From an optimization exercise on the open Yosys and OpenROAD flow, aimed at a short achievable clock period and few clock cycles per item; shortcuts taken in it are not production practice. At most, simulation tests tie the RTL to the original design; equivalence was not proved. Not every run is shown, and edits may drop behaviour that the tests do not exercise. Function not checked in runs 2, 3 and 7 to 10: the RTL went through the layout flow alone. Power is estimated from default activity; no workload was simulated.

File: constraint.sdc
create_clock -name core_clock -period 7.0 [get_ports {clk}]
set_input_delay 1.4000 -clock core_clock [delete_from_list [all_inputs] [get_ports {clk}]]
set_output_delay 1.4000 -clock core_clock [all_outputs]
set_load 0.01 [all_outputs]
File: run.sh
#!/bin/bash
# synth_recipe.tcl (not shown) runs the flow's synth.tcl, then flattens the netlist and writes it again
# the make line also repeats each setting of config.mk as NAME=value (left out here)
make -C /OpenROAD-flow-scripts/flow DESIGN_CONFIG=/design/flow/config.mk WORK_HOME=/design/flow/orfs CLKGATE_MAP_FILE= SYNTH_SCRIPT=/design/flow/synth_recipe.tcl finish
File: config.mk
export PLATFORM = sky130hd
export DESIGN_NAME = divider
export DESIGN_NICKNAME = divider
export VERILOG_FILES = /design/flow/design.v
export SDC_FILE = /design/flow/constraint.sdc
export NUM_CORES = 4
export LEC_CHECK = 0
export CAP_MARGIN = 20
export CORE_MARGIN = 2
export CORE_UTILIZATION = 40
export SLEW_MARGIN = 20
File: design.v
`timescale 1ns / 1ps
module divider#(
  parameter WIDTH    = 32,
  parameter CACHING  =  0,  
  parameter INIT_VLD =  0  
)(
  input clk, 
  input rst, 
  input start, 
  input      [WIDTH-1:0] dividend, 
  input      [WIDTH-1:0] divisor, 
  output reg [WIDTH-1:0] quotient, 
  output     [WIDTH-1:0] remainder, 
  output reg zeroErr, 
  output valid
);
  localparam IDLE = 0,
             PREP = 1,
             CALC = 2;
  reg [1:0] state;
  reg [WIDTH-1:0] dividendOp; 
  reg [WIDTH  :0] divisorOp; 
  localparam C_WIDTH = $clog2(WIDTH)+1;
  reg [C_WIDTH-1:0] shiftCounter;
  always@(posedge clk) begin
    if(state == IDLE) begin
      shiftCounter <= 0;
    end case(state)
      PREP: shiftCounter <= shiftCounter+1;
      CALC: shiftCounter <= shiftCounter-1;
    endcase
  end
  wire zeroDivide = divisor == 0;
  wire useCache;  
  wire startCalculation = !zeroDivide && start && !(CACHING && useCache);
  wire subtract  = {1'b0,dividendOp} >= divisorOp && state == CALC;
  wire stopShift = dividendOp < (divisorOp<<1);
  generate  
    if(INIT_VLD) begin
      assign valid = state == IDLE && !start;
    end else begin
      reg valid_en;
      assign valid = valid_en && !start && state == IDLE;
      always@(posedge clk) begin
        if(rst) begin
          valid_en <= 0;
        end else begin
          valid_en <= valid_en || start;
        end
      end
    end
  endgenerate
  always@(posedge clk) begin
    if(rst) begin
      zeroErr <= 0;
    end else begin
      zeroErr <= start && state == IDLE ? zeroDivide : zeroErr;
    end
  end
  always@(posedge clk) begin
    if(startCalculation) begin
      divisorOp <= divisor;
    end else case(state)
      PREP: divisorOp <= divisorOp<<1;
      CALC: divisorOp <= divisorOp>>1;
    endcase
  end
  always@(posedge clk) begin
    if(startCalculation) begin
      dividendOp <= dividend;
    end else begin
      dividendOp <= subtract ? dividendOp-divisorOp : dividendOp; 
    end
  end
  always@(posedge clk) begin
    if(state == PREP) begin
      quotient <= 0;
    end else begin
      quotient <= state == CALC ? (quotient<<1) | subtract : quotient;
    end
  end
  assign remainder = dividendOp;
  always@(posedge clk) begin
    if(rst) begin
      state <= IDLE;
    end else case(state)
      IDLE: state <=  startCalculation ? PREP : state;
      PREP: state <=         stopShift ? CALC : state;
      CALC: state <= shiftCounter == 0 ? IDLE : state;
    endcase
  end
  generate  
    if(CACHING) begin
      reg [WIDTH-1:0] dividend_cached, divisor_cached;
      assign useCache = (dividend == dividend_cached) && (divisor == divisor_cached);
      always@(posedge clk) begin
        if (rst) begin
          dividend_cached <= 0;
          divisor_cached  <= 0;
        end else begin
          dividend_cached <= startCalculation && state == IDLE ? dividend : dividend_cached;
          divisor_cached  <= startCalculation && state == IDLE ? divisor  :  divisor_cached;
        end
      end
    end
  endgenerate
endmodule
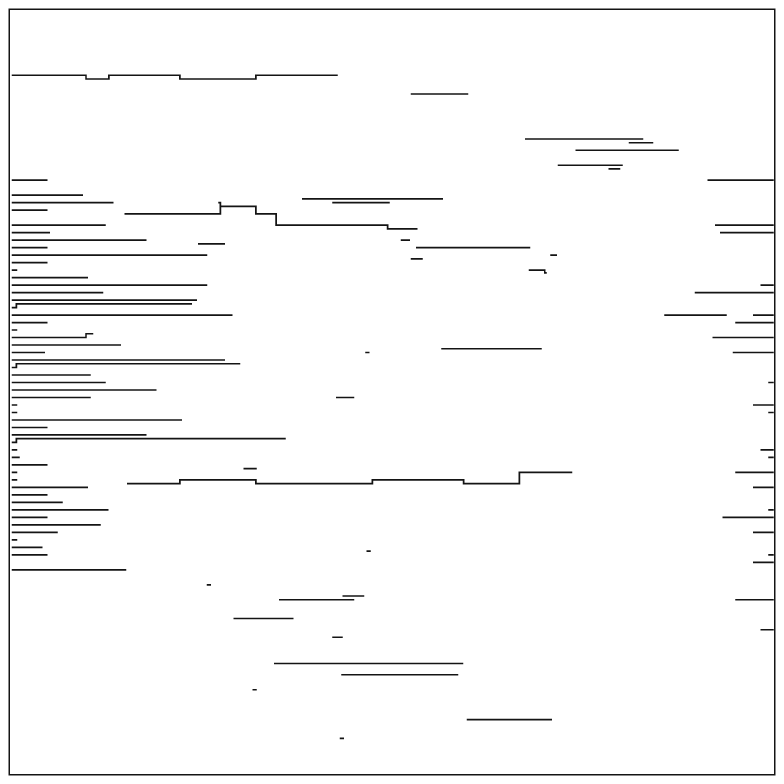
run_1/met3.png
wire length on this layer: 1340 microns
nets with wire on the layer: 96
share of all routed wire: 6.8%
final WL: 19640 microns
met3 Use GR: 6.354%

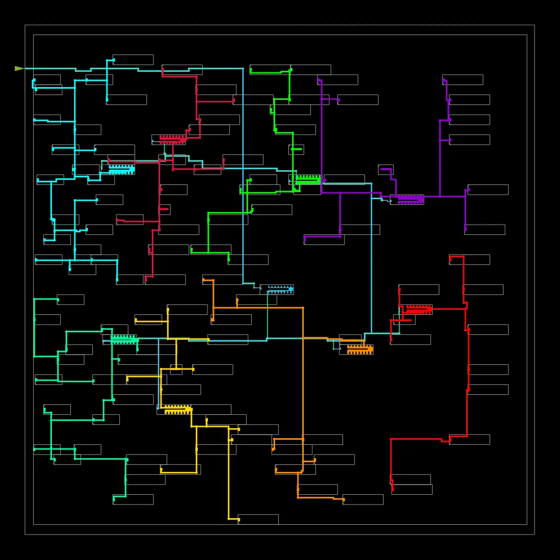
run_1/cts_layout.png
seq_cells: 107
Clock Sinks: 107

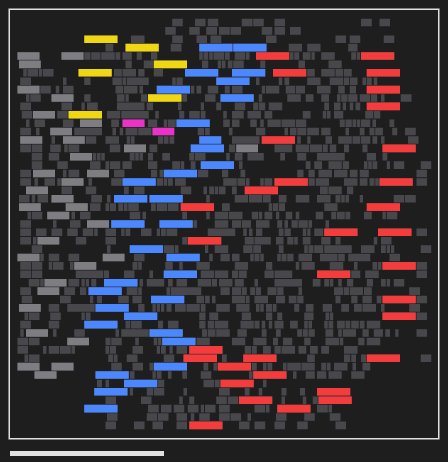
run_1/registers.png
Scale bar: 50 microns.
| netlist name | color | placed flops |
|---|---|---|
| state | magenta | 2 |
| divisorOp | blue | 33 |
| dividendOp | red | 32 |
| shiftCounter | yellow | 6 |
not colored: 34
register area: 0.002843 sq mm
post-layout util: 51.24%

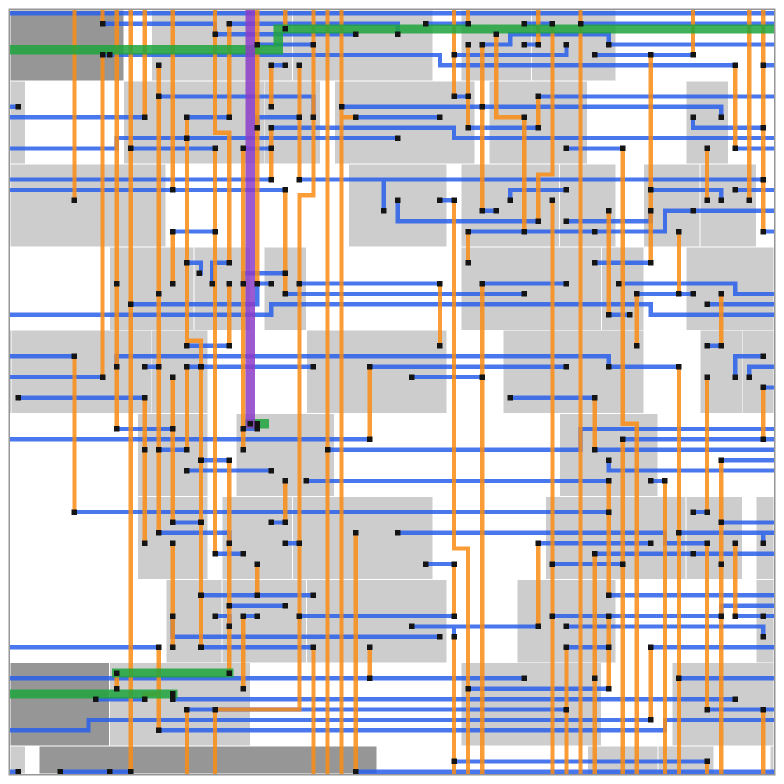
run_1/zoom.png
Window x 57 to 82, y 29 to 54 microns. Cells in gray, sequential cells in the stronger gray; small squares are vias.
| layer | color |
|---|---|
| met2 | orange |
| met1 | blue |
| met4 | purple |
| met3 | green |
most frequent: ha_1 (14), a21oi_1 (6), xor2_1 (4)
cells with their middle in the window: 42
sequential cells in the window: 0

==> impl_metrics.py, run 1 <==
metrics = {
    "logic_synthesis": {
        "synth_mux_area_share_pct": 8.848,
        "async_flop_share_pct": 0,
        "ys_types": 63,
        "synth.top_cell.area_share_pct": 28.98,
        "synth_top_family_by_area": "compound AO/OA/AOI/OAI gates",
        "synth_fa_ha_area_share_pct": 12.63,
        "ys_ff_latch": 107,
    },
    "layout": {
        "multi_input_gates": 587,
        "largest_reg_flops": 33,
        "multi_input_comb_area_sq_mm": 0.004143,
        "clockBufferCount": 10,
        "reg_top3": "divisorOp x33, dividendOp x32, quotient x32",
        "nonClockBufferCount": 139,
    },
    "sta": {
        "worst_slew_pin_slew_ps": 789.3,
        "setup-tns-final_ps": 0,
        "rsz0062_at_grt": "no",
        "relSlewSlack_pct": 47.38,
        "fin_crit_ps": 4093,
        "finalHoldViolations": 0,
    },
    "clock_network": {
        "cts_htree_levels": 3,
        "ctsResizeCount": 0,
        "cts_tree": "done",
        "clock_latency_ps": 370,
        "postCtsSetupBuffers": 0,
        "cts.path.max_buffers": 2,
    },
    "critical_path": {
        "crit_start": "start",
        "r2r-end": "dividendOp[15]",
        "rr_startpoint": "divisorOp[1]",
        "slowest_stage": "clkdlybuf4s50_1",
        "crit_family": "buffers and inverters",
        "path_cells": "clkdlybuf4s50_1, nor2_1, clkdlybuf4s50_1",
        "critPathCapture": "valid",
        "cp_common_cell": "clkdlybuf4s50_1",
    },
    "floorplan": {
        "dieWidth_microns": 138.7,
        "pin_count": 133,
        "initial_core_util_pct": 40.52,
        "die_h_microns": 138.7,
    },
    "drt": {
        "dr.max_layer_used": "met4",
        "ant_nets": 0,
        "vias_per_cell": 5.313,
    },
    "global_routing": {
        "grt_pass1_wl_microns": 31440,
        "grt_pass1_vias": 5970,
        "grt_max_degree": 64,
        "grt_use_total_pct": 20.34,
    },
    "status": {
        "outcome": "complete, no violations",
    },
    "place": {
        "gp_congestion": 0.8546,
        "dp_hpwl_microns": 14790,
    },
    "hold_path": {
        "hold_class": "reg2reg",
    },
}
Testbench counts for the RTL of run 1, summed over its fixed seeds: cycles 50,286, items 3,200.
-- run 1: stage by stage --
step                instances  instance area (sq um)  hold slack, ps  total power (W)  setup slack, ps
global placement         1110                   8822           448.4         0.003305             2323
finish                   1127                   9173           468.8         0.003869             2907
CTS                      1126                   9145           467.7         0.003887             2663
floorplan                 774                   7254           434.3         0.002646             2205
global route             1127                   9173           493.0         0.004189             2783
detailed placement       1110                   8822           453.5         0.003315             2281
-- run 1: power by group --
part	total [W]	switching [W]	internal, W
clock network	0.000557	0.000279	0.000278
registers	0.00109	0.000174	0.000917
logic	0.00222	0.00123	0.000992
-- run 1: placed cells by master, fill, tap and decap left out, types with 9 or more instances in the layout --
master,synthesis,layout
nand2_1,43,43
xnor2_1,12,12
a21oi_1,84,84
nand3_1,9,9
dfxtp_1,37,37
clkbuf_16,0,10
o21ai_0,22,20
nand4_1,13,13
a21o_1,32,32
edfxtp_1,70,70
nor4_1,12,12
xor2_1,14,14
inv_1,49,49
mux2i_1,63,63
clkdlybuf4s50_1,0,132
ha_1,70,69
nor2_1,105,105
-- run 1: worst min-delay path: stages, from the launching register on --
cell	delay [ps]
dfxtp_1	320
nand2_1	50
a21oi_1	50
==> inputs of run 2 (changes only) <==
==> design.v (replaced) <==
`timescale 1ns / 1ps
module divider#(
  parameter WIDTH    = 32,
  parameter CACHING  =  0,
  parameter INIT_VLD =  0
)(
  input clk,
  input rst,
  input start,
  input      [WIDTH-1:0] dividend,
  input      [WIDTH-1:0] divisor,
  output     [WIDTH-1:0] quotient,
  output     [WIDTH-1:0] remainder,
  output reg zeroErr,
  output valid
);
  localparam K  = 4;
  localparam ND = 32 / K;       
  localparam NM = (1 << K) - 1;  
  localparam MW = 32 + K;        
  reg        vld;
  reg        align;
  reg  [3:0] cnt;
  reg [31:0] opA;
  reg [31:0] opD;
  reg [ND:0] csel;               
  reg [31:0] P;                  
  reg [31:0] AQ;                 
  reg [MW*NM-1:0] M;             
  assign valid     = vld;
  assign quotient  = AQ;
  assign remainder = P;
  wire [ND:0] lt;                
  genvar c, j;
  generate
    for (c = 0; c <= ND; c = c + 1) begin : g_lt
      if (c == ND) begin : g_last
        assign lt[c] = divisor != 0;
      end else begin : g_mid
        assign lt[c] = (dividend >> (K*c)) < divisor;
      end
    end
  endgenerate
  wire [ND:0] first = lt & ~{lt[ND-1:0], 1'b0};
  wire zeroDivide = divisor == 0;
  wire quick = zeroDivide | lt[0];
  reg [31:0] alP, alAQ;
  reg [3:0]  alCnt;
  integer i;
  always @* begin
    alP = 0; alAQ = 0; alCnt = 0;
    for (i = 1; i <= ND; i = i + 1) begin
      if (csel[i]) begin
        alP   = alP  | (opA >> (K*i));
        alAQ  = alAQ | (opA << (32 - K*i));
        alCnt = alCnt | i[3:0];
      end
    end
  end
  wire [MW-1:0] PS = {P, AQ[31:32-K]};
  wire [NM:0]   ge;              
  wire [31:0]   diff [0:NM];
  assign ge[0] = 1'b1;
  assign diff[0] = PS[31:0];
  generate
    for (j = 1; j <= NM; j = j + 1) begin : g_sub
      wire [MW:0] d = {1'b0, PS} - {1'b0, M[MW*(j-1) +: MW]};
      assign ge[j]   = ~d[MW];
      assign diff[j] = d[31:0];
    end
  endgenerate
  wire [NM:0] sel = ge & ~{1'b0, ge[NM:1]};
  reg [31:0] nextP;
  reg [K-1:0] digit;
  always @* begin
    nextP = 0; digit = 0;
    for (i = 0; i <= NM; i = i + 1) begin
      if (sel[i]) begin
        nextP = nextP | diff[i];
        digit = digit | i[K-1:0];
      end
    end
  end
  always @(posedge clk) begin
    if (rst) begin
      vld   <= 1'b0;
      align <= 1'b0;
      cnt   <= 0;
    end else if (start) begin
      vld   <= quick;
      align <= ~quick;
      cnt   <= 0;
    end else if (align) begin
      align <= 1'b0;
      cnt   <= alCnt;
    end else if (cnt != 0) begin
      cnt   <= cnt - 1'b1;
      if (cnt == 1) vld <= 1'b1;
    end
  end
  always @(posedge clk) begin
    if (rst) zeroErr <= 1'b0;
    else if (start) zeroErr <= zeroDivide;
  end
  always @(posedge clk) begin
    if (start) begin
      opA  <= dividend;
      opD  <= divisor;
      csel <= first;
    end
  end
  integer m;
  always @(posedge clk) begin
    if (align) begin
      for (m = 1; m <= NM; m = m + 1)
        M[MW*(m-1) +: MW] <= opD * m;
    end
  end
  always @(posedge clk) begin
    if (start) begin
      P  <= dividend;
      AQ <= 0;
    end else if (align) begin
      P  <= alP;
      AQ <= alAQ;
    end else if (cnt != 0) begin
      P  <= nextP;
      AQ <= {AQ[31-K:0], digit};
    end
  end
endmodule
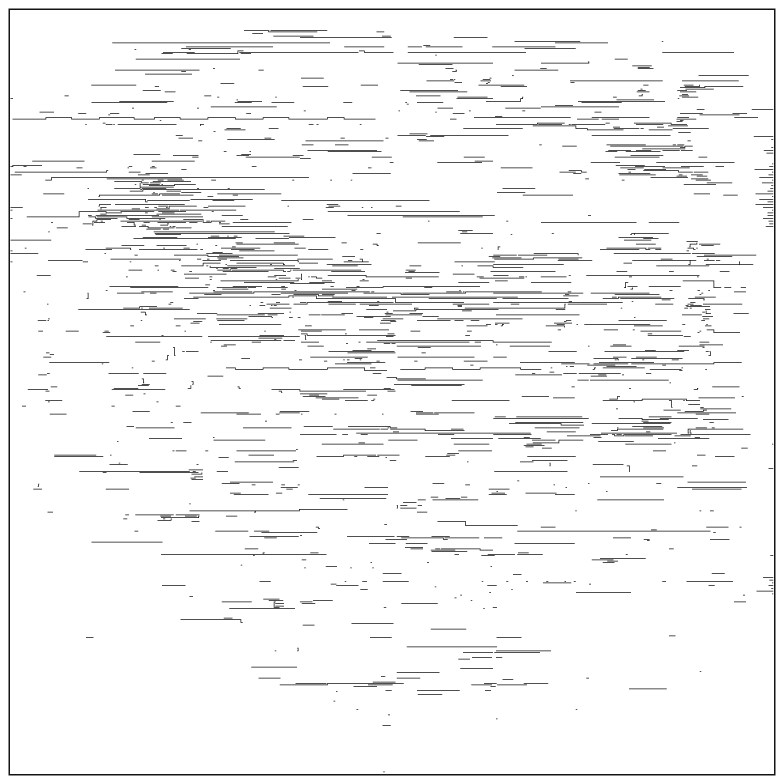
run_2/met3.png
met3 Use GR: 3.757%
final WL: 240200 microns
via count: 53630

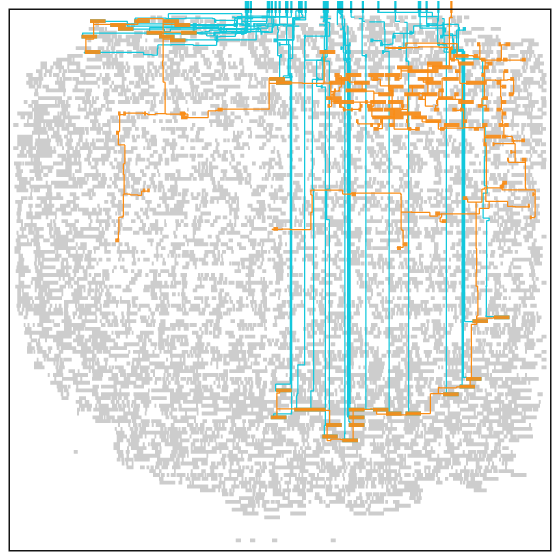
run_2/port_nets.png
| port | color | bits | direction | edge | end cells | wire |
|---|---|---|---|---|---|---|
| divisor | cyan | 32 | input | north | 77 | 7120 microns |
| start | orange | 1 | input | north | 172 | 2490 microns |

==> run 2 against run 1 <==
Still clean. Via count grew to 9.0 times the previous value. Flip-flop and latch count grew 299. Global-route usage grew 12 points. Clock power grew to 5.5 times the previous value. First-iteration DRC count grew to 16 times the previous value. Sequential share of layout area shrank 12 points. Setup slack lost 2400 ps. Combinational power grew to 9.9 times the previous value. Worst hold slack gained 21 ps. Sequential power grew to 3.6 times the previous value. Largest power group unchanged. Highest routed layer unchanged.
==> impl_metrics.py, run 2 <==
metrics = {
    "status": {
        "outcome": "complete, no violations",
    },
    "global_routing": {
        "grt_max_degree": 149,
    },
    "clock_network": {
        "ctsResizeCount": 0,
        "cts_tree": "done",
        "clock_latency_ps": 710,
        "postCtsSetupBuffers": 0,
    },
    "power": {
        "finalPower_w": 0.02886,
    },
    "layout": {
        "layout_commonest_cell": "ha_1",
        "layout_common_cells": "ha_1 (914), inv_1 (678), a21oi_1 (590)",
        "largest_reg_flops": 263,
    },
    "critical_path": {
        "crit_start": "AQ[30]",
        "rr_startpoint": "AQ[30]",
        "critPathCapture": "P[14]",
        "r2r-end": "P[14]",
    },
    "place": {
        "dp_hpwl_microns": 196800,
        "post-place-ws_ps": 787.7,
    },
    "drt": {
        "dr.max_layer_used": "met4",
        "ant_nets": 0,
        "vias_per_cell": 6.109,
    },
    "logic_synthesis": {
        "ys_ff_latch": 406,
        "synth.top_cell.area_share_pct": 20.02,
    },
    "sta": {
        "setup_ws_ps": 480.6,
        "fin_crit_ps": 6519,
        "setup-tns-final_ps": 0,
    },
    "floorplan": {
        "die_h_microns": 381.9,
        "initial_core_util_pct": 40.35,
    },
    "hold_path": {
        "hold_class": "reg2reg",
    },
}
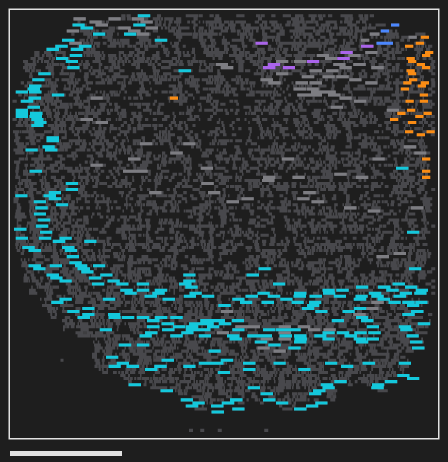
run_2/registers.png
Scale bar: 100 microns.
| netlist name | color | placed flops |
|---|---|---|
| AQ | orange | 32 |
| cnt | blue | 4 |
| csel | purple | 8 |
| M | cyan | 263 |
not colored: 99

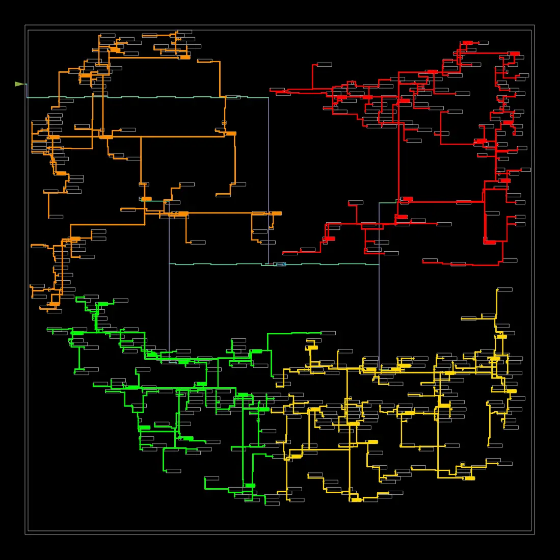
run_2/cts_layout.png
Clock Sinks: 406
root buf cell: clkbuf_16

-- run 2: area by class of cell --
type	count	area, sq um
sequential	406	11810
multi-input combinational	5420	42230
antenna	4	10.01
clock buffer	63	1385
fill	14010	78310
inverter	679	2549
timing repair buffer	277	2451
tap	1890	2365
clock inverter	39	485.5
-- run 2: logic make-up after synthesis --
family / synth area share, %
AND/OR/NAND/NOR: 13.34
multiplexers: 0.2453
AO/OA/AOI/OAI: 25.93
flip-flops: 20.66
adder cells (fa/ha/maj): 25.66
buffers and inverters: 5.521
XOR/XNOR: 8.647
-- run 2: worst max-delay path, cell delays in order, from the launching register on --
cell	delay, ps
dfxtp_1	590
inv_1	220
ha_1	310
fa_1	430
nand2b_1	210
a21oi_1	270
o21ai_1	200
a211oi_1	490
a31oi_1	410
nor3_1	530
nor4_1	120
o41ai_2	660
or2_1	600
buf_4	280
o32a_1	180
nand4_1	90
a221oi_1	330
nand4_1	140
a22o_1	200
-- run 2: power by group --
part,switching [W],internal (W)
clock network,0.00129,0.00176
logic,0.0137,0.00823
registers,0.000555,0.00332
==> inputs of run 3 (changes only) <==
--- a/design.v
+++ b/design.v
@@ -110,10 +110,33 @@
     end
   end
   integer m;
+  function [MW-1:0] mult(input [31:0] d, input integer jj);
+    reg [MW-1:0] x;
+    begin
+      x = {{K{1'b0}}, d};
+      case (jj)
+        1:  mult = x;
+        2:  mult = x << 1;
+        3:  mult = (x << 1) + x;
+        4:  mult = x << 2;
+        5:  mult = (x << 2) + x;
+        6:  mult = (x << 2) + (x << 1);
+        7:  mult = (x << 3) - x;
+        8:  mult = x << 3;
+        9:  mult = (x << 3) + x;
+        10: mult = (x << 3) + (x << 1);
+        11: mult = (x << 3) + (x << 1) + x;
+        12: mult = (x << 3) + (x << 2);
+        13: mult = (x << 3) + (x << 2) + x;
+        14: mult = (x << 4) - (x << 1);
+        default: mult = (x << 4) - x;
+      endcase
+    end
+  endfunction
   always @(posedge clk) begin
     if (align) begin
       for (m = 1; m <= NM; m = m + 1)
-        M[MW*(m-1) +: MW] <= opD * m;
+        M[MW*(m-1) +: MW] <= mult(opD, m);
     end
   end
   always @(posedge clk) begin
--- a/config.mk
+++ b/config.mk
@@ -5,7 +5,9 @@
 export SDC_FILE = /design/flow/constraint.sdc
 export NUM_CORES = 4
 export LEC_CHECK = 0
+export ABC_CLOCK_PERIOD_IN_PS = 2500
 export CAP_MARGIN = 20
 export CORE_MARGIN = 2
 export CORE_UTILIZATION = 40
+export SETUP_SLACK_MARGIN = 4.5
 export SLEW_MARGIN = 20
==> run 3 against run 2 <==
Still clean. Non-clock buffer count increased by 751. Sequential power decreased by 6.7%. Fmax increased by 28%. Cell area increased by 19%. First-iteration DRC count increased by 22%. Flip-flop and latch count increased by 1. Wire length increased by 19%. Count of clock-buffer cells in the layout decreased by 5. Synthesized cell count decreased by 0.96%. Cell count increased by 6.0%. Core utilization increased by 10 points. Global-route usage increased by 6.2 points.
==> impl_metrics.py, run 3 <==
metrics = {
    "power": {
        "clkPwrFrac_pct": 7.1,
        "p_clk_w": 0.00251,
        "power.switching_w": 0.01876,
        "p_comb_share_pct": 82.6,
        "p_int_w": 0.01634,
        "sw_frac_of_total_pct": 53.45,
        "power.group.top": "combinational cells",
        "p_comb_w": 0.0290,
    },
    "critical_path": {
        "path_cells": "buf_6, fa_2, a211oi_2, nor2_2, o22ai_2, nand2b_4, a31oi_4, a211o_4, a21oi_4, xnor2_2, ha_1, buf_6, or3_4, o2111ai_2, o211ai_1, buf_4, buf_6, o21a_1, nor2_2, o21ai_2, a21oi_1, nor2b_1, nor3_1, nor2_1",
        "cp.buffers_inverters": 4,
        "cp_common_cell": "buf_6",
        "crit_family": "compound AO/OA/AOI/OAI gates",
        "crit_cells": 24,
        "slowest_stage": "edfxtp_1",
    },
    "logic_synthesis": {
        "synthXorXnorAreaFrac_pct": 9.171,
        "synth_fa_ha_area_share_pct": 19.60,
        "synth_compound_gate_area_share_pct": 29.57,
        "synth_mux_area_share_pct": 0.1522,
        "ys_ff_latch": 407,
        "synth_top_family_by_area": "compound AO/OA/AOI/OAI gates",
        "synthSimpleGateAreaFrac_pct": 15.38,
    },
    "drt": {
        "ant_nets": 0,
    },
    "hold_path": {
        "hold_class": "reg2reg",
    },
    "floorplan": {
        "initial_core_util_pct": 40.16,
    },
    "global_routing": {
        "grt_max_degree": 74,
    },
    "clock_network": {
        "clock_latency_ps": 620,
        "cts_tree": "done",
        "cts_root_buf": "clkbuf_16",
    },
    "place": {
        "dp_hpwl_microns": 213600,
    },
    "status": {
        "outcome": "complete, no violations",
    },
    "sta": {
        "fin_crit_ps": 5089,
    },
    "layout": {
        "layout_common_cells": "ha_1 (724), buf_4 (553), a21oi_1 (469)",
        "layout_commonest_cell": "ha_1",
    },
}
-- run 3: cell count changes after synthesis, sizes merged, moves of 27 or more --
cell    previous run  this run
a211oi            71       118
clkbuf           111       149
fa               161        11
nor2             379       449
ha               914       845
a21oi            591       618
inv              678       463
-- run 3: per-stage QoR --
stage	std cells	cell area [sq um]	power (W)	utilization, %	setup WS, ps
floorplan	6593	56490	0.01775	-	2332
global placement	8440	59950	0.02540	43.71	1196
detailed placement	8441	59970	0.02534	43.72	1212
CTS	9111	71560	0.03234	52.18	1969
global route	9300	75210	0.03629	54.83	1759
finish	9303	75210	0.03511	54.84	1911
-- run 3: layout make-up --
class / instances / area (sq um)
fill: 12460 / 61940
antenna: 3 / 7.507
timing repair buffer: 1028 / 10090
multi-input combinational: 5524 / 47690
clock buffer: 58 / 1237
clock inverter: 23 / 227.7
inverter: 466 / 1792
sequential: 407 / 11930
tap: 1794 / 2245
-- run 3: path summary, 6_finish.rpt --
check	startpoint	to	slack, ps
setup / recovery	opD[1]	M[461]	1910
hold / removal	zeroErr	zeroErr	500
setup reg to reg	opD[1]	M[461]	1910
hold reg to reg	zeroErr	zeroErr	500
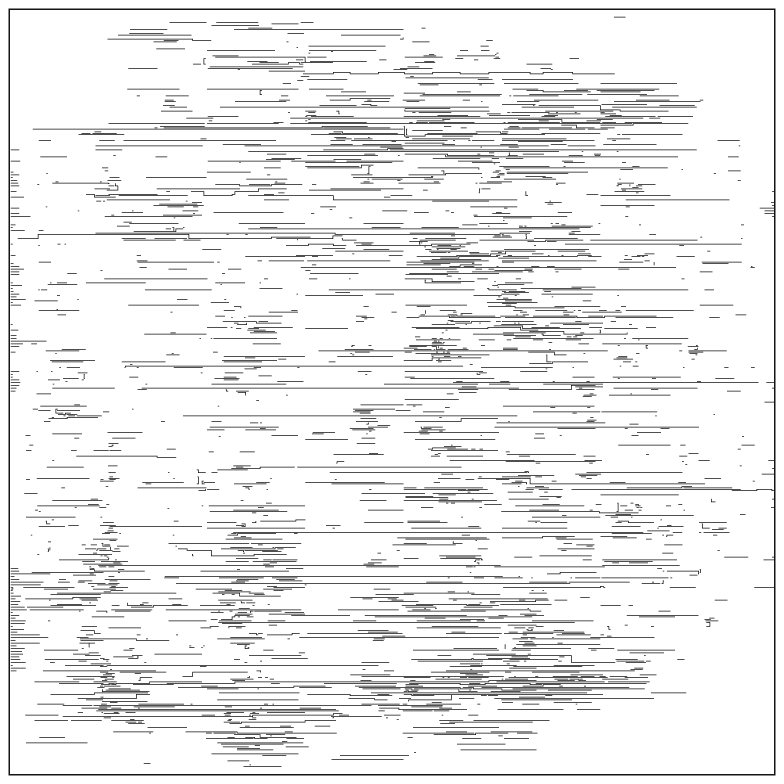
run_3/met3.png
met3 Use GR: 7.273%
final WL: 285500 microns
via count: 60710

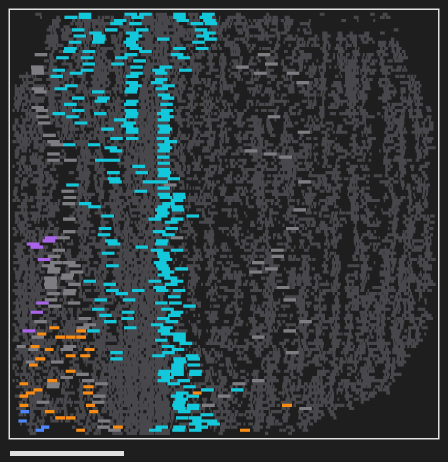
run_3/registers.png
Scale bar: 100 microns.
| netlist name | color | placed flops |
|---|---|---|
| cnt | blue | 4 |
| csel | purple | 8 |
| AQ | orange | 32 |
| M | cyan | 264 |
not colored: 99
sequential cell power: 0.00361 W
post-layout util: 54.84%
register area: 0.01193 sq mm
sequential share of cell area: 15.86%

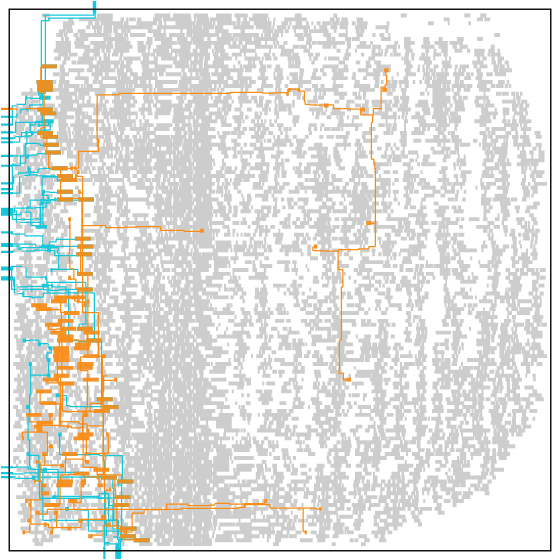
run_3/port_nets.png
Ports: 133
port buffer count: 132

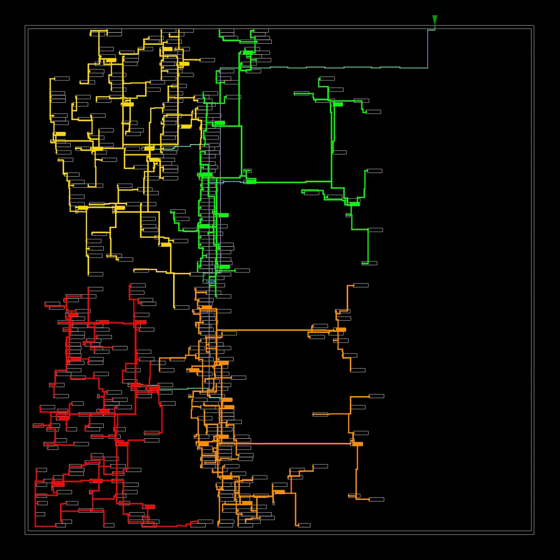
run_3/cts_layout.png
seq_cells: 407
cts bufs inserted: 46
Clock Sinks: 407
H-tree depth: 2

==> inputs of run 4 (changes only) <==
==> design.v (replaced) <==
`timescale 1ns / 1ps
module divider#(
  parameter WIDTH    = 32,
  parameter CACHING  =  0,
  parameter INIT_VLD =  0
)(
  input clk,
  input rst,
  input start,
  input      [WIDTH-1:0] dividend,
  input      [WIDTH-1:0] divisor,
  output     [WIDTH-1:0] quotient,
  output     [WIDTH-1:0] remainder,
  output reg zeroErr,
  output valid
);
  localparam K  = 4;
  localparam ND = 32 / K;        
  localparam NM = (1 << K) - 1;  
  localparam MW = 32 + K;        
  reg          vld;
  reg    [3:0] cnt;
  reg   [31:0] P;                
  reg   [31:0] AQ;               
  reg [MW*NM-1:0] M;             
  assign valid     = vld;
  assign quotient  = AQ;
  assign remainder = P;
  wire [ND:0] lt;                
  genvar c, j;
  generate
    for (c = 0; c <= ND; c = c + 1) begin : g_lt
      if (c == ND) begin : g_last
        assign lt[c] = divisor != 0;
      end else begin : g_mid
        assign lt[c] = (dividend >> (K*c)) < divisor;
      end
    end
  endgenerate
  wire [ND:0] first = lt & ~{lt[ND-1:0], 1'b0};
  wire zeroDivide = divisor == 0;
  reg [31:0] alP, alAQ;
  reg [3:0]  alCnt;
  integer i;
  always @* begin
    alP = 0; alAQ = 0; alCnt = 0;
    for (i = 0; i <= ND; i = i + 1) begin
      if (first[i]) begin
        alP   = alP  | (dividend >> (K*i));
        alAQ  = alAQ | (dividend << (32 - K*i));
        alCnt = alCnt | i[3:0];
      end
    end
  end
  function [MW-1:0] mult(input [31:0] d, input integer jj);
    reg [MW-1:0] x, a, b, e, s, cy;
    begin
      x = {{K{1'b0}}, d};
      case (jj)
        11: begin a = x << 3; b = x << 1; e = x; end
        13: begin a = x << 3; b = x << 2; e = x; end
        default: begin a = 0; b = 0; e = 0; end
      endcase
      s  = a ^ b ^ e;
      cy = ((a & b) | (a & e) | (b & e)) << 1;
      case (jj)
        1:  mult = x;
        2:  mult = x << 1;
        3:  mult = (x << 1) + x;
        4:  mult = x << 2;
        5:  mult = (x << 2) + x;
        6:  mult = (x << 2) + (x << 1);
        7:  mult = (x << 3) - x;
        8:  mult = x << 3;
        9:  mult = (x << 3) + x;
        10: mult = (x << 3) + (x << 1);
        12: mult = (x << 3) + (x << 2);
        14: mult = (x << 4) - (x << 1);
        15: mult = (x << 4) - x;
        default: mult = s + cy;
      endcase
    end
  endfunction
  wire [MW-1:0] PS = {P, AQ[31:32-K]};
  wire [NM:0]   ge;              
  wire [31:0]   diff [0:NM];
  assign ge[0] = 1'b1;
  assign diff[0] = PS[31:0];
  generate
    for (j = 1; j <= NM; j = j + 1) begin : g_sub
      wire [MW:0] d = {1'b0, PS} - {1'b0, M[MW*(j-1) +: MW]};
      assign ge[j]   = ~d[MW];
      assign diff[j] = d[31:0];
    end
  endgenerate
  wire [NM:0] sel = ge & ~{1'b0, ge[NM:1]};
  reg [31:0] nextP;
  reg [K-1:0] digit;
  always @* begin
    nextP = 0; digit = 0;
    for (i = 0; i <= NM; i = i + 1) begin
      if (sel[i]) begin
        nextP = nextP | diff[i];
        digit = digit | i[K-1:0];
      end
    end
  end
  always @(posedge clk) begin
    if (rst) begin
      vld <= 1'b0;
      cnt <= 0;
    end else if (start) begin
      vld <= zeroDivide | lt[0];
      cnt <= zeroDivide ? 4'd0 : alCnt;
    end else if (cnt != 0) begin
      cnt <= cnt - 1'b1;
      if (cnt == 1) vld <= 1'b1;
    end
  end
  always @(posedge clk) begin
    if (rst) zeroErr <= 1'b0;
    else if (start) zeroErr <= zeroDivide;
  end
  integer m;
  always @(posedge clk) begin
    if (start) begin
      for (m = 1; m <= NM; m = m + 1)
        M[MW*(m-1) +: MW] <= mult(divisor, m);
    end
  end
  always @(posedge clk) begin
    if (start) begin
      P  <= alP;
      AQ <= alAQ;
    end else if (cnt != 0) begin
      P  <= nextP;
      AQ <= {AQ[31-K:0], digit};
    end
  end
endmodule
--- a/config.mk
+++ b/config.mk
@@ -5,9 +5,9 @@
 export SDC_FILE = /design/flow/constraint.sdc
 export NUM_CORES = 4
 export LEC_CHECK = 0
-export ABC_CLOCK_PERIOD_IN_PS = 2500
 export CAP_MARGIN = 20
 export CORE_MARGIN = 2
-export CORE_UTILIZATION = 40
+export CORE_UTILIZATION = 70
+export PLACE_DENSITY = 0.8
 export SETUP_SLACK_MARGIN = 4.5
 export SLEW_MARGIN = 20
==> run 4 against run 3 <==
The flow now stops in global routing (5_1_grt). Synthesized cell count decreased by 0.97%. Area after synthesis down 2.2%.
==> impl_metrics.py, run 4 <==
metrics = {
    "global_routing": {
        "grtUsageMet3_pct": 94.60,
        "busiest_layer": "met2",
        "grt_use_total_pct": 101.6,
        "grt_use_met1_pct": 96.75,
        "grt_pass1_vias": 86910,
        "grt_pass1_wl_microns": 610000,
        "met2_usage_pct": 112.2,
        "globalRouteOverflowTotal": 4139,
        "grt_max_degree": 101,
    },
    "logic_synthesis": {
        "synth.top_cell.area_share_pct": 20.02,
        "async_flop_share_pct": 0,
        "ys_types": 107,
        "synth_area_leaders": "ha_1 (20%), edfxtp_1 (18%), xnor2_1 (6.2%)",
        "yosysMostFrequentCell": "ha_1",
        "synth_edf_count": 328,
        "yosys.area.top_type": "ha_1",
        "avgSynthCellArea_sq_um": 8.250,
        "ys.warnings.count": 1,
        "synth_flop_cell": "edfxtp_1",
        "ys_ff_latch": 334,
        "synth_cells": 6529,
        "seq_area_frac_synth_pct": 18.51,
        "synthTopCellsByCount": "ha_1 (862), a21oi_1 (609), nor2_1 (472), inv_1 (465), nand2_1 (410)",
        "synthesis.area_sq_mm": 0.05386,
    },
    "place": {
        "port-buffer-count": 132,
        "dpl_cell_area_sq_mm": 0.05803,
        "dp_hpwl_microns": 182700,
        "gp_congestion": 1.140,
    },
    "floorplan": {
        "rows": 101,
        "pin_count": 133,
        "die_h_microns": 281.4,
        "dieWidth_microns": 281.4,
        "initial_core_util_pct": 70.80,
    },
    "status": {
        "stop_stage": "global routing (5_1_grt)",
        "outcome": "did not finish",
        "stop_error": "[ERROR GRT-0116] Global routing finished with congestion. Check the congestion regions in the DRC Viewer.",
    },
    "clock_network": {
        "cts_buffers": 38,
        "cts_root_buf": "clkbuf_16",
        "cts.path.max_buffers": 3,
        "cts_htree_levels": 2,
        "holdBufCountCts": 0,
        "cts.sinks": 334,
    },
}
Testbench counts for the RTL of run 4, summed over its fixed seeds: cycles 8,936, items 3,200.
## run 4: worst max-delay path by stage
stage                          start      to  slack (ps)  cells past startpoint
after global placement    divisor[2]  M[394]         510                     17
after CTS                 divisor[1]  M[394]        2360                     18
after floorplan           divisor[1]  M[394]        2250                     16
after detailed placement  divisor[2]  M[394]         440                     17
## run 4: power by group through the flow
stage	clock network, W	logic, W	registers, W
after floorplan	0	0.0144	0.00331
after global placement	0	0.0208	0.00333
after detailed placement	0	0.0212	0.00335
after CTS	0.00199	0.0262	0.00310
## run 4: stage by stage
step / worst slack, ps / cells / power (W)
after CTS: 2365 / 8350 / 0.03129
after detailed placement: 439.7 / 7630 / 0.02457
after global placement: 507.1 / 7630 / 0.02415
after floorplan: 2252 / 6529 / 0.01770
## run 4: cells by family after synthesis
logic type,synth area share [%]
compound gates,29.11
xor+xnor,9.301
fa+ha+maj,22.66
buf+inv,4.836
flops,18.51
mux,0.1138
simple gates,15.47
## run 4: timing repair
| action | in CTS |
|---|---|
| endpoints found under the setup margin | 594 |
| gates cloned | 22 |
| gates resized for setup | 1771 |
| setup buffers | 630 |
| pin swaps | 472 |
==> inputs of run 5 (changes only) <==
--- a/config.mk
+++ b/config.mk
@@ -7,7 +7,6 @@
 export LEC_CHECK = 0
 export CAP_MARGIN = 20
 export CORE_MARGIN = 2
-export CORE_UTILIZATION = 70
-export PLACE_DENSITY = 0.8
+export CORE_UTILIZATION = 55
 export SETUP_SLACK_MARGIN = 4.5
 export SLEW_MARGIN = 20
==> run 5 against run 4 <==
Area after synthesis unchanged. The flow again stops in global routing (5_1_grt). Synthesized cell count unchanged.
==> impl_metrics.py, run 5 <==
metrics = {
    "logic_synthesis": {
        "synthTopCellsByCount": "ha_1 (862), a21oi_1 (609), nor2_1 (472), inv_1 (465), nand2_1 (410)",
        "seq_area_frac_synth_pct": 18.51,
        "ys.warnings.count": 1,
        "synth_edf_count": 328,
        "synth_area_leaders": "ha_1 (20%), edfxtp_1 (18%), xnor2_1 (6.2%)",
        "synth_cells": 6529,
        "avgSynthCellArea_sq_um": 8.250,
        "ys_ff_latch": 334,
        "async_flop_share_pct": 0,
        "synth.top_cell.area_share_pct": 20.02,
        "ys_types": 107,
        "yosysMostFrequentCell": "ha_1",
        "yosys.area.top_type": "ha_1",
        "synthesis.area_sq_mm": 0.05386,
        "synth_flop_cell": "edfxtp_1",
    },
    "global_routing": {
        "grt_use_total_pct": 70.73,
        "grt_max_degree": 62,
        "globalRouteOverflowTotal": 88,
    },
    "floorplan": {
        "initial_core_util_pct": 55.61,
        "dieWidth_microns": 316.9,
        "rows": 114,
        "die_h_microns": 316.9,
    },
    "place": {
        "gp_congestion": 1.116,
        "port-buffer-count": 132,
        "dp_cells": 7909,
        "dpl_cell_area_sq_mm": 0.05863,
        "dp_hpwl_microns": 195300,
    },
    "clock_network": {
        "cts_buffers": 41,
        "cts_root_buf": "clkbuf_16",
        "cts_htree_levels": 2,
        "cts.path.max_buffers": 3,
        "cts.sinks": 334,
    },
    "status": {
        "stop_error": "[ERROR GRT-0232] Routing congestion too high. Check the congestion heatmap in the GUI.",
        "stop_stage": "global routing (5_1_grt)",
        "outcome": "did not finish",
    },
}
run 5: cell counts after synthesis:
No cell type changed its count.
run 5: timing repair:
item	4_1_cts
setup endpoints to repair	556
buffers inserted	580
pin swaps	460
resized for setup	1663
endpoints found under the hold margin	0
cloned	16
hold buffers	0
run 5: cell families after synthesis:
| logic type | synth area share [%] |
|---|---|
| muxes | 0.1138 |
| buffers and inverters | 4.836 |
| and+or+nand+nor | 15.47 |
| xor gates and xnor gates | 9.301 |
| adders and majority gates | 22.66 |
| AOI/OAI and AO/OA | 29.11 |
| DFF | 18.51 |
run 5: metrics by stage:
stage                     setup slack (ps)  hold WS, ps
after CTS                             2369        568.1
after detailed placement             119.1        522.4
after global placement               216.2        515.0
after floorplan                       2252        510.4
run 5: worst max path at each step:
stage / start / to / slack [ps] / cells past startpoint
4_1_cts: M[504] / P[16] / 2370 / 20
2_1_floorplan: divisor[1] / M[394] / 2250 / 16
3_5_place_dp: divisor[2] / M[394] / 120 / 17
3_3_place_gp: divisor[2] / M[394] / 220 / 17
run 5: per-layer routing:
layer	track usage, %	GRT overflow
met4	58.94	37
met5	32.01	0
met3	53.33	1
met2	88.15	49
met1	75.10	1
==> inputs of run 6 (changes only) <==
--- a/config.mk
+++ b/config.mk
@@ -5,8 +5,9 @@
 export SDC_FILE = /design/flow/constraint.sdc
 export NUM_CORES = 4
 export LEC_CHECK = 0
+export ABC_CLOCK_PERIOD_IN_PS = 2500
 export CAP_MARGIN = 20
 export CORE_MARGIN = 2
-export CORE_UTILIZATION = 55
+export CORE_UTILIZATION = 40
 export SETUP_SLACK_MARGIN = 4.5
 export SLEW_MARGIN = 20
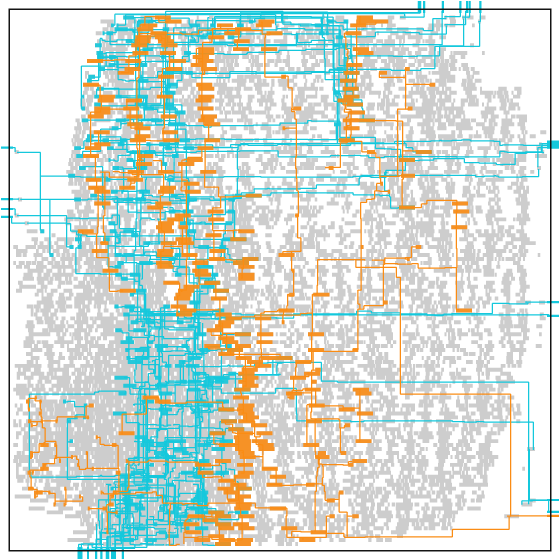
run_6/port_nets.png

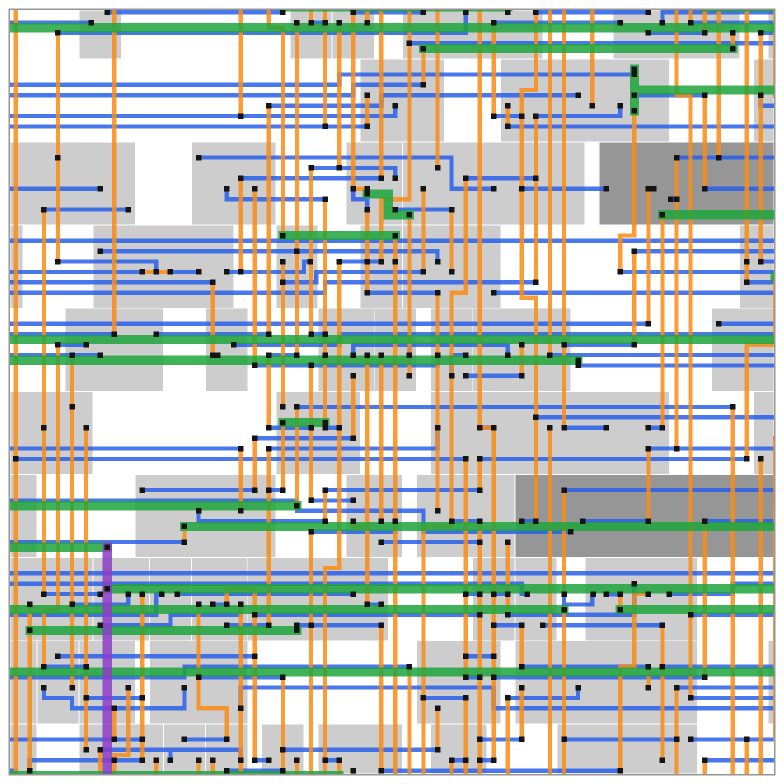
run_6/zoom.png
Window x 173 to 198, y 99 to 124 microns. Cells in gray, sequential cells in the stronger gray; small squares are vias.

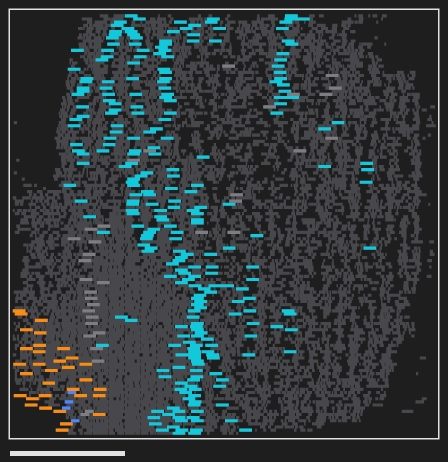
run_6/registers.png
Scale bar: 100 microns.
| netlist name | color | placed flops |
|---|---|---|
| M | cyan | 264 |
| AQ | orange | 32 |
| cnt | blue | 4 |
not colored: 34
register area: 0.009972 sq mm
post-layout util: 56.70%
sequential cell power: 0.00312 W

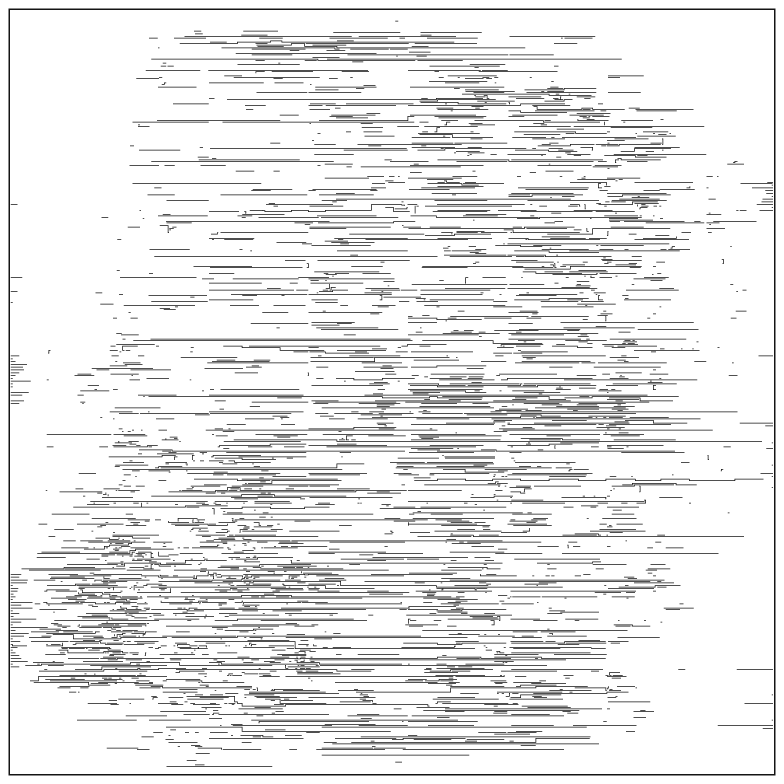
run_6/met3.png
share of all routed wire: 13%
wire length on this layer: 36.6 mm

==> run 6 against run 5 <==
Now clean on timing, DRC and antenna. Synthesized cell count did not move. Area after synthesis unchanged.
==> impl_metrics.py, run 6 <==
metrics = {
    "clock_network": {
        "cts_buffers": 46,
        "cts_root_buf": "clkbuf_16",
        "cts.sinks": 334,
        "cts_htree_levels": 2,
        "holdBufCountCts": 0,
        "ctsResizeCount": 1693,
    },
    "place": {
        "port-buffer-count": 132,
        "gp_congestion": 1.044,
        "dpl_cell_area_sq_mm": 0.05948,
        "dp_hpwl_microns": 205100,
    },
    "logic_synthesis": {
        "ys.warnings.count": 1,
        "yosysMostFrequentCell": "ha_1",
        "synth_compound_gate_area_share_pct": 29.11,
        "synth_top_family_by_area": "compound AO/OA/AOI/OAI gates",
        "synth_flop_cell": "edfxtp_1",
        "avgSynthCellArea_sq_um": 8.250,
        "yosys.area.top_type": "ha_1",
        "synthesis.area_sq_mm": 0.05386,
        "synth_mux_area_share_pct": 0.1138,
        "synth.top_cell.area_share_pct": 20.02,
        "synthSimpleGateAreaFrac_pct": 15.47,
        "ys_ff_latch": 334,
        "synth_fa_ha_area_share_pct": 22.66,
        "synthTopCellsByCount": "ha_1 (862), a21oi_1 (609), nor2_1 (472), inv_1 (465), nand2_1 (410)",
        "synth_edf_count": 328,
        "synthXorXnorAreaFrac_pct": 9.301,
        "seq_area_frac_synth_pct": 18.51,
        "synth_area_leaders": "ha_1 (20%), edfxtp_1 (18%), xnor2_1 (6.2%)",
        "async_flop_share_pct": 0,
    },
    "floorplan": {
        "rows": 134,
        "dieWidth_microns": 371.0,
        "initial_core_util_pct": 40.31,
        "die_h_microns": 371.0,
    },
    "global_routing": {
        "globalRouteOverflowTotal": 0,
        "grt_use_total_pct": 39.05,
    },
    "status": {
        "outcome": "complete, no violations",
    },
}
## run 6: cell counts after synthesis
Identical to the previous run, type by type.
## run 6: final cells by class
type,count,share of cell area [%]
inverters,470,2.538
repair inverters,1,0.009909
diodes,7,0.02312
flip-flops and latches,334,13.16
clock inverters,30,0.3947
multi-input cells,5526,63.77
repair buffers,1140,15.59
clock buffers,50,1.595
well taps,1768,2.920
## run 6: metal layers
metal	global-route usage [%]	vias to the layer above	part of all wire, %
met2	60.08	4294	42
met4	18.79	14	7.1
li1	-	26640	-
met3	9.130	1177	13
met1	51.32	29840	38
met5	0	-	0.034
## run 6: worst min path at each step
stage / endpoint
after floorplan: zeroErr
after global placement: zeroErr
after detailed placement: zeroErr
after CTS: zeroErr
after global routing: zeroErr
final: zeroErr
## run 6: critical path: stages, from the launching register on
cell and delay, ps:
edfxtp_1 390, buf_6 170, inv_4 60, ha_4 150, inv_2 40, fa_2 380
a211oi_4 240, o211ai_1 210, a221o_1 430, o2111a_2 340, o211a_4 300, o2111ai_4 260
a21boi_4 100, buf_12 180, buf_4 180, buf_12 150, a221oi_4 300, nand4_1 530
a2bb2oi_1 290
## Run 7: files that changed since run 6, shown whole
==> design.v <==
`timescale 1ns / 1ps
module divider#(
  parameter WIDTH    = 32,
  parameter CACHING  =  0,
  parameter INIT_VLD =  0
)(
  input clk,
  input rst,
  input start,
  input      [WIDTH-1:0] dividend,
  input      [WIDTH-1:0] divisor,
  output     [WIDTH-1:0] quotient,
  output     [WIDTH-1:0] remainder,
  output reg zeroErr,
  output valid
);
  reg          vld;
  reg [2:0]    cnt;
  reg [31:0]   P;                
  reg [34:0]   AQ;               
  reg [36:0]   M1;               
  reg [36:0]   M2;               
  reg [36:0]   M3;               
  reg [36:0]   M4;               
  reg [36:0]   M5;               
  reg [36:0]   M6;               
  reg [36:0]   M7;               
  reg [36:0]   M8;               
  reg [36:0]   M9;               
  reg [36:0]   M10;               
  reg [36:0]   M11;               
  reg [36:0]   M12;               
  reg [36:0]   M13;               
  reg [36:0]   M14;               
  reg [36:0]   M15;               
  reg [36:0]   M16;               
  reg [36:0]   M17;               
  reg [36:0]   M18;               
  reg [36:0]   M19;               
  reg [36:0]   M20;               
  reg [36:0]   M21;               
  reg [36:0]   M22;               
  reg [36:0]   M23;               
  reg [36:0]   M24;               
  reg [36:0]   M25;               
  reg [36:0]   M26;               
  reg [36:0]   M27;               
  reg [36:0]   M28;               
  reg [36:0]   M29;               
  reg [36:0]   M30;               
  reg [36:0]   M31;               
  assign valid     = vld;
  assign quotient  = AQ[31:0];
  assign remainder = P;
  wire [7:0] lt;
  assign lt[0] = dividend < divisor;
  assign lt[1] = dividend[31:5] < divisor;
  assign lt[2] = dividend[31:10] < divisor;
  assign lt[3] = dividend[31:15] < divisor;
  assign lt[4] = dividend[31:20] < divisor;
  assign lt[5] = dividend[31:25] < divisor;
  assign lt[6] = dividend[31:30] < divisor;
  assign lt[7] = divisor != 0;
  wire [7:0] first = lt & ~{lt[6:0], 1'b0};
  wire zeroDivide = divisor == 0;
  wire [31:0] alP;
  wire [34:0] alAQ;
  wire [2:0] alCnt;
  assign alP = ({32{first[0]}} & dividend) |
               ({32{first[1]}} & {5'd0, dividend[31:5]}) |
               ({32{first[2]}} & {10'd0, dividend[31:10]}) |
               ({32{first[3]}} & {15'd0, dividend[31:15]}) |
               ({32{first[4]}} & {20'd0, dividend[31:20]}) |
               ({32{first[5]}} & {25'd0, dividend[31:25]}) |
               ({32{first[6]}} & {30'd0, dividend[31:30]});
  assign alAQ = ({35{first[1]}} & {dividend[4:0], 30'd0}) |
                ({35{first[2]}} & {dividend[9:0], 25'd0}) |
                ({35{first[3]}} & {dividend[14:0], 20'd0}) |
                ({35{first[4]}} & {dividend[19:0], 15'd0}) |
                ({35{first[5]}} & {dividend[24:0], 10'd0}) |
                ({35{first[6]}} & {dividend[29:0], 5'd0}) |
                ({35{first[7]}} & {3'd0, dividend[31:0]});
  assign alCnt = ({3{first[1]}} & 3'd1) |
                 ({3{first[2]}} & 3'd2) |
                 ({3{first[3]}} & 3'd3) |
                 ({3{first[4]}} & 3'd4) |
                 ({3{first[5]}} & 3'd5) |
                 ({3{first[6]}} & 3'd6) |
                 ({3{first[7]}} & 3'd7);
  wire [36:0] X = {5'd0, divisor};
  wire [36:0] mul1 = X;
  wire [36:0] mul2 = (X << 1);
  wire [36:0] mul3 = (X << 1) + X;
  wire [36:0] mul4 = (X << 2);
  wire [36:0] mul5 = (X << 2) + X;
  wire [36:0] mul6 = (X << 2) + (X << 1);
  wire [36:0] mul7 = (X << 3) - X;
  wire [36:0] mul8 = (X << 3);
  wire [36:0] mul9 = (X << 3) + X;
  wire [36:0] mul10 = (X << 3) + (X << 1);
  wire [36:0] mul11_s0 = (X << 3) ^ (X << 1) ^ X;
  wire [36:0] mul11_c0 = (((X << 3) & (X << 1)) | ((X << 3) & X) | ((X << 1) & X)) << 1;
  wire [36:0] mul11 = mul11_s0 + mul11_c0;
  wire [36:0] mul12 = (X << 3) + (X << 2);
  wire [36:0] mul13_s0 = (X << 3) ^ (X << 2) ^ X;
  wire [36:0] mul13_c0 = (((X << 3) & (X << 2)) | ((X << 3) & X) | ((X << 2) & X)) << 1;
  wire [36:0] mul13 = mul13_s0 + mul13_c0;
  wire [36:0] mul14 = (X << 4) - (X << 1);
  wire [36:0] mul15 = (X << 4) - X;
  wire [36:0] mul16 = (X << 4);
  wire [36:0] mul17 = (X << 4) + X;
  wire [36:0] mul18 = (X << 4) + (X << 1);
  wire [36:0] mul19_s0 = (X << 4) ^ (X << 1) ^ X;
  wire [36:0] mul19_c0 = (((X << 4) & (X << 1)) | ((X << 4) & X) | ((X << 1) & X)) << 1;
  wire [36:0] mul19 = mul19_s0 + mul19_c0;
  wire [36:0] mul20 = (X << 4) + (X << 2);
  wire [36:0] mul21_s0 = (X << 4) ^ (X << 2) ^ X;
  wire [36:0] mul21_c0 = (((X << 4) & (X << 2)) | ((X << 4) & X) | ((X << 2) & X)) << 1;
  wire [36:0] mul21 = mul21_s0 + mul21_c0;
  wire [36:0] mul22_s0 = (X << 4) ^ (X << 2) ^ (X << 1);
  wire [36:0] mul22_c0 = (((X << 4) & (X << 2)) | ((X << 4) & (X << 1)) | ((X << 2) & (X << 1))) << 1;
  wire [36:0] mul22 = mul22_s0 + mul22_c0;
  wire [36:0] mul23_s0 = (X << 4) ^ (X << 3) ^ ~X;
  wire [36:0] mul23_c0 = (((X << 4) & (X << 3)) | ((X << 4) & ~X) | ((X << 3) & ~X)) << 1;
  wire [36:0] mul23 = mul23_s0 + (mul23_c0 | 37'd1);
  wire [36:0] mul24 = (X << 4) + (X << 3);
  wire [36:0] mul25_s0 = (X << 4) ^ (X << 3) ^ X;
  wire [36:0] mul25_c0 = (((X << 4) & (X << 3)) | ((X << 4) & X) | ((X << 3) & X)) << 1;
  wire [36:0] mul25 = mul25_s0 + mul25_c0;
  wire [36:0] mul26_s0 = (X << 4) ^ (X << 3) ^ (X << 1);
  wire [36:0] mul26_c0 = (((X << 4) & (X << 3)) | ((X << 4) & (X << 1)) | ((X << 3) & (X << 1))) << 1;
  wire [36:0] mul26 = mul26_s0 + mul26_c0;
  wire [36:0] mul27_s0 = (X << 5) ^ ~(X << 2) ^ ~X;
  wire [36:0] mul27_c0 = (((X << 5) & ~(X << 2)) | ((X << 5) & ~X) | (~(X << 2) & ~X)) << 1;
  wire [36:0] mul27 = mul27_s0 + (mul27_c0 | 37'd1) + 37'd1;
  wire [36:0] mul28 = (X << 5) - (X << 2);
  wire [36:0] mul29_s0 = (X << 5) ^ ~(X << 2) ^ X;
  wire [36:0] mul29_c0 = (((X << 5) & ~(X << 2)) | ((X << 5) & X) | (~(X << 2) & X)) << 1;
  wire [36:0] mul29 = mul29_s0 + (mul29_c0 | 37'd1);
  wire [36:0] mul30 = (X << 5) - (X << 1);
  wire [36:0] mul31 = (X << 5) - X;
  wire [36:0] PS = {P, AQ[34:30]};
  wire [31:0] ge;
  assign ge[0] = 1'b1;
  wire [37:0] t1 = {1'b0, PS} - {1'b0, M1};
  wire [31:0] d1 = t1[31:0];
  assign ge[1] = ~t1[37];
  wire [37:0] t2 = {1'b0, PS} - {1'b0, M2};
  wire [31:0] d2 = t2[31:0];
  assign ge[2] = ~t2[37];
  wire [37:0] t3 = {1'b0, PS} - {1'b0, M3};
  wire [31:0] d3 = t3[31:0];
  assign ge[3] = ~t3[37];
  wire [37:0] t4 = {1'b0, PS} - {1'b0, M4};
  wire [31:0] d4 = t4[31:0];
  assign ge[4] = ~t4[37];
  wire [37:0] t5 = {1'b0, PS} - {1'b0, M5};
  wire [31:0] d5 = t5[31:0];
  assign ge[5] = ~t5[37];
  wire [37:0] t6 = {1'b0, PS} - {1'b0, M6};
  wire [31:0] d6 = t6[31:0];
  assign ge[6] = ~t6[37];
  wire [37:0] t7 = {1'b0, PS} - {1'b0, M7};
  wire [31:0] d7 = t7[31:0];
  assign ge[7] = ~t7[37];
  wire [37:0] t8 = {1'b0, PS} - {1'b0, M8};
  wire [31:0] d8 = t8[31:0];
  assign ge[8] = ~t8[37];
  wire [37:0] t9 = {1'b0, PS} - {1'b0, M9};
  wire [31:0] d9 = t9[31:0];
  assign ge[9] = ~t9[37];
  wire [37:0] t10 = {1'b0, PS} - {1'b0, M10};
  wire [31:0] d10 = t10[31:0];
  assign ge[10] = ~t10[37];
  wire [37:0] t11 = {1'b0, PS} - {1'b0, M11};
  wire [31:0] d11 = t11[31:0];
  assign ge[11] = ~t11[37];
  wire [37:0] t12 = {1'b0, PS} - {1'b0, M12};
  wire [31:0] d12 = t12[31:0];
  assign ge[12] = ~t12[37];
  wire [37:0] t13 = {1'b0, PS} - {1'b0, M13};
  wire [31:0] d13 = t13[31:0];
  assign ge[13] = ~t13[37];
  wire [37:0] t14 = {1'b0, PS} - {1'b0, M14};
  wire [31:0] d14 = t14[31:0];
  assign ge[14] = ~t14[37];
  wire [37:0] t15 = {1'b0, PS} - {1'b0, M15};
  wire [31:0] d15 = t15[31:0];
  assign ge[15] = ~t15[37];
  wire [37:0] t16 = {1'b0, PS} - {1'b0, M16};
  wire [31:0] d16 = t16[31:0];
  assign ge[16] = ~t16[37];
  wire [37:0] t17 = {1'b0, PS} - {1'b0, M17};
  wire [31:0] d17 = t17[31:0];
  assign ge[17] = ~t17[37];
  wire [37:0] t18 = {1'b0, PS} - {1'b0, M18};
  wire [31:0] d18 = t18[31:0];
  assign ge[18] = ~t18[37];
  wire [37:0] t19 = {1'b0, PS} - {1'b0, M19};
  wire [31:0] d19 = t19[31:0];
  assign ge[19] = ~t19[37];
  wire [37:0] t20 = {1'b0, PS} - {1'b0, M20};
  wire [31:0] d20 = t20[31:0];
  assign ge[20] = ~t20[37];
  wire [37:0] t21 = {1'b0, PS} - {1'b0, M21};
  wire [31:0] d21 = t21[31:0];
  assign ge[21] = ~t21[37];
  wire [37:0] t22 = {1'b0, PS} - {1'b0, M22};
  wire [31:0] d22 = t22[31:0];
  assign ge[22] = ~t22[37];
  wire [37:0] t23 = {1'b0, PS} - {1'b0, M23};
  wire [31:0] d23 = t23[31:0];
  assign ge[23] = ~t23[37];
  wire [37:0] t24 = {1'b0, PS} - {1'b0, M24};
  wire [31:0] d24 = t24[31:0];
  assign ge[24] = ~t24[37];
  wire [37:0] t25 = {1'b0, PS} - {1'b0, M25};
  wire [31:0] d25 = t25[31:0];
  assign ge[25] = ~t25[37];
  wire [37:0] t26 = {1'b0, PS} - {1'b0, M26};
  wire [31:0] d26 = t26[31:0];
  assign ge[26] = ~t26[37];
  wire [37:0] t27 = {1'b0, PS} - {1'b0, M27};
  wire [31:0] d27 = t27[31:0];
  assign ge[27] = ~t27[37];
  wire [37:0] t28 = {1'b0, PS} - {1'b0, M28};
  wire [31:0] d28 = t28[31:0];
  assign ge[28] = ~t28[37];
  wire [37:0] t29 = {1'b0, PS} - {1'b0, M29};
  wire [31:0] d29 = t29[31:0];
  assign ge[29] = ~t29[37];
  wire [37:0] t30 = {1'b0, PS} - {1'b0, M30};
  wire [31:0] d30 = t30[31:0];
  assign ge[30] = ~t30[37];
  wire [37:0] t31 = {1'b0, PS} - {1'b0, M31};
  wire [31:0] d31 = t31[31:0];
  assign ge[31] = ~t31[37];
  wire [31:0] sel = ge & ~{1'b0, ge[31:1]};
  wire [31:0] nextP = ({32{sel[0]}} & PS[31:0]) |
                       ({32{sel[1]}} & d1) |
                       ({32{sel[2]}} & d2) |
                       ({32{sel[3]}} & d3) |
                       ({32{sel[4]}} & d4) |
                       ({32{sel[5]}} & d5) |
                       ({32{sel[6]}} & d6) |
                       ({32{sel[7]}} & d7) |
                       ({32{sel[8]}} & d8) |
                       ({32{sel[9]}} & d9) |
                       ({32{sel[10]}} & d10) |
                       ({32{sel[11]}} & d11) |
                       ({32{sel[12]}} & d12) |
                       ({32{sel[13]}} & d13) |
                       ({32{sel[14]}} & d14) |
                       ({32{sel[15]}} & d15) |
                       ({32{sel[16]}} & d16) |
                       ({32{sel[17]}} & d17) |
                       ({32{sel[18]}} & d18) |
                       ({32{sel[19]}} & d19) |
                       ({32{sel[20]}} & d20) |
                       ({32{sel[21]}} & d21) |
                       ({32{sel[22]}} & d22) |
                       ({32{sel[23]}} & d23) |
                       ({32{sel[24]}} & d24) |
                       ({32{sel[25]}} & d25) |
                       ({32{sel[26]}} & d26) |
                       ({32{sel[27]}} & d27) |
                       ({32{sel[28]}} & d28) |
                       ({32{sel[29]}} & d29) |
                       ({32{sel[30]}} & d30) |
                       ({32{sel[31]}} & d31);
  wire [4:0] digit = ({5{sel[1]}} & 5'd1) |
                      ({5{sel[2]}} & 5'd2) |
                      ({5{sel[3]}} & 5'd3) |
                      ({5{sel[4]}} & 5'd4) |
                      ({5{sel[5]}} & 5'd5) |
                      ({5{sel[6]}} & 5'd6) |
                      ({5{sel[7]}} & 5'd7) |
                      ({5{sel[8]}} & 5'd8) |
                      ({5{sel[9]}} & 5'd9) |
                      ({5{sel[10]}} & 5'd10) |
                      ({5{sel[11]}} & 5'd11) |
                      ({5{sel[12]}} & 5'd12) |
                      ({5{sel[13]}} & 5'd13) |
                      ({5{sel[14]}} & 5'd14) |
                      ({5{sel[15]}} & 5'd15) |
                      ({5{sel[16]}} & 5'd16) |
                      ({5{sel[17]}} & 5'd17) |
                      ({5{sel[18]}} & 5'd18) |
                      ({5{sel[19]}} & 5'd19) |
                      ({5{sel[20]}} & 5'd20) |
                      ({5{sel[21]}} & 5'd21) |
                      ({5{sel[22]}} & 5'd22) |
                      ({5{sel[23]}} & 5'd23) |
                      ({5{sel[24]}} & 5'd24) |
                      ({5{sel[25]}} & 5'd25) |
                      ({5{sel[26]}} & 5'd26) |
                      ({5{sel[27]}} & 5'd27) |
                      ({5{sel[28]}} & 5'd28) |
                      ({5{sel[29]}} & 5'd29) |
                      ({5{sel[30]}} & 5'd30) |
                      ({5{sel[31]}} & 5'd31);
  always @(posedge clk) begin
    if (rst) begin
      vld <= 1'b0;
      cnt <= 0;
    end else if (start) begin
      vld <= zeroDivide | lt[0];
      cnt <= zeroDivide ? 3'd0 : alCnt;
    end else if (cnt != 0) begin
      cnt <= cnt - 1'b1;
      if (cnt == 1) vld <= 1'b1;
    end
  end
  always @(posedge clk) begin
    if (rst) zeroErr <= 1'b0;
    else if (start) zeroErr <= zeroDivide;
  end
  always @(posedge clk) begin
    if (start) begin
      M1 <= mul1;
      M2 <= mul2;
      M3 <= mul3;
      M4 <= mul4;
      M5 <= mul5;
      M6 <= mul6;
      M7 <= mul7;
      M8 <= mul8;
      M9 <= mul9;
      M10 <= mul10;
      M11 <= mul11;
      M12 <= mul12;
      M13 <= mul13;
      M14 <= mul14;
      M15 <= mul15;
      M16 <= mul16;
      M17 <= mul17;
      M18 <= mul18;
      M19 <= mul19;
      M20 <= mul20;
      M21 <= mul21;
      M22 <= mul22;
      M23 <= mul23;
      M24 <= mul24;
      M25 <= mul25;
      M26 <= mul26;
      M27 <= mul27;
      M28 <= mul28;
      M29 <= mul29;
      M30 <= mul30;
      M31 <= mul31;
    end
  end
  always @(posedge clk) begin
    if (start) begin
      P  <= alP;
      AQ <= alAQ;
    end else if (cnt != 0) begin
      P  <= nextP;
      AQ <= {AQ[29:0], digit};
    end
  end
endmodule
==> run 7 against run 6 <==
Clock skew is 26 ps higher. Setup slack got worse by 480 ps. Sequential power is 76% higher. Critical path type unchanged. Cell area grew 88%.
==> impl_metrics.py, run 7 <==
metrics = {
    "logic_synthesis": {
        "ys_ff_latch": 607,
        "synthTopCellsByCount": "ha_1 (1657), a21oi_1 (1217), inv_1 (1091), xnor2_1 (805), nor2_1 (790)",
        "synth_area_leaders": "ha_1 (20%), edfxtp_1 (18%), xnor2_1 (6.8%)",
        "avgSynthCellArea_sq_um": 8.301,
        "synth_edf_count": 602,
        "ys.warnings.count": 1,
        "yosysMostFrequentCell": "ha_1",
        "yosys.area.top_type": "ha_1",
        "synth.top_cell.area_share_pct": 20.09,
        "synth_flop_cell": "edfxtp_1",
        "async_flop_share_pct": 0,
        "synthesis.area_sq_mm": 0.1032,
    },
    "critical_path": {
        "crit_family": "compound AO/OA/AOI/OAI gates",
        "cp_common_cell": "a21oi_2",
        "slowest_stage": "edfxtp_1",
        "path_cells": "inv_2, ha_2, inv_1, fa_1, a21oi_2, o211ai_1, o211ai_1, nand3_2, a221o_1, a21oi_2, a21oi_2, and4b_1, nor3_4, o22ai_2, nor4_1, nand4_1, a2111oi_4, buf_4, a32oi_1",
        "cpPeakStageDelay_ps": 520,
        "cp.buffers_inverters": 3,
    },
    "clock_network": {
        "cts_htree_levels": 3,
        "holdBufCountCts": 0,
        "cts.sinks": 607,
    },
    "place": {
        "dpl_cell_area_sq_mm": 0.1150,
        "dp_hpwl_microns": 466100,
    },
    "drt": {
        "wl_met1_microns": 231300,
        "dr_wl_met2_microns": 242400,
        "dr.max_layer_used": "met5",
    },
    "layout": {
        "seq_area_share_pct": 12.80,
        "clockBufferCount": 99,
        "inv_count": 1093,
        "nonClockBufferCount": 1942,
        "multi_input_gates": 10440,
        "flops_and_latches": 607,
        "buf_share_pct": 14.01,
        "diodes": 17,
        "clk_share_pct": 1.977,
    },
    "floorplan": {
        "taps": 3384,
        "dieWidth_microns": 511.9,
        "rows": 186,
        "die_h_microns": 511.9,
        "initial_core_util_pct": 40.20,
    },
    "global_routing": {
        "met2_usage_pct": 62.56,
        "grtUsageMet3_pct": 14.49,
        "grt_use_total_pct": 43.56,
        "grt_use_met1_pct": 56.55,
    },
    "hold_path": {
        "whs_endpoint": "cnt[1]",
    },
    "status": {
        "outcome": "complete, no violations",
    },
    "power": {
        "pg_seq_w": 0.00548,
    },
}
[run 7: how the worst max path moves through the flow]
stage               cells after the start      end
floorplan                              18  M21[33]
global placement                       18  M15[34]
detailed placement                     18  M15[34]
CTS                                    18    P[28]
global route                           20    P[30]
finish                                 19    P[30]
[run 7: kinds of logic (layout without fill, tap and decap cells)]
| kind of cell | count (synthesis) | count (layout) | share of synthesized area [%] |
|---|---|---|---|
| compound gates | 4284 | 4285 | 27.56 |
| simple gates | 3046 | 3046 | 14.42 |
| fa+ha+maj | 1908 | 1908 | 24.96 |
| buf+inv | 1381 | 3190 | 5.201 |
| xor+xnor | 1195 | 1195 | 10.14 |
| flops | 607 | 607 | 17.61 |
| mux | 10 | 10 | 0.1043 |
| other cells | 0 | 17 | 0 |
[run 7: worst reg2reg max path, cell delays in order (launching register included)]
cell and delay (ps):
edfxtp_1 520, inv_2 140, ha_2 240, inv_1 110, fa_1 460, a21oi_2 210
o211ai_1 250, o211ai_1 490, nand3_2 230, a221o_1 450, a21oi_2 250, a21oi_2 130
and4b_1 250, nor3_4 240, o22ai_2 170, nor4_1 210, nand4_1 190, a2111oi_4 320
buf_4 180, a32oi_1 110
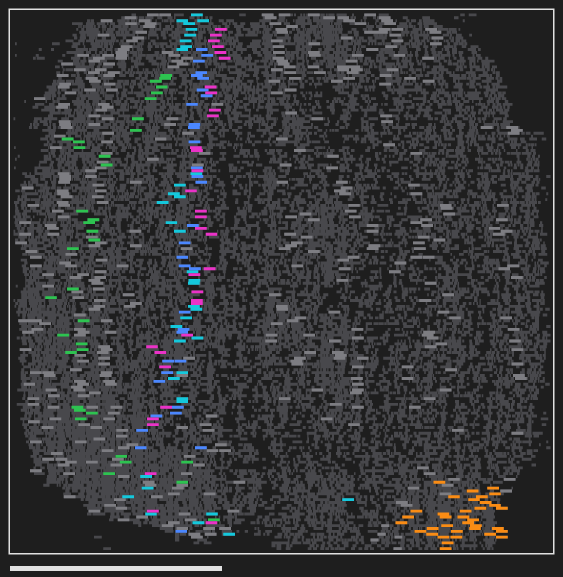
run_7/registers.png
Scale bar: 200 microns.
register area: 0.01818 sq mm
post-layout util: 55.35%

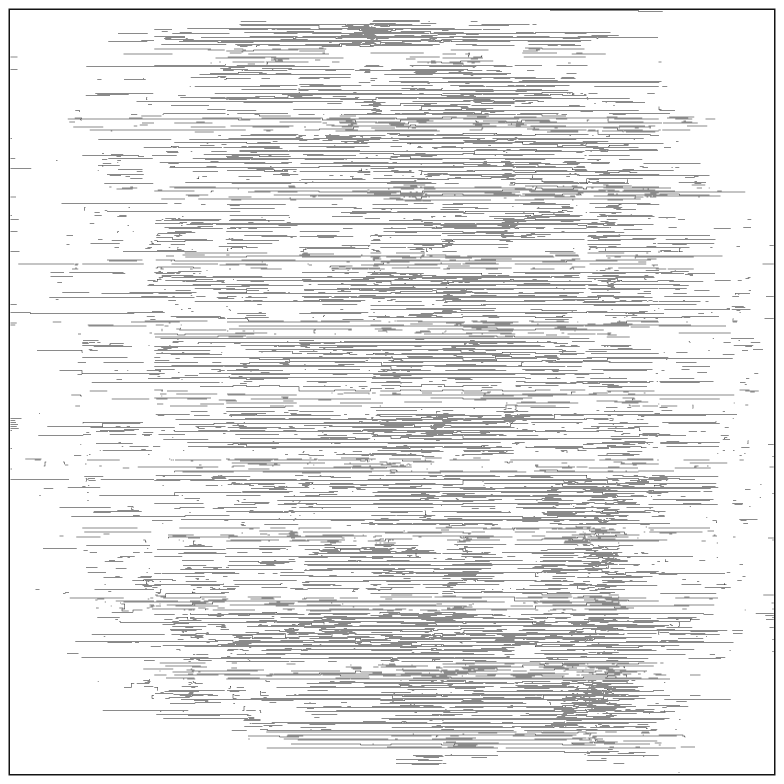
run_7/met3.png
main direction: horizontal
wire length on this layer: 84.9 mm
nets with wire on the layer: 2431
share of all routed wire: 14%
longest straight run: 287 microns

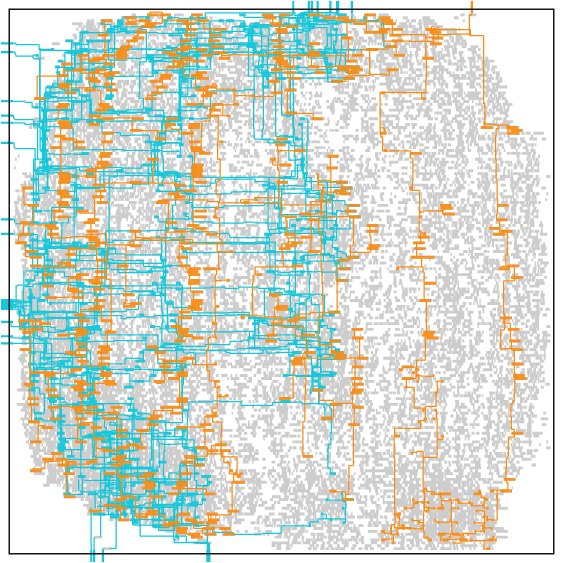
run_7/port_nets.png

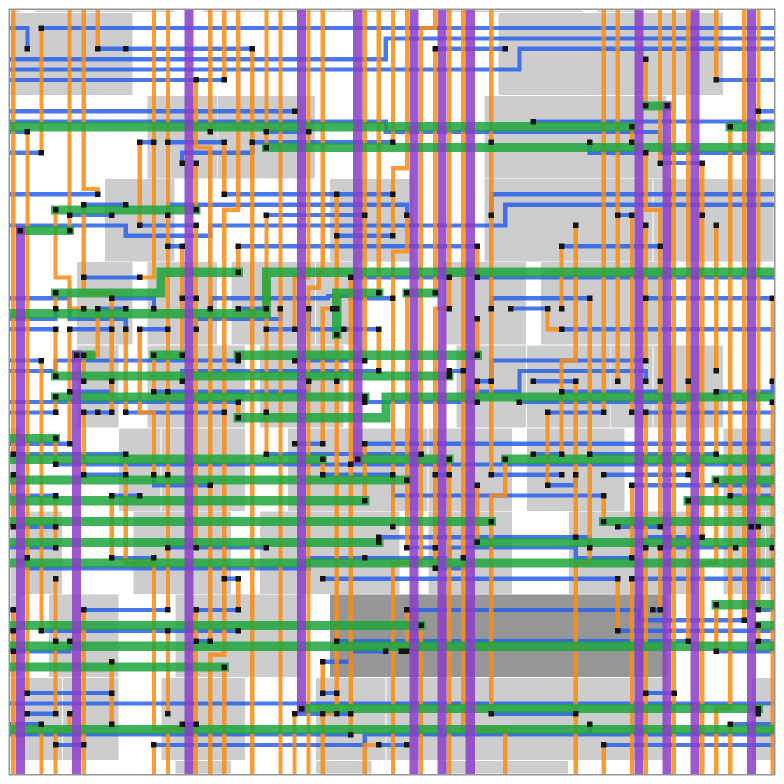
run_7/zoom.png
Window x 243 to 268, y 141 to 166 microns. Cells in gray, sequential cells in the stronger gray; small squares are vias.
| layer | color |
|---|---|
| met3 | green |
| met1 | blue |
| met2 | orange |
| met4 | purple |
sequential cells in the window: 1
cells with their middle in the window: 39
netlist names of flops here include: M7 (1)
most frequent: buf_4 (5), nand2_1 (3)

--- run 8 (changed files replaced; the others as in run 7) ---
==> design.v <==
`timescale 1ns / 1ps
module divider#(
  parameter WIDTH    = 32,
  parameter CACHING  =  0,
  parameter INIT_VLD =  0
)(
  input clk,
  input rst,
  input start,
  input      [WIDTH-1:0] dividend,
  input      [WIDTH-1:0] divisor,
  output     [WIDTH-1:0] quotient,
  output     [WIDTH-1:0] remainder,
  output reg zeroErr,
  output valid
);
  reg          vld;
  reg [2:0]    cnt;
  reg [31:0]   P;                
  reg [34:0]   AQ;               
  reg [36:0]   M1;               
  reg [36:0]   M2;               
  reg [36:0]   M3;               
  reg [36:0]   M4;               
  reg [36:0]   M5;               
  reg [36:0]   M6;               
  reg [36:0]   M7;               
  reg [36:0]   M8;               
  reg [36:0]   M9;               
  reg [36:0]   M10;               
  reg [36:0]   M11;               
  reg [36:0]   M12;               
  reg [36:0]   M13;               
  reg [36:0]   M14;               
  reg [36:0]   M15;               
  reg [36:0]   M16;               
  reg [36:0]   M17;               
  reg [36:0]   M18;               
  reg [36:0]   M19;               
  reg [36:0]   M20;               
  reg [36:0]   M21;               
  reg [36:0]   M22;               
  reg [36:0]   M23;               
  reg [36:0]   M24;               
  reg [36:0]   M25;               
  reg [36:0]   M26;               
  reg [36:0]   M27;               
  reg [36:0]   M28;               
  reg [36:0]   M29;               
  reg [36:0]   M30;               
  reg [36:0]   M31;               
  assign valid = vld;
  wire [7:0] lt;
  assign lt[0] = dividend[31:1] < divisor;
  assign lt[1] = dividend[31:6] < divisor;
  assign lt[2] = dividend[31:11] < divisor;
  assign lt[3] = dividend[31:16] < divisor;
  assign lt[4] = dividend[31:21] < divisor;
  assign lt[5] = dividend[31:26] < divisor;
  assign lt[6] = dividend[31:31] < divisor;
  assign lt[7] = divisor != 0;
  wire [7:0] first = lt & ~{lt[6:0], 1'b0};
  wire zeroDivide = divisor == 0;
  wire [31:0] alP;
  wire [34:0] alAQ;
  wire [2:0] alCnt;
  wire [32:0] s0 = {1'b0, dividend} - {1'b0, divisor};
  wire [31:0] cand0 = s0[32] ? dividend : s0[31:0];
  wire [32:0] s1 = {1'b0, {5'd0, dividend[31:5]}} - {1'b0, divisor};
  wire [31:0] cand1 = s1[32] ? {5'd0, dividend[31:5]} : s1[31:0];
  wire [32:0] s2 = {1'b0, {10'd0, dividend[31:10]}} - {1'b0, divisor};
  wire [31:0] cand2 = s2[32] ? {10'd0, dividend[31:10]} : s2[31:0];
  wire [32:0] s3 = {1'b0, {15'd0, dividend[31:15]}} - {1'b0, divisor};
  wire [31:0] cand3 = s3[32] ? {15'd0, dividend[31:15]} : s3[31:0];
  wire [32:0] s4 = {1'b0, {20'd0, dividend[31:20]}} - {1'b0, divisor};
  wire [31:0] cand4 = s4[32] ? {20'd0, dividend[31:20]} : s4[31:0];
  wire [32:0] s5 = {1'b0, {25'd0, dividend[31:25]}} - {1'b0, divisor};
  wire [31:0] cand5 = s5[32] ? {25'd0, dividend[31:25]} : s5[31:0];
  wire [32:0] s6 = {1'b0, {30'd0, dividend[31:30]}} - {1'b0, divisor};
  wire [31:0] cand6 = s6[32] ? {30'd0, dividend[31:30]} : s6[31:0];
  assign alP = ({32{first[0]}} & cand0) |
               ({32{first[1]}} & cand1) |
               ({32{first[2]}} & cand2) |
               ({32{first[3]}} & cand3) |
               ({32{first[4]}} & cand4) |
               ({32{first[5]}} & cand5) |
               ({32{first[6]}} & cand6);
  assign alAQ = ({35{first[1]}} & {dividend[4:0], 30'd0}) |
                ({35{first[2]}} & {dividend[9:0], 25'd0}) |
                ({35{first[3]}} & {dividend[14:0], 20'd0}) |
                ({35{first[4]}} & {dividend[19:0], 15'd0}) |
                ({35{first[5]}} & {dividend[24:0], 10'd0}) |
                ({35{first[6]}} & {dividend[29:0], 5'd0}) |
                ({35{first[7]}} & {3'd0, dividend[31:0]}) |
                {34'd0, (first[0] & ~s0[32]) | (first[1] & ~s1[32]) | (first[2] & ~s2[32]) | (first[3] & ~s3[32]) | (first[4] & ~s4[32]) | (first[5] & ~s5[32]) | (first[6] & ~s6[32])};
  assign alCnt = ({3{first[1]}} & 3'd1) |
                 ({3{first[2]}} & 3'd2) |
                 ({3{first[3]}} & 3'd3) |
                 ({3{first[4]}} & 3'd4) |
                 ({3{first[5]}} & 3'd5) |
                 ({3{first[6]}} & 3'd6) |
                 ({3{first[7]}} & 3'd7);
  wire [36:0] X = {5'd0, divisor};
  wire [36:0] mul1 = X;
  wire [36:0] mul2 = (X << 1);
  wire [36:0] mul3 = X + (X << 1);
  wire [36:0] mul4 = (X << 2);
  wire [36:0] mul5 = X + (X << 2);
  wire [36:0] mul6 = (X << 1) + (X << 2);
  wire [36:0] mul7 = (X << 3) - X;
  wire [36:0] mul8 = (X << 3);
  wire [36:0] mul9 = X + (X << 3);
  wire [36:0] mul10 = (X << 1) + (X << 3);
  wire [36:0] mul11_s0 = X ^ (X << 1) ^ (X << 3);
  wire [36:0] mul11_c0 = ((X & (X << 1)) | (X & (X << 3)) | ((X << 1) & (X << 3))) << 1;
  wire [36:0] mul11 = mul11_s0 + mul11_c0;
  wire [36:0] mul12 = (X << 2) + (X << 3);
  wire [36:0] mul13_s0 = X ^ (X << 2) ^ (X << 3);
  wire [36:0] mul13_c0 = ((X & (X << 2)) | (X & (X << 3)) | ((X << 2) & (X << 3))) << 1;
  wire [36:0] mul13 = mul13_s0 + mul13_c0;
  wire [36:0] mul14 = (X << 4) - (X << 1);
  wire [36:0] mul15 = (X << 4) - X;
  wire [36:0] mul16 = (X << 4);
  wire [36:0] mul17 = X + (X << 4);
  wire [36:0] mul18 = (X << 1) + (X << 4);
  wire [36:0] mul19_s0 = X ^ (X << 1) ^ (X << 4);
  wire [36:0] mul19_c0 = ((X & (X << 1)) | (X & (X << 4)) | ((X << 1) & (X << 4))) << 1;
  wire [36:0] mul19 = mul19_s0 + mul19_c0;
  wire [36:0] mul20 = (X << 2) + (X << 4);
  wire [36:0] mul21_s0 = X ^ (X << 2) ^ (X << 4);
  wire [36:0] mul21_c0 = ((X & (X << 2)) | (X & (X << 4)) | ((X << 2) & (X << 4))) << 1;
  wire [36:0] mul21 = mul21_s0 + mul21_c0;
  wire [36:0] mul22_s0 = (X << 1) ^ (X << 2) ^ (X << 4);
  wire [36:0] mul22_c0 = (((X << 1) & (X << 2)) | ((X << 1) & (X << 4)) | ((X << 2) & (X << 4))) << 1;
  wire [36:0] mul22 = mul22_s0 + mul22_c0;
  wire [36:0] mul23_s0 = ~X ^ (X << 3) ^ (X << 4);
  wire [36:0] mul23_c0 = ((~X & (X << 3)) | (~X & (X << 4)) | ((X << 3) & (X << 4))) << 1;
  wire [36:0] mul23_s1 = mul23_s0 ^ mul23_c0 ^ 37'd1;
  wire [36:0] mul23_c1 = ((mul23_s0 & mul23_c0) | (mul23_s0 & 37'd1) | (mul23_c0 & 37'd1)) << 1;
  wire [36:0] mul23 = mul23_s1 + mul23_c1;
  wire [36:0] mul24 = (X << 3) + (X << 4);
  wire [36:0] mul25_s0 = X ^ (X << 3) ^ (X << 4);
  wire [36:0] mul25_c0 = ((X & (X << 3)) | (X & (X << 4)) | ((X << 3) & (X << 4))) << 1;
  wire [36:0] mul25 = mul25_s0 + mul25_c0;
  wire [36:0] mul26_s0 = (X << 1) ^ (X << 3) ^ (X << 4);
  wire [36:0] mul26_c0 = (((X << 1) & (X << 3)) | ((X << 1) & (X << 4)) | ((X << 3) & (X << 4))) << 1;
  wire [36:0] mul26 = mul26_s0 + mul26_c0;
  wire [36:0] mul27_s0 = ~X ^ ~(X << 2) ^ (X << 5);
  wire [36:0] mul27_c0 = ((~X & ~(X << 2)) | (~X & (X << 5)) | (~(X << 2) & (X << 5))) << 1;
  wire [36:0] mul27_s1 = mul27_s0 ^ mul27_c0 ^ 37'd2;
  wire [36:0] mul27_c1 = ((mul27_s0 & mul27_c0) | (mul27_s0 & 37'd2) | (mul27_c0 & 37'd2)) << 1;
  wire [36:0] mul27 = mul27_s1 + mul27_c1;
  wire [36:0] mul28 = (X << 5) - (X << 2);
  wire [36:0] mul29_s0 = X ^ ~(X << 2) ^ (X << 5);
  wire [36:0] mul29_c0 = ((X & ~(X << 2)) | (X & (X << 5)) | (~(X << 2) & (X << 5))) << 1;
  wire [36:0] mul29_s1 = mul29_s0 ^ mul29_c0 ^ 37'd1;
  wire [36:0] mul29_c1 = ((mul29_s0 & mul29_c0) | (mul29_s0 & 37'd1) | (mul29_c0 & 37'd1)) << 1;
  wire [36:0] mul29 = mul29_s1 + mul29_c1;
  wire [36:0] mul30 = (X << 5) - (X << 1);
  wire [36:0] mul31 = (X << 5) - X;
  wire [36:0] PS = {P, AQ[34:30]};
  wire [31:0] ge;
  assign ge[0] = 1'b1;
  wire [37:0] t1 = {1'b0, PS} - {1'b0, M1};
  assign ge[1] = ~t1[37];
  wire [37:0] t2 = {1'b0, PS} - {1'b0, M2};
  assign ge[2] = ~t2[37];
  wire [37:0] t3 = {1'b0, PS} - {1'b0, M3};
  assign ge[3] = ~t3[37];
  wire [37:0] t4 = {1'b0, PS} - {1'b0, M4};
  assign ge[4] = ~t4[37];
  wire [37:0] t5 = {1'b0, PS} - {1'b0, M5};
  assign ge[5] = ~t5[37];
  wire [37:0] t6 = {1'b0, PS} - {1'b0, M6};
  assign ge[6] = ~t6[37];
  wire [37:0] t7 = {1'b0, PS} - {1'b0, M7};
  assign ge[7] = ~t7[37];
  wire [37:0] t8 = {1'b0, PS} - {1'b0, M8};
  assign ge[8] = ~t8[37];
  wire [37:0] t9 = {1'b0, PS} - {1'b0, M9};
  assign ge[9] = ~t9[37];
  wire [37:0] t10 = {1'b0, PS} - {1'b0, M10};
  assign ge[10] = ~t10[37];
  wire [37:0] t11 = {1'b0, PS} - {1'b0, M11};
  assign ge[11] = ~t11[37];
  wire [37:0] t12 = {1'b0, PS} - {1'b0, M12};
  assign ge[12] = ~t12[37];
  wire [37:0] t13 = {1'b0, PS} - {1'b0, M13};
  assign ge[13] = ~t13[37];
  wire [37:0] t14 = {1'b0, PS} - {1'b0, M14};
  assign ge[14] = ~t14[37];
  wire [37:0] t15 = {1'b0, PS} - {1'b0, M15};
  assign ge[15] = ~t15[37];
  wire [37:0] t16 = {1'b0, PS} - {1'b0, M16};
  assign ge[16] = ~t16[37];
  wire [37:0] t17 = {1'b0, PS} - {1'b0, M17};
  assign ge[17] = ~t17[37];
  wire [37:0] t18 = {1'b0, PS} - {1'b0, M18};
  assign ge[18] = ~t18[37];
  wire [37:0] t19 = {1'b0, PS} - {1'b0, M19};
  assign ge[19] = ~t19[37];
  wire [37:0] t20 = {1'b0, PS} - {1'b0, M20};
  assign ge[20] = ~t20[37];
  wire [37:0] t21 = {1'b0, PS} - {1'b0, M21};
  assign ge[21] = ~t21[37];
  wire [37:0] t22 = {1'b0, PS} - {1'b0, M22};
  assign ge[22] = ~t22[37];
  wire [37:0] t23 = {1'b0, PS} - {1'b0, M23};
  assign ge[23] = ~t23[37];
  wire [37:0] t24 = {1'b0, PS} - {1'b0, M24};
  assign ge[24] = ~t24[37];
  wire [37:0] t25 = {1'b0, PS} - {1'b0, M25};
  assign ge[25] = ~t25[37];
  wire [37:0] t26 = {1'b0, PS} - {1'b0, M26};
  assign ge[26] = ~t26[37];
  wire [37:0] t27 = {1'b0, PS} - {1'b0, M27};
  assign ge[27] = ~t27[37];
  wire [37:0] t28 = {1'b0, PS} - {1'b0, M28};
  assign ge[28] = ~t28[37];
  wire [37:0] t29 = {1'b0, PS} - {1'b0, M29};
  assign ge[29] = ~t29[37];
  wire [37:0] t30 = {1'b0, PS} - {1'b0, M30};
  assign ge[30] = ~t30[37];
  wire [37:0] t31 = {1'b0, PS} - {1'b0, M31};
  assign ge[31] = ~t31[37];
  wire [31:0] sel = ge & ~{1'b0, ge[31:1]};
  wire [31:0] nextP = ({32{sel[0]}} & PS[31:0]) |
                       ({32{sel[1]}} & t1[31:0]) |
                       ({32{sel[2]}} & t2[31:0]) |
                       ({32{sel[3]}} & t3[31:0]) |
                       ({32{sel[4]}} & t4[31:0]) |
                       ({32{sel[5]}} & t5[31:0]) |
                       ({32{sel[6]}} & t6[31:0]) |
                       ({32{sel[7]}} & t7[31:0]) |
                       ({32{sel[8]}} & t8[31:0]) |
                       ({32{sel[9]}} & t9[31:0]) |
                       ({32{sel[10]}} & t10[31:0]) |
                       ({32{sel[11]}} & t11[31:0]) |
                       ({32{sel[12]}} & t12[31:0]) |
                       ({32{sel[13]}} & t13[31:0]) |
                       ({32{sel[14]}} & t14[31:0]) |
                       ({32{sel[15]}} & t15[31:0]) |
                       ({32{sel[16]}} & t16[31:0]) |
                       ({32{sel[17]}} & t17[31:0]) |
                       ({32{sel[18]}} & t18[31:0]) |
                       ({32{sel[19]}} & t19[31:0]) |
                       ({32{sel[20]}} & t20[31:0]) |
                       ({32{sel[21]}} & t21[31:0]) |
                       ({32{sel[22]}} & t22[31:0]) |
                       ({32{sel[23]}} & t23[31:0]) |
                       ({32{sel[24]}} & t24[31:0]) |
                       ({32{sel[25]}} & t25[31:0]) |
                       ({32{sel[26]}} & t26[31:0]) |
                       ({32{sel[27]}} & t27[31:0]) |
                       ({32{sel[28]}} & t28[31:0]) |
                       ({32{sel[29]}} & t29[31:0]) |
                       ({32{sel[30]}} & t30[31:0]) |
                       ({32{sel[31]}} & t31[31:0]);
  wire [4:0] digit = ({5{sel[1]}} & 5'd1) |
                      ({5{sel[2]}} & 5'd2) |
                      ({5{sel[3]}} & 5'd3) |
                      ({5{sel[4]}} & 5'd4) |
                      ({5{sel[5]}} & 5'd5) |
                      ({5{sel[6]}} & 5'd6) |
                      ({5{sel[7]}} & 5'd7) |
                      ({5{sel[8]}} & 5'd8) |
                      ({5{sel[9]}} & 5'd9) |
                      ({5{sel[10]}} & 5'd10) |
                      ({5{sel[11]}} & 5'd11) |
                      ({5{sel[12]}} & 5'd12) |
                      ({5{sel[13]}} & 5'd13) |
                      ({5{sel[14]}} & 5'd14) |
                      ({5{sel[15]}} & 5'd15) |
                      ({5{sel[16]}} & 5'd16) |
                      ({5{sel[17]}} & 5'd17) |
                      ({5{sel[18]}} & 5'd18) |
                      ({5{sel[19]}} & 5'd19) |
                      ({5{sel[20]}} & 5'd20) |
                      ({5{sel[21]}} & 5'd21) |
                      ({5{sel[22]}} & 5'd22) |
                      ({5{sel[23]}} & 5'd23) |
                      ({5{sel[24]}} & 5'd24) |
                      ({5{sel[25]}} & 5'd25) |
                      ({5{sel[26]}} & 5'd26) |
                      ({5{sel[27]}} & 5'd27) |
                      ({5{sel[28]}} & 5'd28) |
                      ({5{sel[29]}} & 5'd29) |
                      ({5{sel[30]}} & 5'd30) |
                      ({5{sel[31]}} & 5'd31);
  assign quotient  = AQ[31:0];
  assign remainder = P;
  always @(posedge clk) begin
    if (rst) begin
      vld <= 1'b0;
      cnt <= 0;
    end else if (start) begin
      vld <= zeroDivide | lt[0];
      cnt <= zeroDivide ? 3'd0 : alCnt;
    end else if (cnt != 0) begin
      cnt <= cnt - 1'b1;
      if (cnt == 1) vld <= 1'b1;
    end
  end
  always @(posedge clk) begin
    if (rst) zeroErr <= 1'b0;
    else if (start) zeroErr <= zeroDivide;
  end
  always @(posedge clk) begin
    if (start) begin
      M1 <= mul1;
      M2 <= mul2;
      M3 <= mul3;
      M4 <= mul4;
      M5 <= mul5;
      M6 <= mul6;
      M7 <= mul7;
      M8 <= mul8;
      M9 <= mul9;
      M10 <= mul10;
      M11 <= mul11;
      M12 <= mul12;
      M13 <= mul13;
      M14 <= mul14;
      M15 <= mul15;
      M16 <= mul16;
      M17 <= mul17;
      M18 <= mul18;
      M19 <= mul19;
      M20 <= mul20;
      M21 <= mul21;
      M22 <= mul22;
      M23 <= mul23;
      M24 <= mul24;
      M25 <= mul25;
      M26 <= mul26;
      M27 <= mul27;
      M28 <= mul28;
      M29 <= mul29;
      M30 <= mul30;
      M31 <= mul31;
    end
  end
  always @(posedge clk) begin
    if (start) begin
      P  <= alP;
      AQ <= alAQ;
    end else if (cnt != 0) begin
      P  <= nextP;
      AQ <= {AQ[29:0], digit};
    end
  end
endmodule
==> run 8 against run 7 <==
Largest cell class unchanged. Core utilization shrank 1.2 points. Highest routed layer unchanged. Setup slack lost 200 ps. Cell count grew 9.4%. Worst hold slack lost 26 ps.
==> impl_metrics.py, run 8 <==
metrics = {
    "status": {
        "outcome": "complete, no violations",
    },
    "critical_path": {
        "slowest_stage": "edfxtp_1",
        "critPathCapture": "P[11]",
        "crit_family": "compound AO/OA/AOI/OAI gates",
        "path_cells": "buf_4, buf_6, ha_4, and2b_2, buf_6, o2111ai_4, a31o_4, a31oi_2, buf_6, o21ai_2, buf_6, o31a_1, a21boi_4, buf_12, a221oi_2, nand4_1, a221oi_2, o2111ai_2, a221oi_2, buf_4, a21oi_2",
        "cp_common_cell": "buf_6",
        "crit_cells": 21,
        "cpPeakStageDelay_ps": 560,
    },
    "power": {
        "p_clk_w": 0.00489,
        "pg_seq_w": 0.00555,
    },
    "logic_synthesis": {
        "yosysMostFrequentCell": "ha_1",
        "synth_mux_area_share_pct": 0.4673,
        "ys_ff_latch": 608,
        "synthesis.area_sq_mm": 0.1122,
        "avgSynthCellArea_sq_um": 8.196,
        "synth.top_cell.area_share_pct": 20.99,
        "synth_edf_count": 603,
        "synth_fa_ha_area_share_pct": 25.61,
        "synth_area_leaders": "ha_1 (21%), edfxtp_1 (16%), xnor2_1 (7.3%)",
        "yosys.area.top_type": "ha_1",
        "synthSimpleGateAreaFrac_pct": 14.74,
        "ys.warnings.count": 1,
        "synthTopCellsByCount": "ha_1 (1882), a21oi_1 (1333), inv_1 (1121), xnor2_1 (935), nor2_1 (917)",
        "synthXorXnorAreaFrac_pct": 10.47,
        "async_flop_share_pct": 0,
    },
    "global_routing": {
        "grt_pass1_vias": 118800,
        "globalRouteOverflowTotal": 0,
        "grt_use_total_pct": 43.89,
    },
    "floorplan": {
        "initial_core_util_pct": 40.19,
        "die_h_microns": 533.6,
        "dieWidth_microns": 533.6,
        "rows": 194,
    },
    "clock_network": {
        "path_clk_slew_ps": 60,
        "cts_tree": "done",
        "holdBufCountCts": 0,
    },
    "place": {
        "dpl_cell_area_sq_mm": 0.1253,
    },
}
[run 8: cell types whose count changed in the layout (fill, tap and decap cells not counted), sizes merged, moves of 49 or more]
cell / delta
a21oi: +117
a22oi: +54
a31oi: +49
buf: +71
ha: +225
nand2: +146
nor2: +127
o21ai: +146
xnor2: +130
[run 8: routing by layer]
metal | wire (microns) | global-route usage (%) | part of all wire [%] | vias up
li1 | - | - | - | 54340
met1 | 250300 | 55.93 | 37 | 62220
met2 | 273600 | 64.69 | 41 | 8626
met3 | 91030 | 13.11 | 14 | 2176
met4 | 53960 | 27.11 | 8.1 | 24
met5 | 240 | 0 | 0.036 | -
[run 8: cell type report]
class                   instances  area [sq um]
clock inverters                59         564.3
flip-flops and latches        608         18210
clock buffers                 100          2311
multi-input cells           11630         99760
diodes                         32         80.08
inverters                    1128          4399
repair buffers               2024         21220
fillers                     25510        127900
well taps                    3724          4659
[run 8: kinds of logic after synthesis]
logic type / Yosys count
adders and majority gates: 2141
and+or+nand+nor: 3425
AOI/OAI and AO/OA: 4674
buffers and inverters: 1447
DFF: 608
xor gates and xnor gates: 1341
muxes: 51
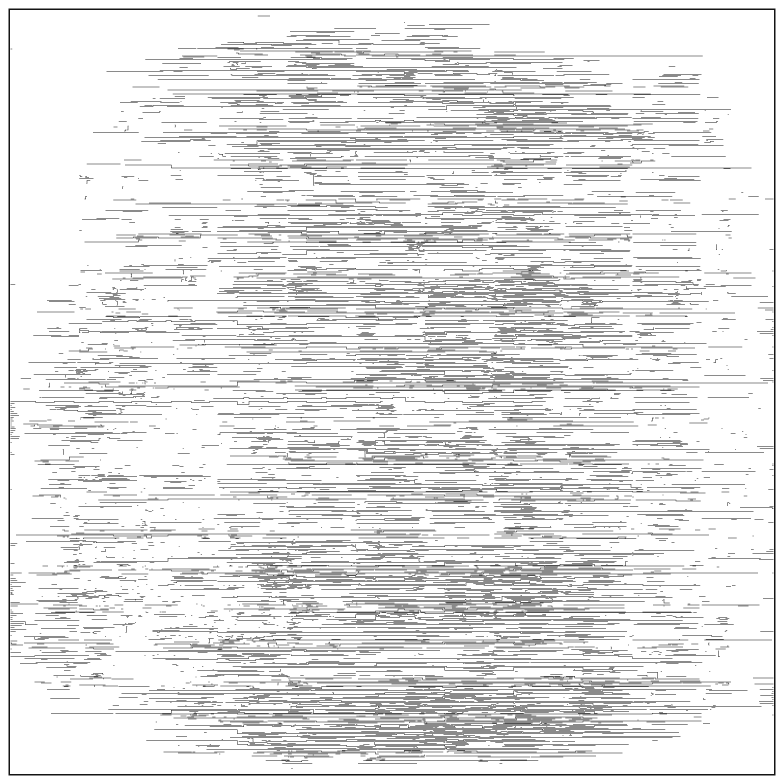
run_8/met3.png
final WL: 669100 microns
via count: 127400
met3 Use GR: 13.11%

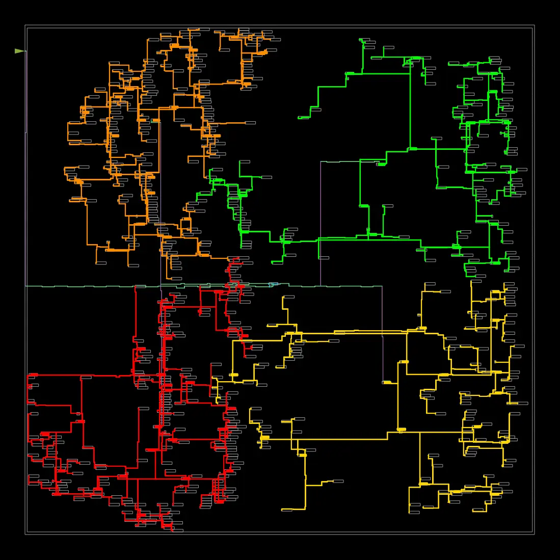
run_8/cts_layout.png
Clock Sinks: 608
H-tree depth: 3
seq_cells: 608

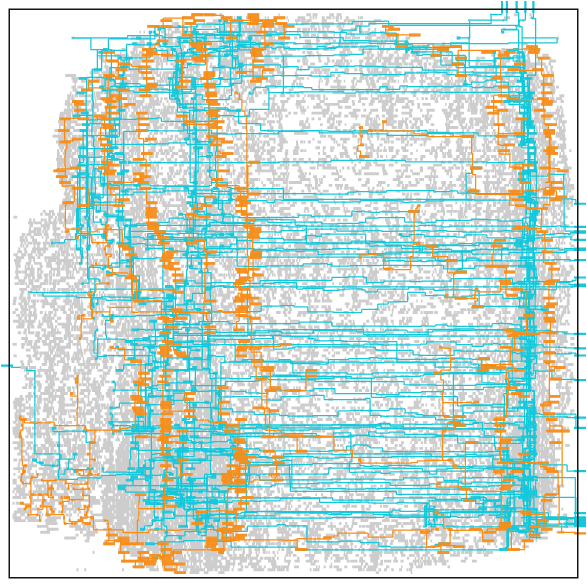
run_8/port_nets.png

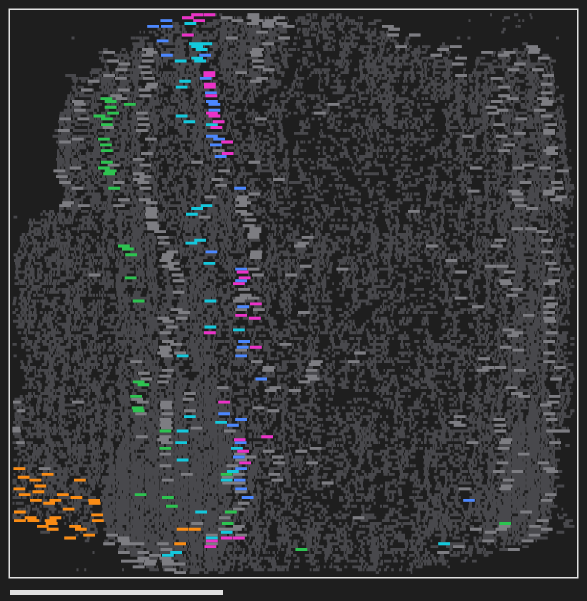
run_8/registers.png
Scale bar: 200 microns.
| netlist name | color | placed flops |
|---|---|---|
| M31 | cyan | 37 |
| AQ | orange | 35 |
| M17 | blue | 34 |
| M25 | green | 36 |
| M15 | magenta | 33 |
not colored: 433
post-layout util: 54.17%
sequential share of cell area: 12.04%

run_8/zoom.png
Window x 254 to 279, y 148 to 173 microns. Cells in gray, sequential cells in the stronger gray; small squares are vias.
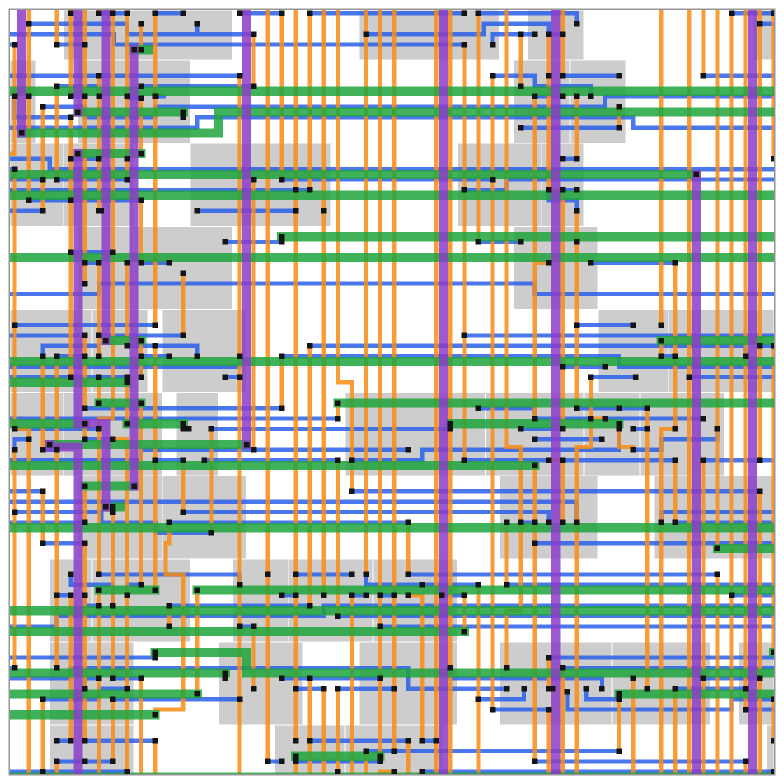

==> inputs of run 9 (changes only) <==
--- a/design.v
+++ b/design.v
@@ -223,70 +223,70 @@
   assign ge[30] = ~t30[37];
   wire [37:0] t31 = {1'b0, PS} - {1'b0, M31};
   assign ge[31] = ~t31[37];
-  wire [31:0] sel = ge & ~{1'b0, ge[31:1]};
-  wire [31:0] nextP = ({32{sel[0]}} & PS[31:0]) |
-                       ({32{sel[1]}} & t1[31:0]) |
-                       ({32{sel[2]}} & t2[31:0]) |
-                       ({32{sel[3]}} & t3[31:0]) |
-                       ({32{sel[4]}} & t4[31:0]) |
-                       ({32{sel[5]}} & t5[31:0]) |
-                       ({32{sel[6]}} & t6[31:0]) |
-                       ({32{sel[7]}} & t7[31:0]) |
-                       ({32{sel[8]}} & t8[31:0]) |
-                       ({32{sel[9]}} & t9[31:0]) |
-                       ({32{sel[10]}} & t10[31:0]) |
-                       ({32{sel[11]}} & t11[31:0]) |
-                       ({32{sel[12]}} & t12[31:0]) |
-                       ({32{sel[13]}} & t13[31:0]) |
-                       ({32{sel[14]}} & t14[31:0]) |
-                       ({32{sel[15]}} & t15[31:0]) |
-                       ({32{sel[16]}} & t16[31:0]) |
-                       ({32{sel[17]}} & t17[31:0]) |
-                       ({32{sel[18]}} & t18[31:0]) |
-                       ({32{sel[19]}} & t19[31:0]) |
-                       ({32{sel[20]}} & t20[31:0]) |
-                       ({32{sel[21]}} & t21[31:0]) |
-                       ({32{sel[22]}} & t22[31:0]) |
-                       ({32{sel[23]}} & t23[31:0]) |
-                       ({32{sel[24]}} & t24[31:0]) |
-                       ({32{sel[25]}} & t25[31:0]) |
-                       ({32{sel[26]}} & t26[31:0]) |
-                       ({32{sel[27]}} & t27[31:0]) |
-                       ({32{sel[28]}} & t28[31:0]) |
-                       ({32{sel[29]}} & t29[31:0]) |
-                       ({32{sel[30]}} & t30[31:0]) |
-                       ({32{sel[31]}} & t31[31:0]);
-  wire [4:0] digit = ({5{sel[1]}} & 5'd1) |
-                      ({5{sel[2]}} & 5'd2) |
-                      ({5{sel[3]}} & 5'd3) |
-                      ({5{sel[4]}} & 5'd4) |
-                      ({5{sel[5]}} & 5'd5) |
-                      ({5{sel[6]}} & 5'd6) |
-                      ({5{sel[7]}} & 5'd7) |
-                      ({5{sel[8]}} & 5'd8) |
-                      ({5{sel[9]}} & 5'd9) |
-                      ({5{sel[10]}} & 5'd10) |
-                      ({5{sel[11]}} & 5'd11) |
-                      ({5{sel[12]}} & 5'd12) |
-                      ({5{sel[13]}} & 5'd13) |
-                      ({5{sel[14]}} & 5'd14) |
-                      ({5{sel[15]}} & 5'd15) |
-                      ({5{sel[16]}} & 5'd16) |
-                      ({5{sel[17]}} & 5'd17) |
-                      ({5{sel[18]}} & 5'd18) |
-                      ({5{sel[19]}} & 5'd19) |
-                      ({5{sel[20]}} & 5'd20) |
-                      ({5{sel[21]}} & 5'd21) |
-                      ({5{sel[22]}} & 5'd22) |
-                      ({5{sel[23]}} & 5'd23) |
-                      ({5{sel[24]}} & 5'd24) |
-                      ({5{sel[25]}} & 5'd25) |
-                      ({5{sel[26]}} & 5'd26) |
-                      ({5{sel[27]}} & 5'd27) |
-                      ({5{sel[28]}} & 5'd28) |
-                      ({5{sel[29]}} & 5'd29) |
-                      ({5{sel[30]}} & 5'd30) |
-                      ({5{sel[31]}} & 5'd31);
+  wire [31:0] mx0_0 = ge[1] ? t1[31:0] : PS[31:0];
+  wire [4:0] dx0_0 = ge[1] ? 5'd1 : 5'd0;
+  wire [31:0] mx0_1 = ge[3] ? t3[31:0] : t2[31:0];
+  wire [4:0] dx0_1 = ge[3] ? 5'd3 : 5'd2;
+  wire [31:0] mx0_2 = ge[5] ? t5[31:0] : t4[31:0];
+  wire [4:0] dx0_2 = ge[5] ? 5'd5 : 5'd4;
+  wire [31:0] mx0_3 = ge[7] ? t7[31:0] : t6[31:0];
+  wire [4:0] dx0_3 = ge[7] ? 5'd7 : 5'd6;
+  wire [31:0] mx0_4 = ge[9] ? t9[31:0] : t8[31:0];
+  wire [4:0] dx0_4 = ge[9] ? 5'd9 : 5'd8;
+  wire [31:0] mx0_5 = ge[11] ? t11[31:0] : t10[31:0];
+  wire [4:0] dx0_5 = ge[11] ? 5'd11 : 5'd10;
+  wire [31:0] mx0_6 = ge[13] ? t13[31:0] : t12[31:0];
+  wire [4:0] dx0_6 = ge[13] ? 5'd13 : 5'd12;
+  wire [31:0] mx0_7 = ge[15] ? t15[31:0] : t14[31:0];
+  wire [4:0] dx0_7 = ge[15] ? 5'd15 : 5'd14;
+  wire [31:0] mx0_8 = ge[17] ? t17[31:0] : t16[31:0];
+  wire [4:0] dx0_8 = ge[17] ? 5'd17 : 5'd16;
+  wire [31:0] mx0_9 = ge[19] ? t19[31:0] : t18[31:0];
+  wire [4:0] dx0_9 = ge[19] ? 5'd19 : 5'd18;
+  wire [31:0] mx0_10 = ge[21] ? t21[31:0] : t20[31:0];
+  wire [4:0] dx0_10 = ge[21] ? 5'd21 : 5'd20;
+  wire [31:0] mx0_11 = ge[23] ? t23[31:0] : t22[31:0];
+  wire [4:0] dx0_11 = ge[23] ? 5'd23 : 5'd22;
+  wire [31:0] mx0_12 = ge[25] ? t25[31:0] : t24[31:0];
+  wire [4:0] dx0_12 = ge[25] ? 5'd25 : 5'd24;
+  wire [31:0] mx0_13 = ge[27] ? t27[31:0] : t26[31:0];
+  wire [4:0] dx0_13 = ge[27] ? 5'd27 : 5'd26;
+  wire [31:0] mx0_14 = ge[29] ? t29[31:0] : t28[31:0];
+  wire [4:0] dx0_14 = ge[29] ? 5'd29 : 5'd28;
+  wire [31:0] mx0_15 = ge[31] ? t31[31:0] : t30[31:0];
+  wire [4:0] dx0_15 = ge[31] ? 5'd31 : 5'd30;
+  wire [31:0] mx1_0 = ge[2] ? mx0_1 : mx0_0;
+  wire [4:0] dx1_0 = ge[2] ? dx0_1 : dx0_0;
+  wire [31:0] mx1_1 = ge[6] ? mx0_3 : mx0_2;
+  wire [4:0] dx1_1 = ge[6] ? dx0_3 : dx0_2;
+  wire [31:0] mx1_2 = ge[10] ? mx0_5 : mx0_4;
+  wire [4:0] dx1_2 = ge[10] ? dx0_5 : dx0_4;
+  wire [31:0] mx1_3 = ge[14] ? mx0_7 : mx0_6;
+  wire [4:0] dx1_3 = ge[14] ? dx0_7 : dx0_6;
+  wire [31:0] mx1_4 = ge[18] ? mx0_9 : mx0_8;
+  wire [4:0] dx1_4 = ge[18] ? dx0_9 : dx0_8;
+  wire [31:0] mx1_5 = ge[22] ? mx0_11 : mx0_10;
+  wire [4:0] dx1_5 = ge[22] ? dx0_11 : dx0_10;
+  wire [31:0] mx1_6 = ge[26] ? mx0_13 : mx0_12;
+  wire [4:0] dx1_6 = ge[26] ? dx0_13 : dx0_12;
+  wire [31:0] mx1_7 = ge[30] ? mx0_15 : mx0_14;
+  wire [4:0] dx1_7 = ge[30] ? dx0_15 : dx0_14;
+  wire [31:0] mx2_0 = ge[4] ? mx1_1 : mx1_0;
+  wire [4:0] dx2_0 = ge[4] ? dx1_1 : dx1_0;
+  wire [31:0] mx2_1 = ge[12] ? mx1_3 : mx1_2;
+  wire [4:0] dx2_1 = ge[12] ? dx1_3 : dx1_2;
+  wire [31:0] mx2_2 = ge[20] ? mx1_5 : mx1_4;
+  wire [4:0] dx2_2 = ge[20] ? dx1_5 : dx1_4;
+  wire [31:0] mx2_3 = ge[28] ? mx1_7 : mx1_6;
+  wire [4:0] dx2_3 = ge[28] ? dx1_7 : dx1_6;
+  wire [31:0] mx3_0 = ge[8] ? mx2_1 : mx2_0;
+  wire [4:0] dx3_0 = ge[8] ? dx2_1 : dx2_0;
+  wire [31:0] mx3_1 = ge[24] ? mx2_3 : mx2_2;
+  wire [4:0] dx3_1 = ge[24] ? dx2_3 : dx2_2;
+  wire [31:0] mx4_0 = ge[16] ? mx3_1 : mx3_0;
+  wire [4:0] dx4_0 = ge[16] ? dx3_1 : dx3_0;
+  wire [31:0] nextP = mx4_0;
+  wire [4:0] digit = dx4_0;
   assign quotient  = AQ[31:0];
   assign remainder = P;
   always @(posedge clk) begin
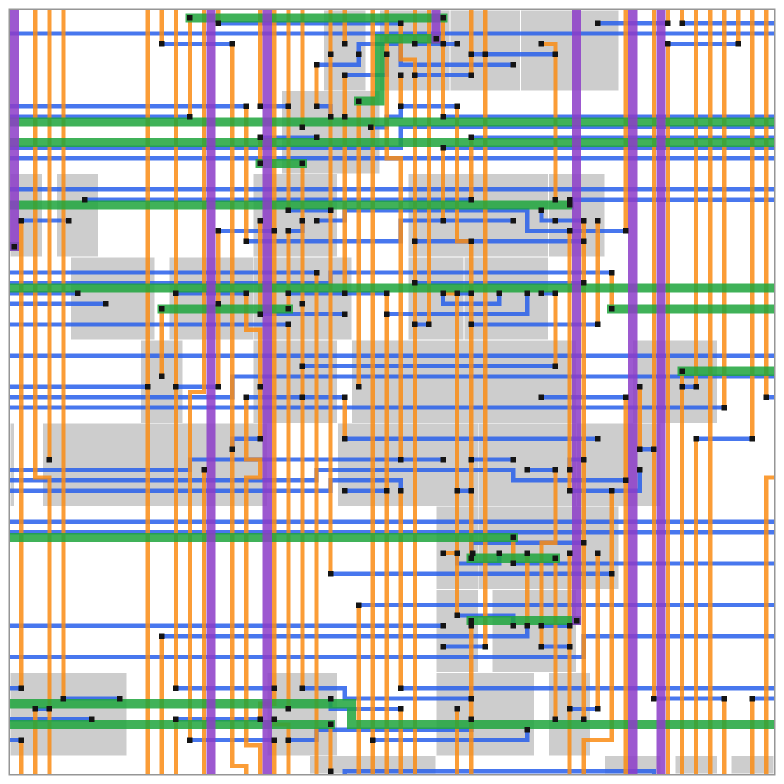
run_9/zoom.png
Window x 257 to 282, y 149 to 174 microns. Cells in gray, sequential cells in the stronger gray; small squares are vias.

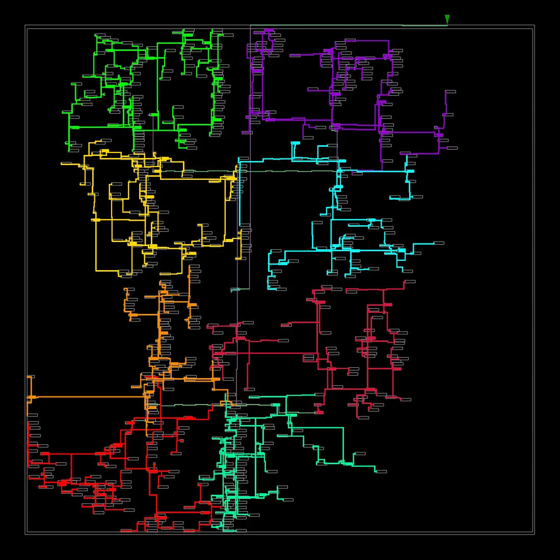
run_9/cts_layout.png
cts bufs inserted: 84

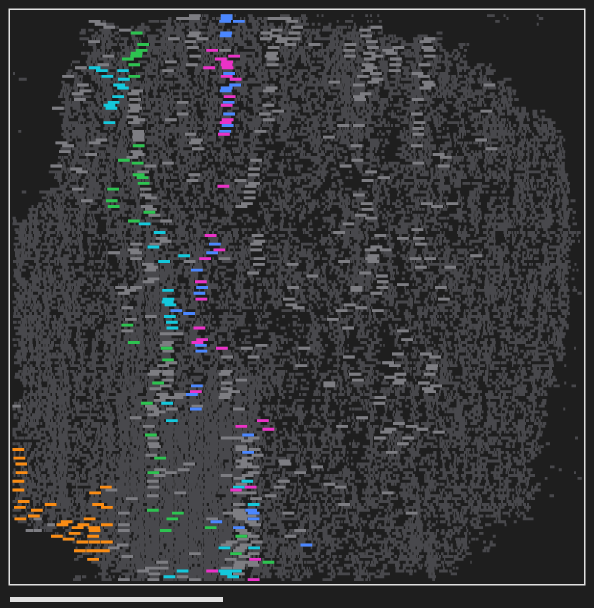
run_9/registers.png
Scale bar: 200 microns.
| netlist name | color | placed flops |
|---|---|---|
| M31 | cyan | 37 |
| M17 | blue | 34 |
| AQ | orange | 35 |
| M15 | magenta | 33 |
| M25 | green | 36 |
not colored: 433
post-layout util: 55.42%
sequential share of cell area: 11.51%
register area: 0.01821 sq mm

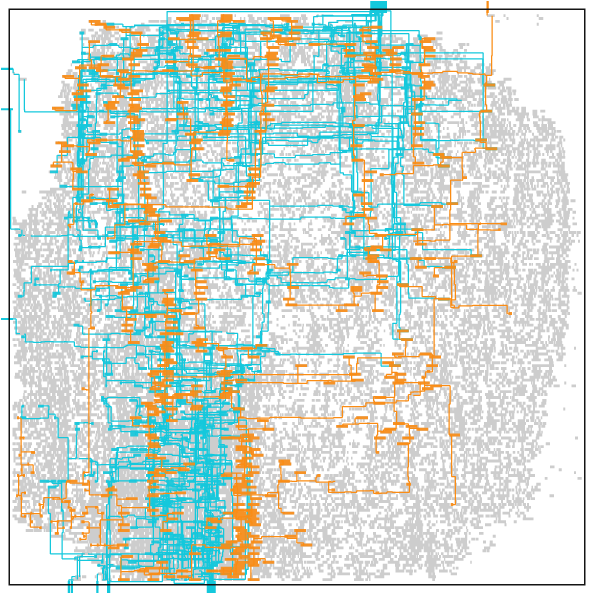
run_9/port_nets.png

==> run 9 against run 8 <==
Power is 49% higher. Setup slack better by 180 ps. Count of clock-buffer cells in the layout decreased by 4. Area after synthesis rose by 2.4%. Wire length is 0.39% higher. Combinational power increased by about 60%. Via count up 2.5%. Non-clock buffer count up 194. Register-to-register slack better by 450 ps. Sequential share of layout area is 0.53 points lower. Clock power fell by 0.8%.
==> impl_metrics.py, run 9 <==
metrics = {
    "layout": {
        "largestClassByArea": "multi-input gates",
        "multi_input_gates": 12080,
        "diodes": 25,
        "nFillCells": 25750,
        "multi_input_comb_area_sq_mm": 0.1043,
        "buf_share_pct": 14.90,
        "multi_input_area_share_pct": 65.93,
        "inv_count": 1125,
        "flops_and_latches": 608,
        "clockBufferCount": 96,
        "clk_share_pct": 1.814,
    },
    "global_routing": {
        "busiest_layer": "met2",
        "grt_use_total_pct": 43.05,
        "grt_use_met1_pct": 52.61,
        "met2_usage_pct": 64.63,
        "grtUsageMet3_pct": 13.22,
        "globalRouteOverflowTotal": 0,
    },
    "logic_synthesis": {
        "yosysMostFrequentCell": "ha_1",
        "synthesis.area_sq_mm": 0.1148,
        "avgSynthCellArea_sq_um": 8.100,
        "synthXorXnorAreaFrac_pct": 9.779,
        "ys_ff_latch": 608,
        "yosys.area.top_type": "ha_1",
        "synthTopCellsByCount": "ha_1 (1882), a21oi_1 (1342), inv_1 (1122), nor2_1 (1098), nand2_1 (937)",
        "synth.top_cell.area_share_pct": 20.51,
    },
    "power": {
        "p_clk_w": 0.00485,
        "pg_seq_w": 0.00580,
    },
    "clock_network": {
        "cts_htree_levels": 3,
        "holdBufCountCts": 0,
        "cts_tree": "done",
        "path_clk_slew_ps": 60,
    },
    "drt": {
        "drt-total-wl_microns": 671700,
        "dr.max_layer_used": "met5",
        "wl_met3_microns": 85930,
        "dr_wl_met2_microns": 277800,
        "wl_met1_microns": 246800,
        "dr_total_vias": 130600,
    },
    "critical_path": {
        "cpPeakStageDelay_ps": 570,
        "critPathCapture": "M29[36]",
        "crit_family": "compound AO/OA/AOI/OAI gates",
        "crit_cells": 23,
        "path_cells": "buf_8, clkinvlp_4, buf_6, buf_6, buf_6, buf_6, fa_2, inv_2, ha_4, ha_4, o21a_1, o21a_1, o311ai_4, a31oi_4, a311o_1, nand2_2, o221ai_4, a211o_1, a31o_4, a311o_1, a21o_1, a21oi_2, xnor2_1",
    },
    "floorplan": {
        "initial_core_util_pct": 40.22,
        "die_h_microns": 539.8,
        "rows": 196,
    },
    "status": {
        "outcome": "complete, no violations",
    },
}
## run 9: cell count changes in the layout (fill, tap and decap cells not counted), moves of 48 or more
| cell | previous run | this run |
|---|---|---|
| a211oi_1 | 87 | 179 |
| mux2i_1 | 40 | 110 |
| o21ai_1 | 68 | 116 |
| xnor2_1 | 826 | 771 |
| nor2_1 | 821 | 991 |
| nand2_1 | 840 | 889 |
| o211ai_1 | 103 | 230 |
| o21ai_0 | 658 | 593 |
| nand4_1 | 179 | 104 |
| nor3_1 | 194 | 243 |
| buf_4 | 1098 | 1213 |
| a22oi_1 | 143 | 7 |
## run 9: metrics by stage
stage | util (%) | hold WS, ps | std cells | worst slack (ps) | total power [W]
finish | 55.42 | 498.3 | 19970 | 1521 | 0.08284
global route | 55.41 | 558.4 | 19950 | 1477 | 0.08508
global placement | 44.58 | 480.5 | 18450 | 235.1 | 0.06261
CTS | 52.69 | 502.3 | 19540 | 1672 | 0.07642
floorplan | - | 468.4 | 14180 | 1223 | 0.04030
detailed placement | 44.58 | 485.4 | 18450 | 168.4 | 0.06252
## run 9: timing repair
action | in CTS | in global routing
pin swaps | 728 | 705
resized for setup | 2694 | 931
buffers inserted | 876 | 402
setup endpoints to repair | 1038 | 826
cloned | 54 | 6
run_9/met3.png
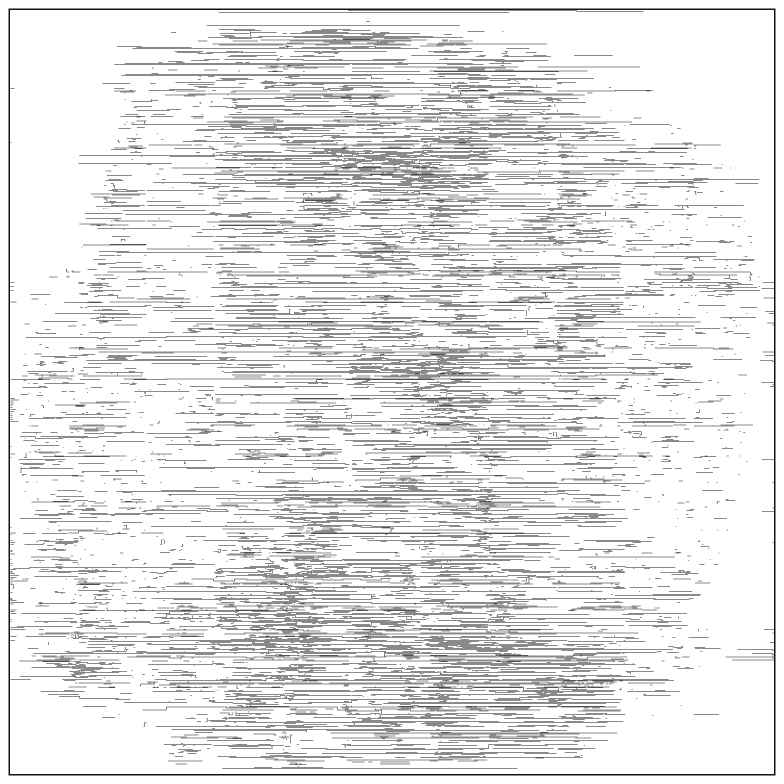

--- run 10: outline of the changes from run 9 ---
design.v: 352 -> 332 lines; modules unchanged: 0
  divider: edited, 351 -> 63 lines
  divider_align: new, 58 lines
  divider_mults: new, 94 lines
  divider_sub: new, 10 lines
  divider_step: new, 106 lines
==> module divider_sub as of run 10 <==
module divider_sub (
  input  [36:0] ps,
  input  [36:0] m,
  output        ge,
  output [31:0] diff
);
  wire [37:0] t = {1'b0, ps} - {1'b0, m};
  assign ge = ~t[37];
  assign diff = t[31:0];
endmodule
==> module divider as of run 10 <==
module divider#(
  parameter WIDTH    = 32,
  parameter CACHING  =  0,
  parameter INIT_VLD =  0
)(
  input clk,
  input rst,
  input start,
  input      [WIDTH-1:0] dividend,
  input      [WIDTH-1:0] divisor,
  output     [WIDTH-1:0] quotient,
  output     [WIDTH-1:0] remainder,
  output reg zeroErr,
  output valid
);
  reg          vld;
  reg [2:0]    cnt;
  reg [31:0]   P;                
  reg [34:0]   AQ;               
  reg [1146:0]  M;               
  assign valid     = vld;
  assign quotient  = AQ[31:0];
  assign remainder = P;
  wire          quick, zeroDivide;
  wire [31:0]   alP;
  wire [34:0]   alAQ;
  wire [2:0]    alCnt;
  wire [1146:0]  mul;
  wire [31:0]   nextP;
  wire [4:0]    digit;
  divider_align u_align (.dividend(dividend), .divisor(divisor), .quick(quick),
    .zeroDivide(zeroDivide), .alP(alP), .alAQ(alAQ), .alCnt(alCnt));
  divider_mults u_mults (.d(divisor), .m(mul));
  divider_step u_step (.ps({P, AQ[34:30]}), .m(M), .nextP(nextP), .digit(digit));
  always @(posedge clk) begin
    if (rst) begin
      vld <= 1'b0;
      cnt <= 0;
    end else if (start) begin
      vld <= quick;
      cnt <= quick ? 3'd0 : alCnt;
    end else if (cnt != 0) begin
      cnt <= cnt - 1'b1;
      if (cnt == 1) vld <= 1'b1;
    end
  end
  always @(posedge clk) begin
    if (rst) zeroErr <= 1'b0;
    else if (start) zeroErr <= zeroDivide;
  end
  always @(posedge clk) begin
    if (start) M <= mul;
  end
  always @(posedge clk) begin
    if (start) begin
      P  <= alP;
      AQ <= alAQ;
    end else if (cnt != 0) begin
      P  <= nextP;
      AQ <= {AQ[29:0], digit};
    end
  end
endmodule
--- a/config.mk
+++ b/config.mk
@@ -6,5 +6,4 @@
 export NUM_CORES = 4
 export LEC_CHECK = 0
-export ABC_CLOCK_PERIOD_IN_PS = 2500
 export CAP_MARGIN = 20
 export CORE_MARGIN = 2
@@ -12,2 +11,3 @@
 export SETUP_SLACK_MARGIN = 4.5
 export SLEW_MARGIN = 20
+export SYNTH_HIERARCHICAL = 1
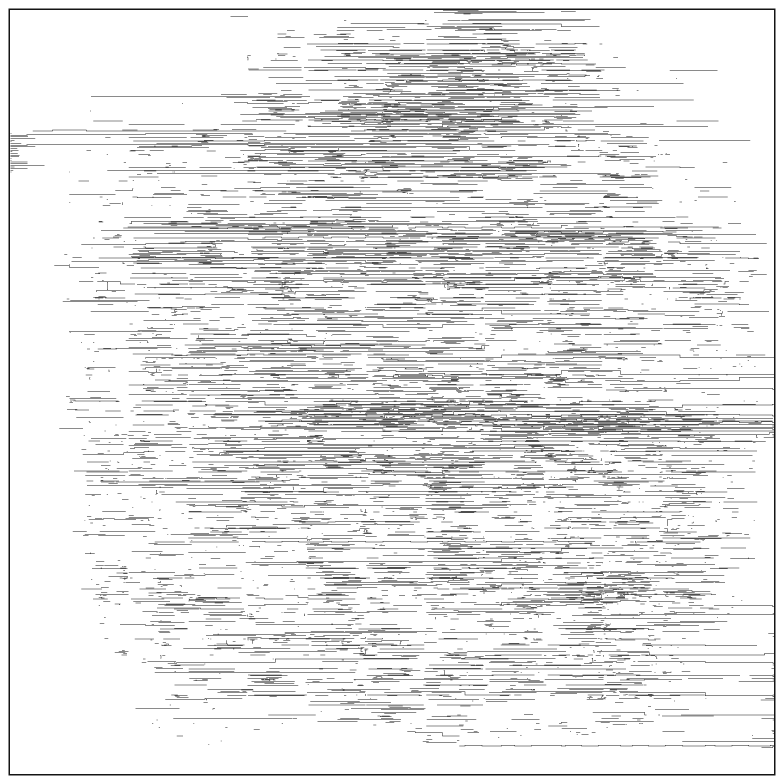
run_10/met3.png
via count: 147400
met3 Use GR: 10.59%
final WL: 754200 microns

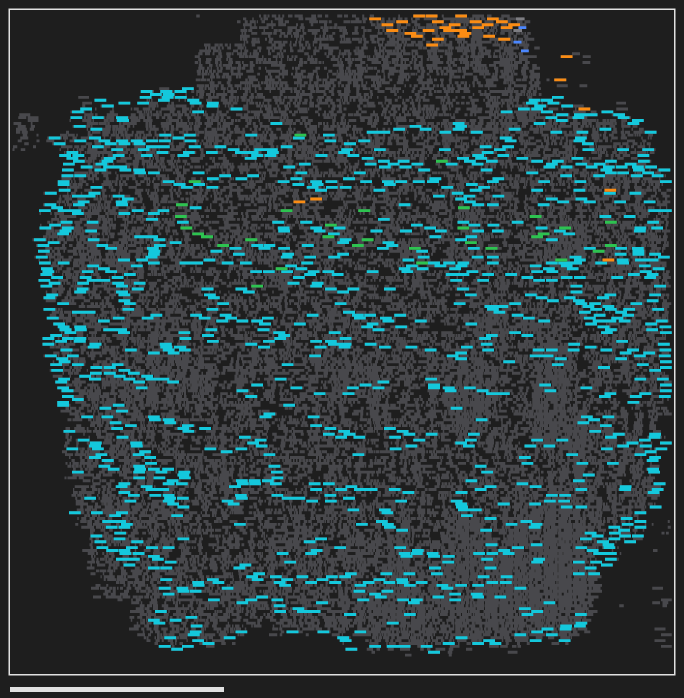
run_10/registers.png
Scale bar: 200 microns.
register area: 0.03656 sq mm
sequential cell power: 0.0106 W
sequential share of cell area: 18.58%

==> run 10 against run 9 <==
Sequential power up 83%. Wire length rose by 12%. Largest power group unchanged. Register-to-register slack got worse by 340 ps. Sequential share of layout area grew 7.1 points. Highest routed layer unchanged. Still clean. Synthesized cell count rose by 22%. Clock skew increased by 47 ps. Critical endpoint is now P[8]. Power grew 22%.
==> impl_metrics.py, run 10 <==
metrics = {
    "place": {
        "dp_cells": 21910,
        "post-place-ws_ps": 472.0,
    },
    "layout": {
        "multi_input_comb_area_sq_mm": 0.1180,
    },
    "status": {
        "outcome": "complete, no violations",
    },
    "floorplan": {
        "die_h_microns": 621.7,
        "rows": 226,
    },
    "critical_path": {
        "critPathCapture": "P[8]",
    },
    "drt": {
        "wl_met1_microns": 305700,
        "dr_wl_met2_microns": 286100,
    },
}
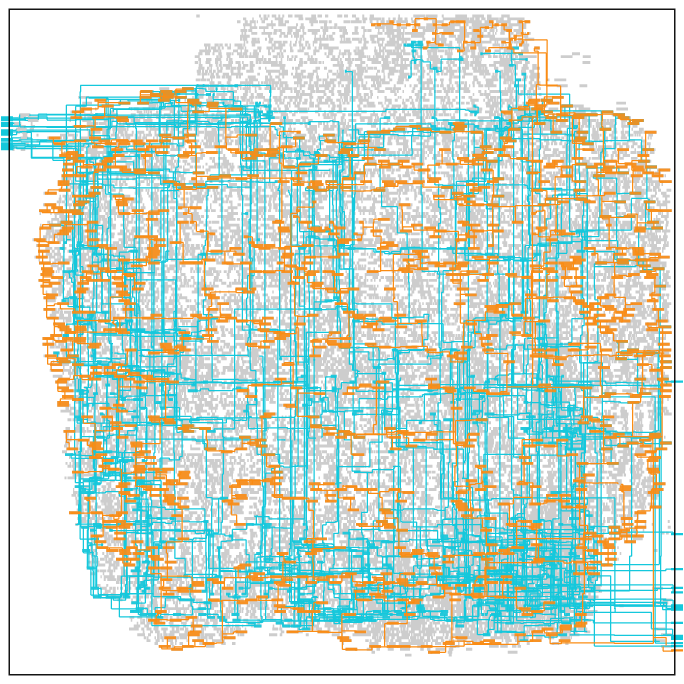
run_10/port_nets.png
| port | color | bits | direction | edge | end cells | wire |
|---|---|---|---|---|---|---|
| start | orange | 1 | input | east | 1226 | 18100 microns |
| divisor | cyan | 32 | input | 17 west, 15 east | 811 | 69.3 mm |

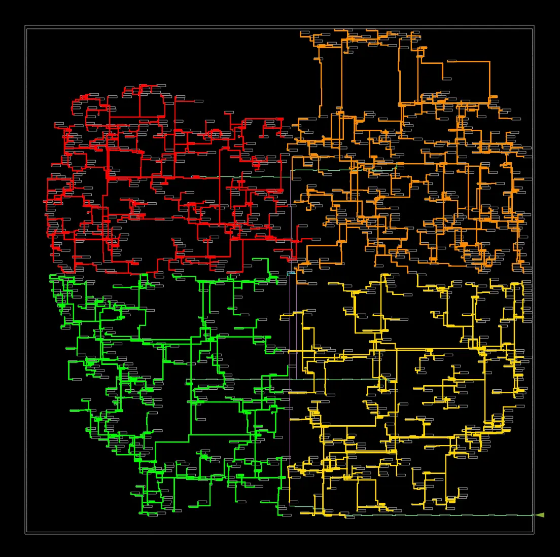
run_10/cts_layout.png
cts bufs inserted: 173
seq_cells: 1219
H-tree depth: 4

## run 10: cell count changes in the layout (fill, tap and decap cells not counted), moves of 136 or more
cell / change
edfxtp_1: +611
nor2_1: -149
nand2_1: -152
xnor2_1: -136
o211ai_1: -143
buf_4: -204
a21oi_1: +296
o21ai_0: +140
inv_1: +748
mux2i_1: +202
nor2b_1: +147
a211oi_1: +145
## run 10: tightest hold or removal path, cell delays in order (launching register included)
cell     delay [ps]
dfxtp_2         340
mux2i_1          60
nor2_1           80
## run 10: area by class of cell
| class | instances | area share [%] |
|---|---|---|
| clock buffer | 201 | 2.275 |
| timing repair buffer | 1994 | 11.69 |
| tap | 5016 | 3.190 |
| sequential | 1219 | 18.58 |
| antenna | 14 | 0.01780 |
| clock inverter | 112 | 0.6333 |
| inverter | 1855 | 3.644 |
| multi-input combinational | 13200 | 59.97 |

-- what the ideal ports hide --
How much do the figures lean on ideal ports? The routed layouts below were timed once more, with nothing changed but the port constraints. Step 1, drivers: a clkbuf_16 drives clk and a buf_2 each remaining input, both assumed. Step 2, shift: input delay + t, output delay - t, t = (earliest + latest rising clock arrival at the registers) / 2. This alone moves slack from input paths to output paths. a / b / c = no drivers / after step 1 / after step 2; a / b = the first two.
run | shift t [ns] | slack for setup (ns)
run 1 | 0.409 | 2.907 / 2.873 / 2.582
run 2 | 0.770 | 0.481 / 0.481 / 0.481
run 3 | 0.692 | 1.911 / 1.911 / 1.911
run 6 | 0.717 | 2.012 / 2.012 / 1.485
run 7 | 0.880 | 1.536 / 1.536 / 1.011
run 8 | 0.975 | 1.337 / 1.337 / 0.565
run 9 | 0.859 | 1.521 / 1.571 / 0.712
run 10 | 1.045 | 1.451 / 1.451 / 0.833
After both steps setup and hold are still met in every run listed.
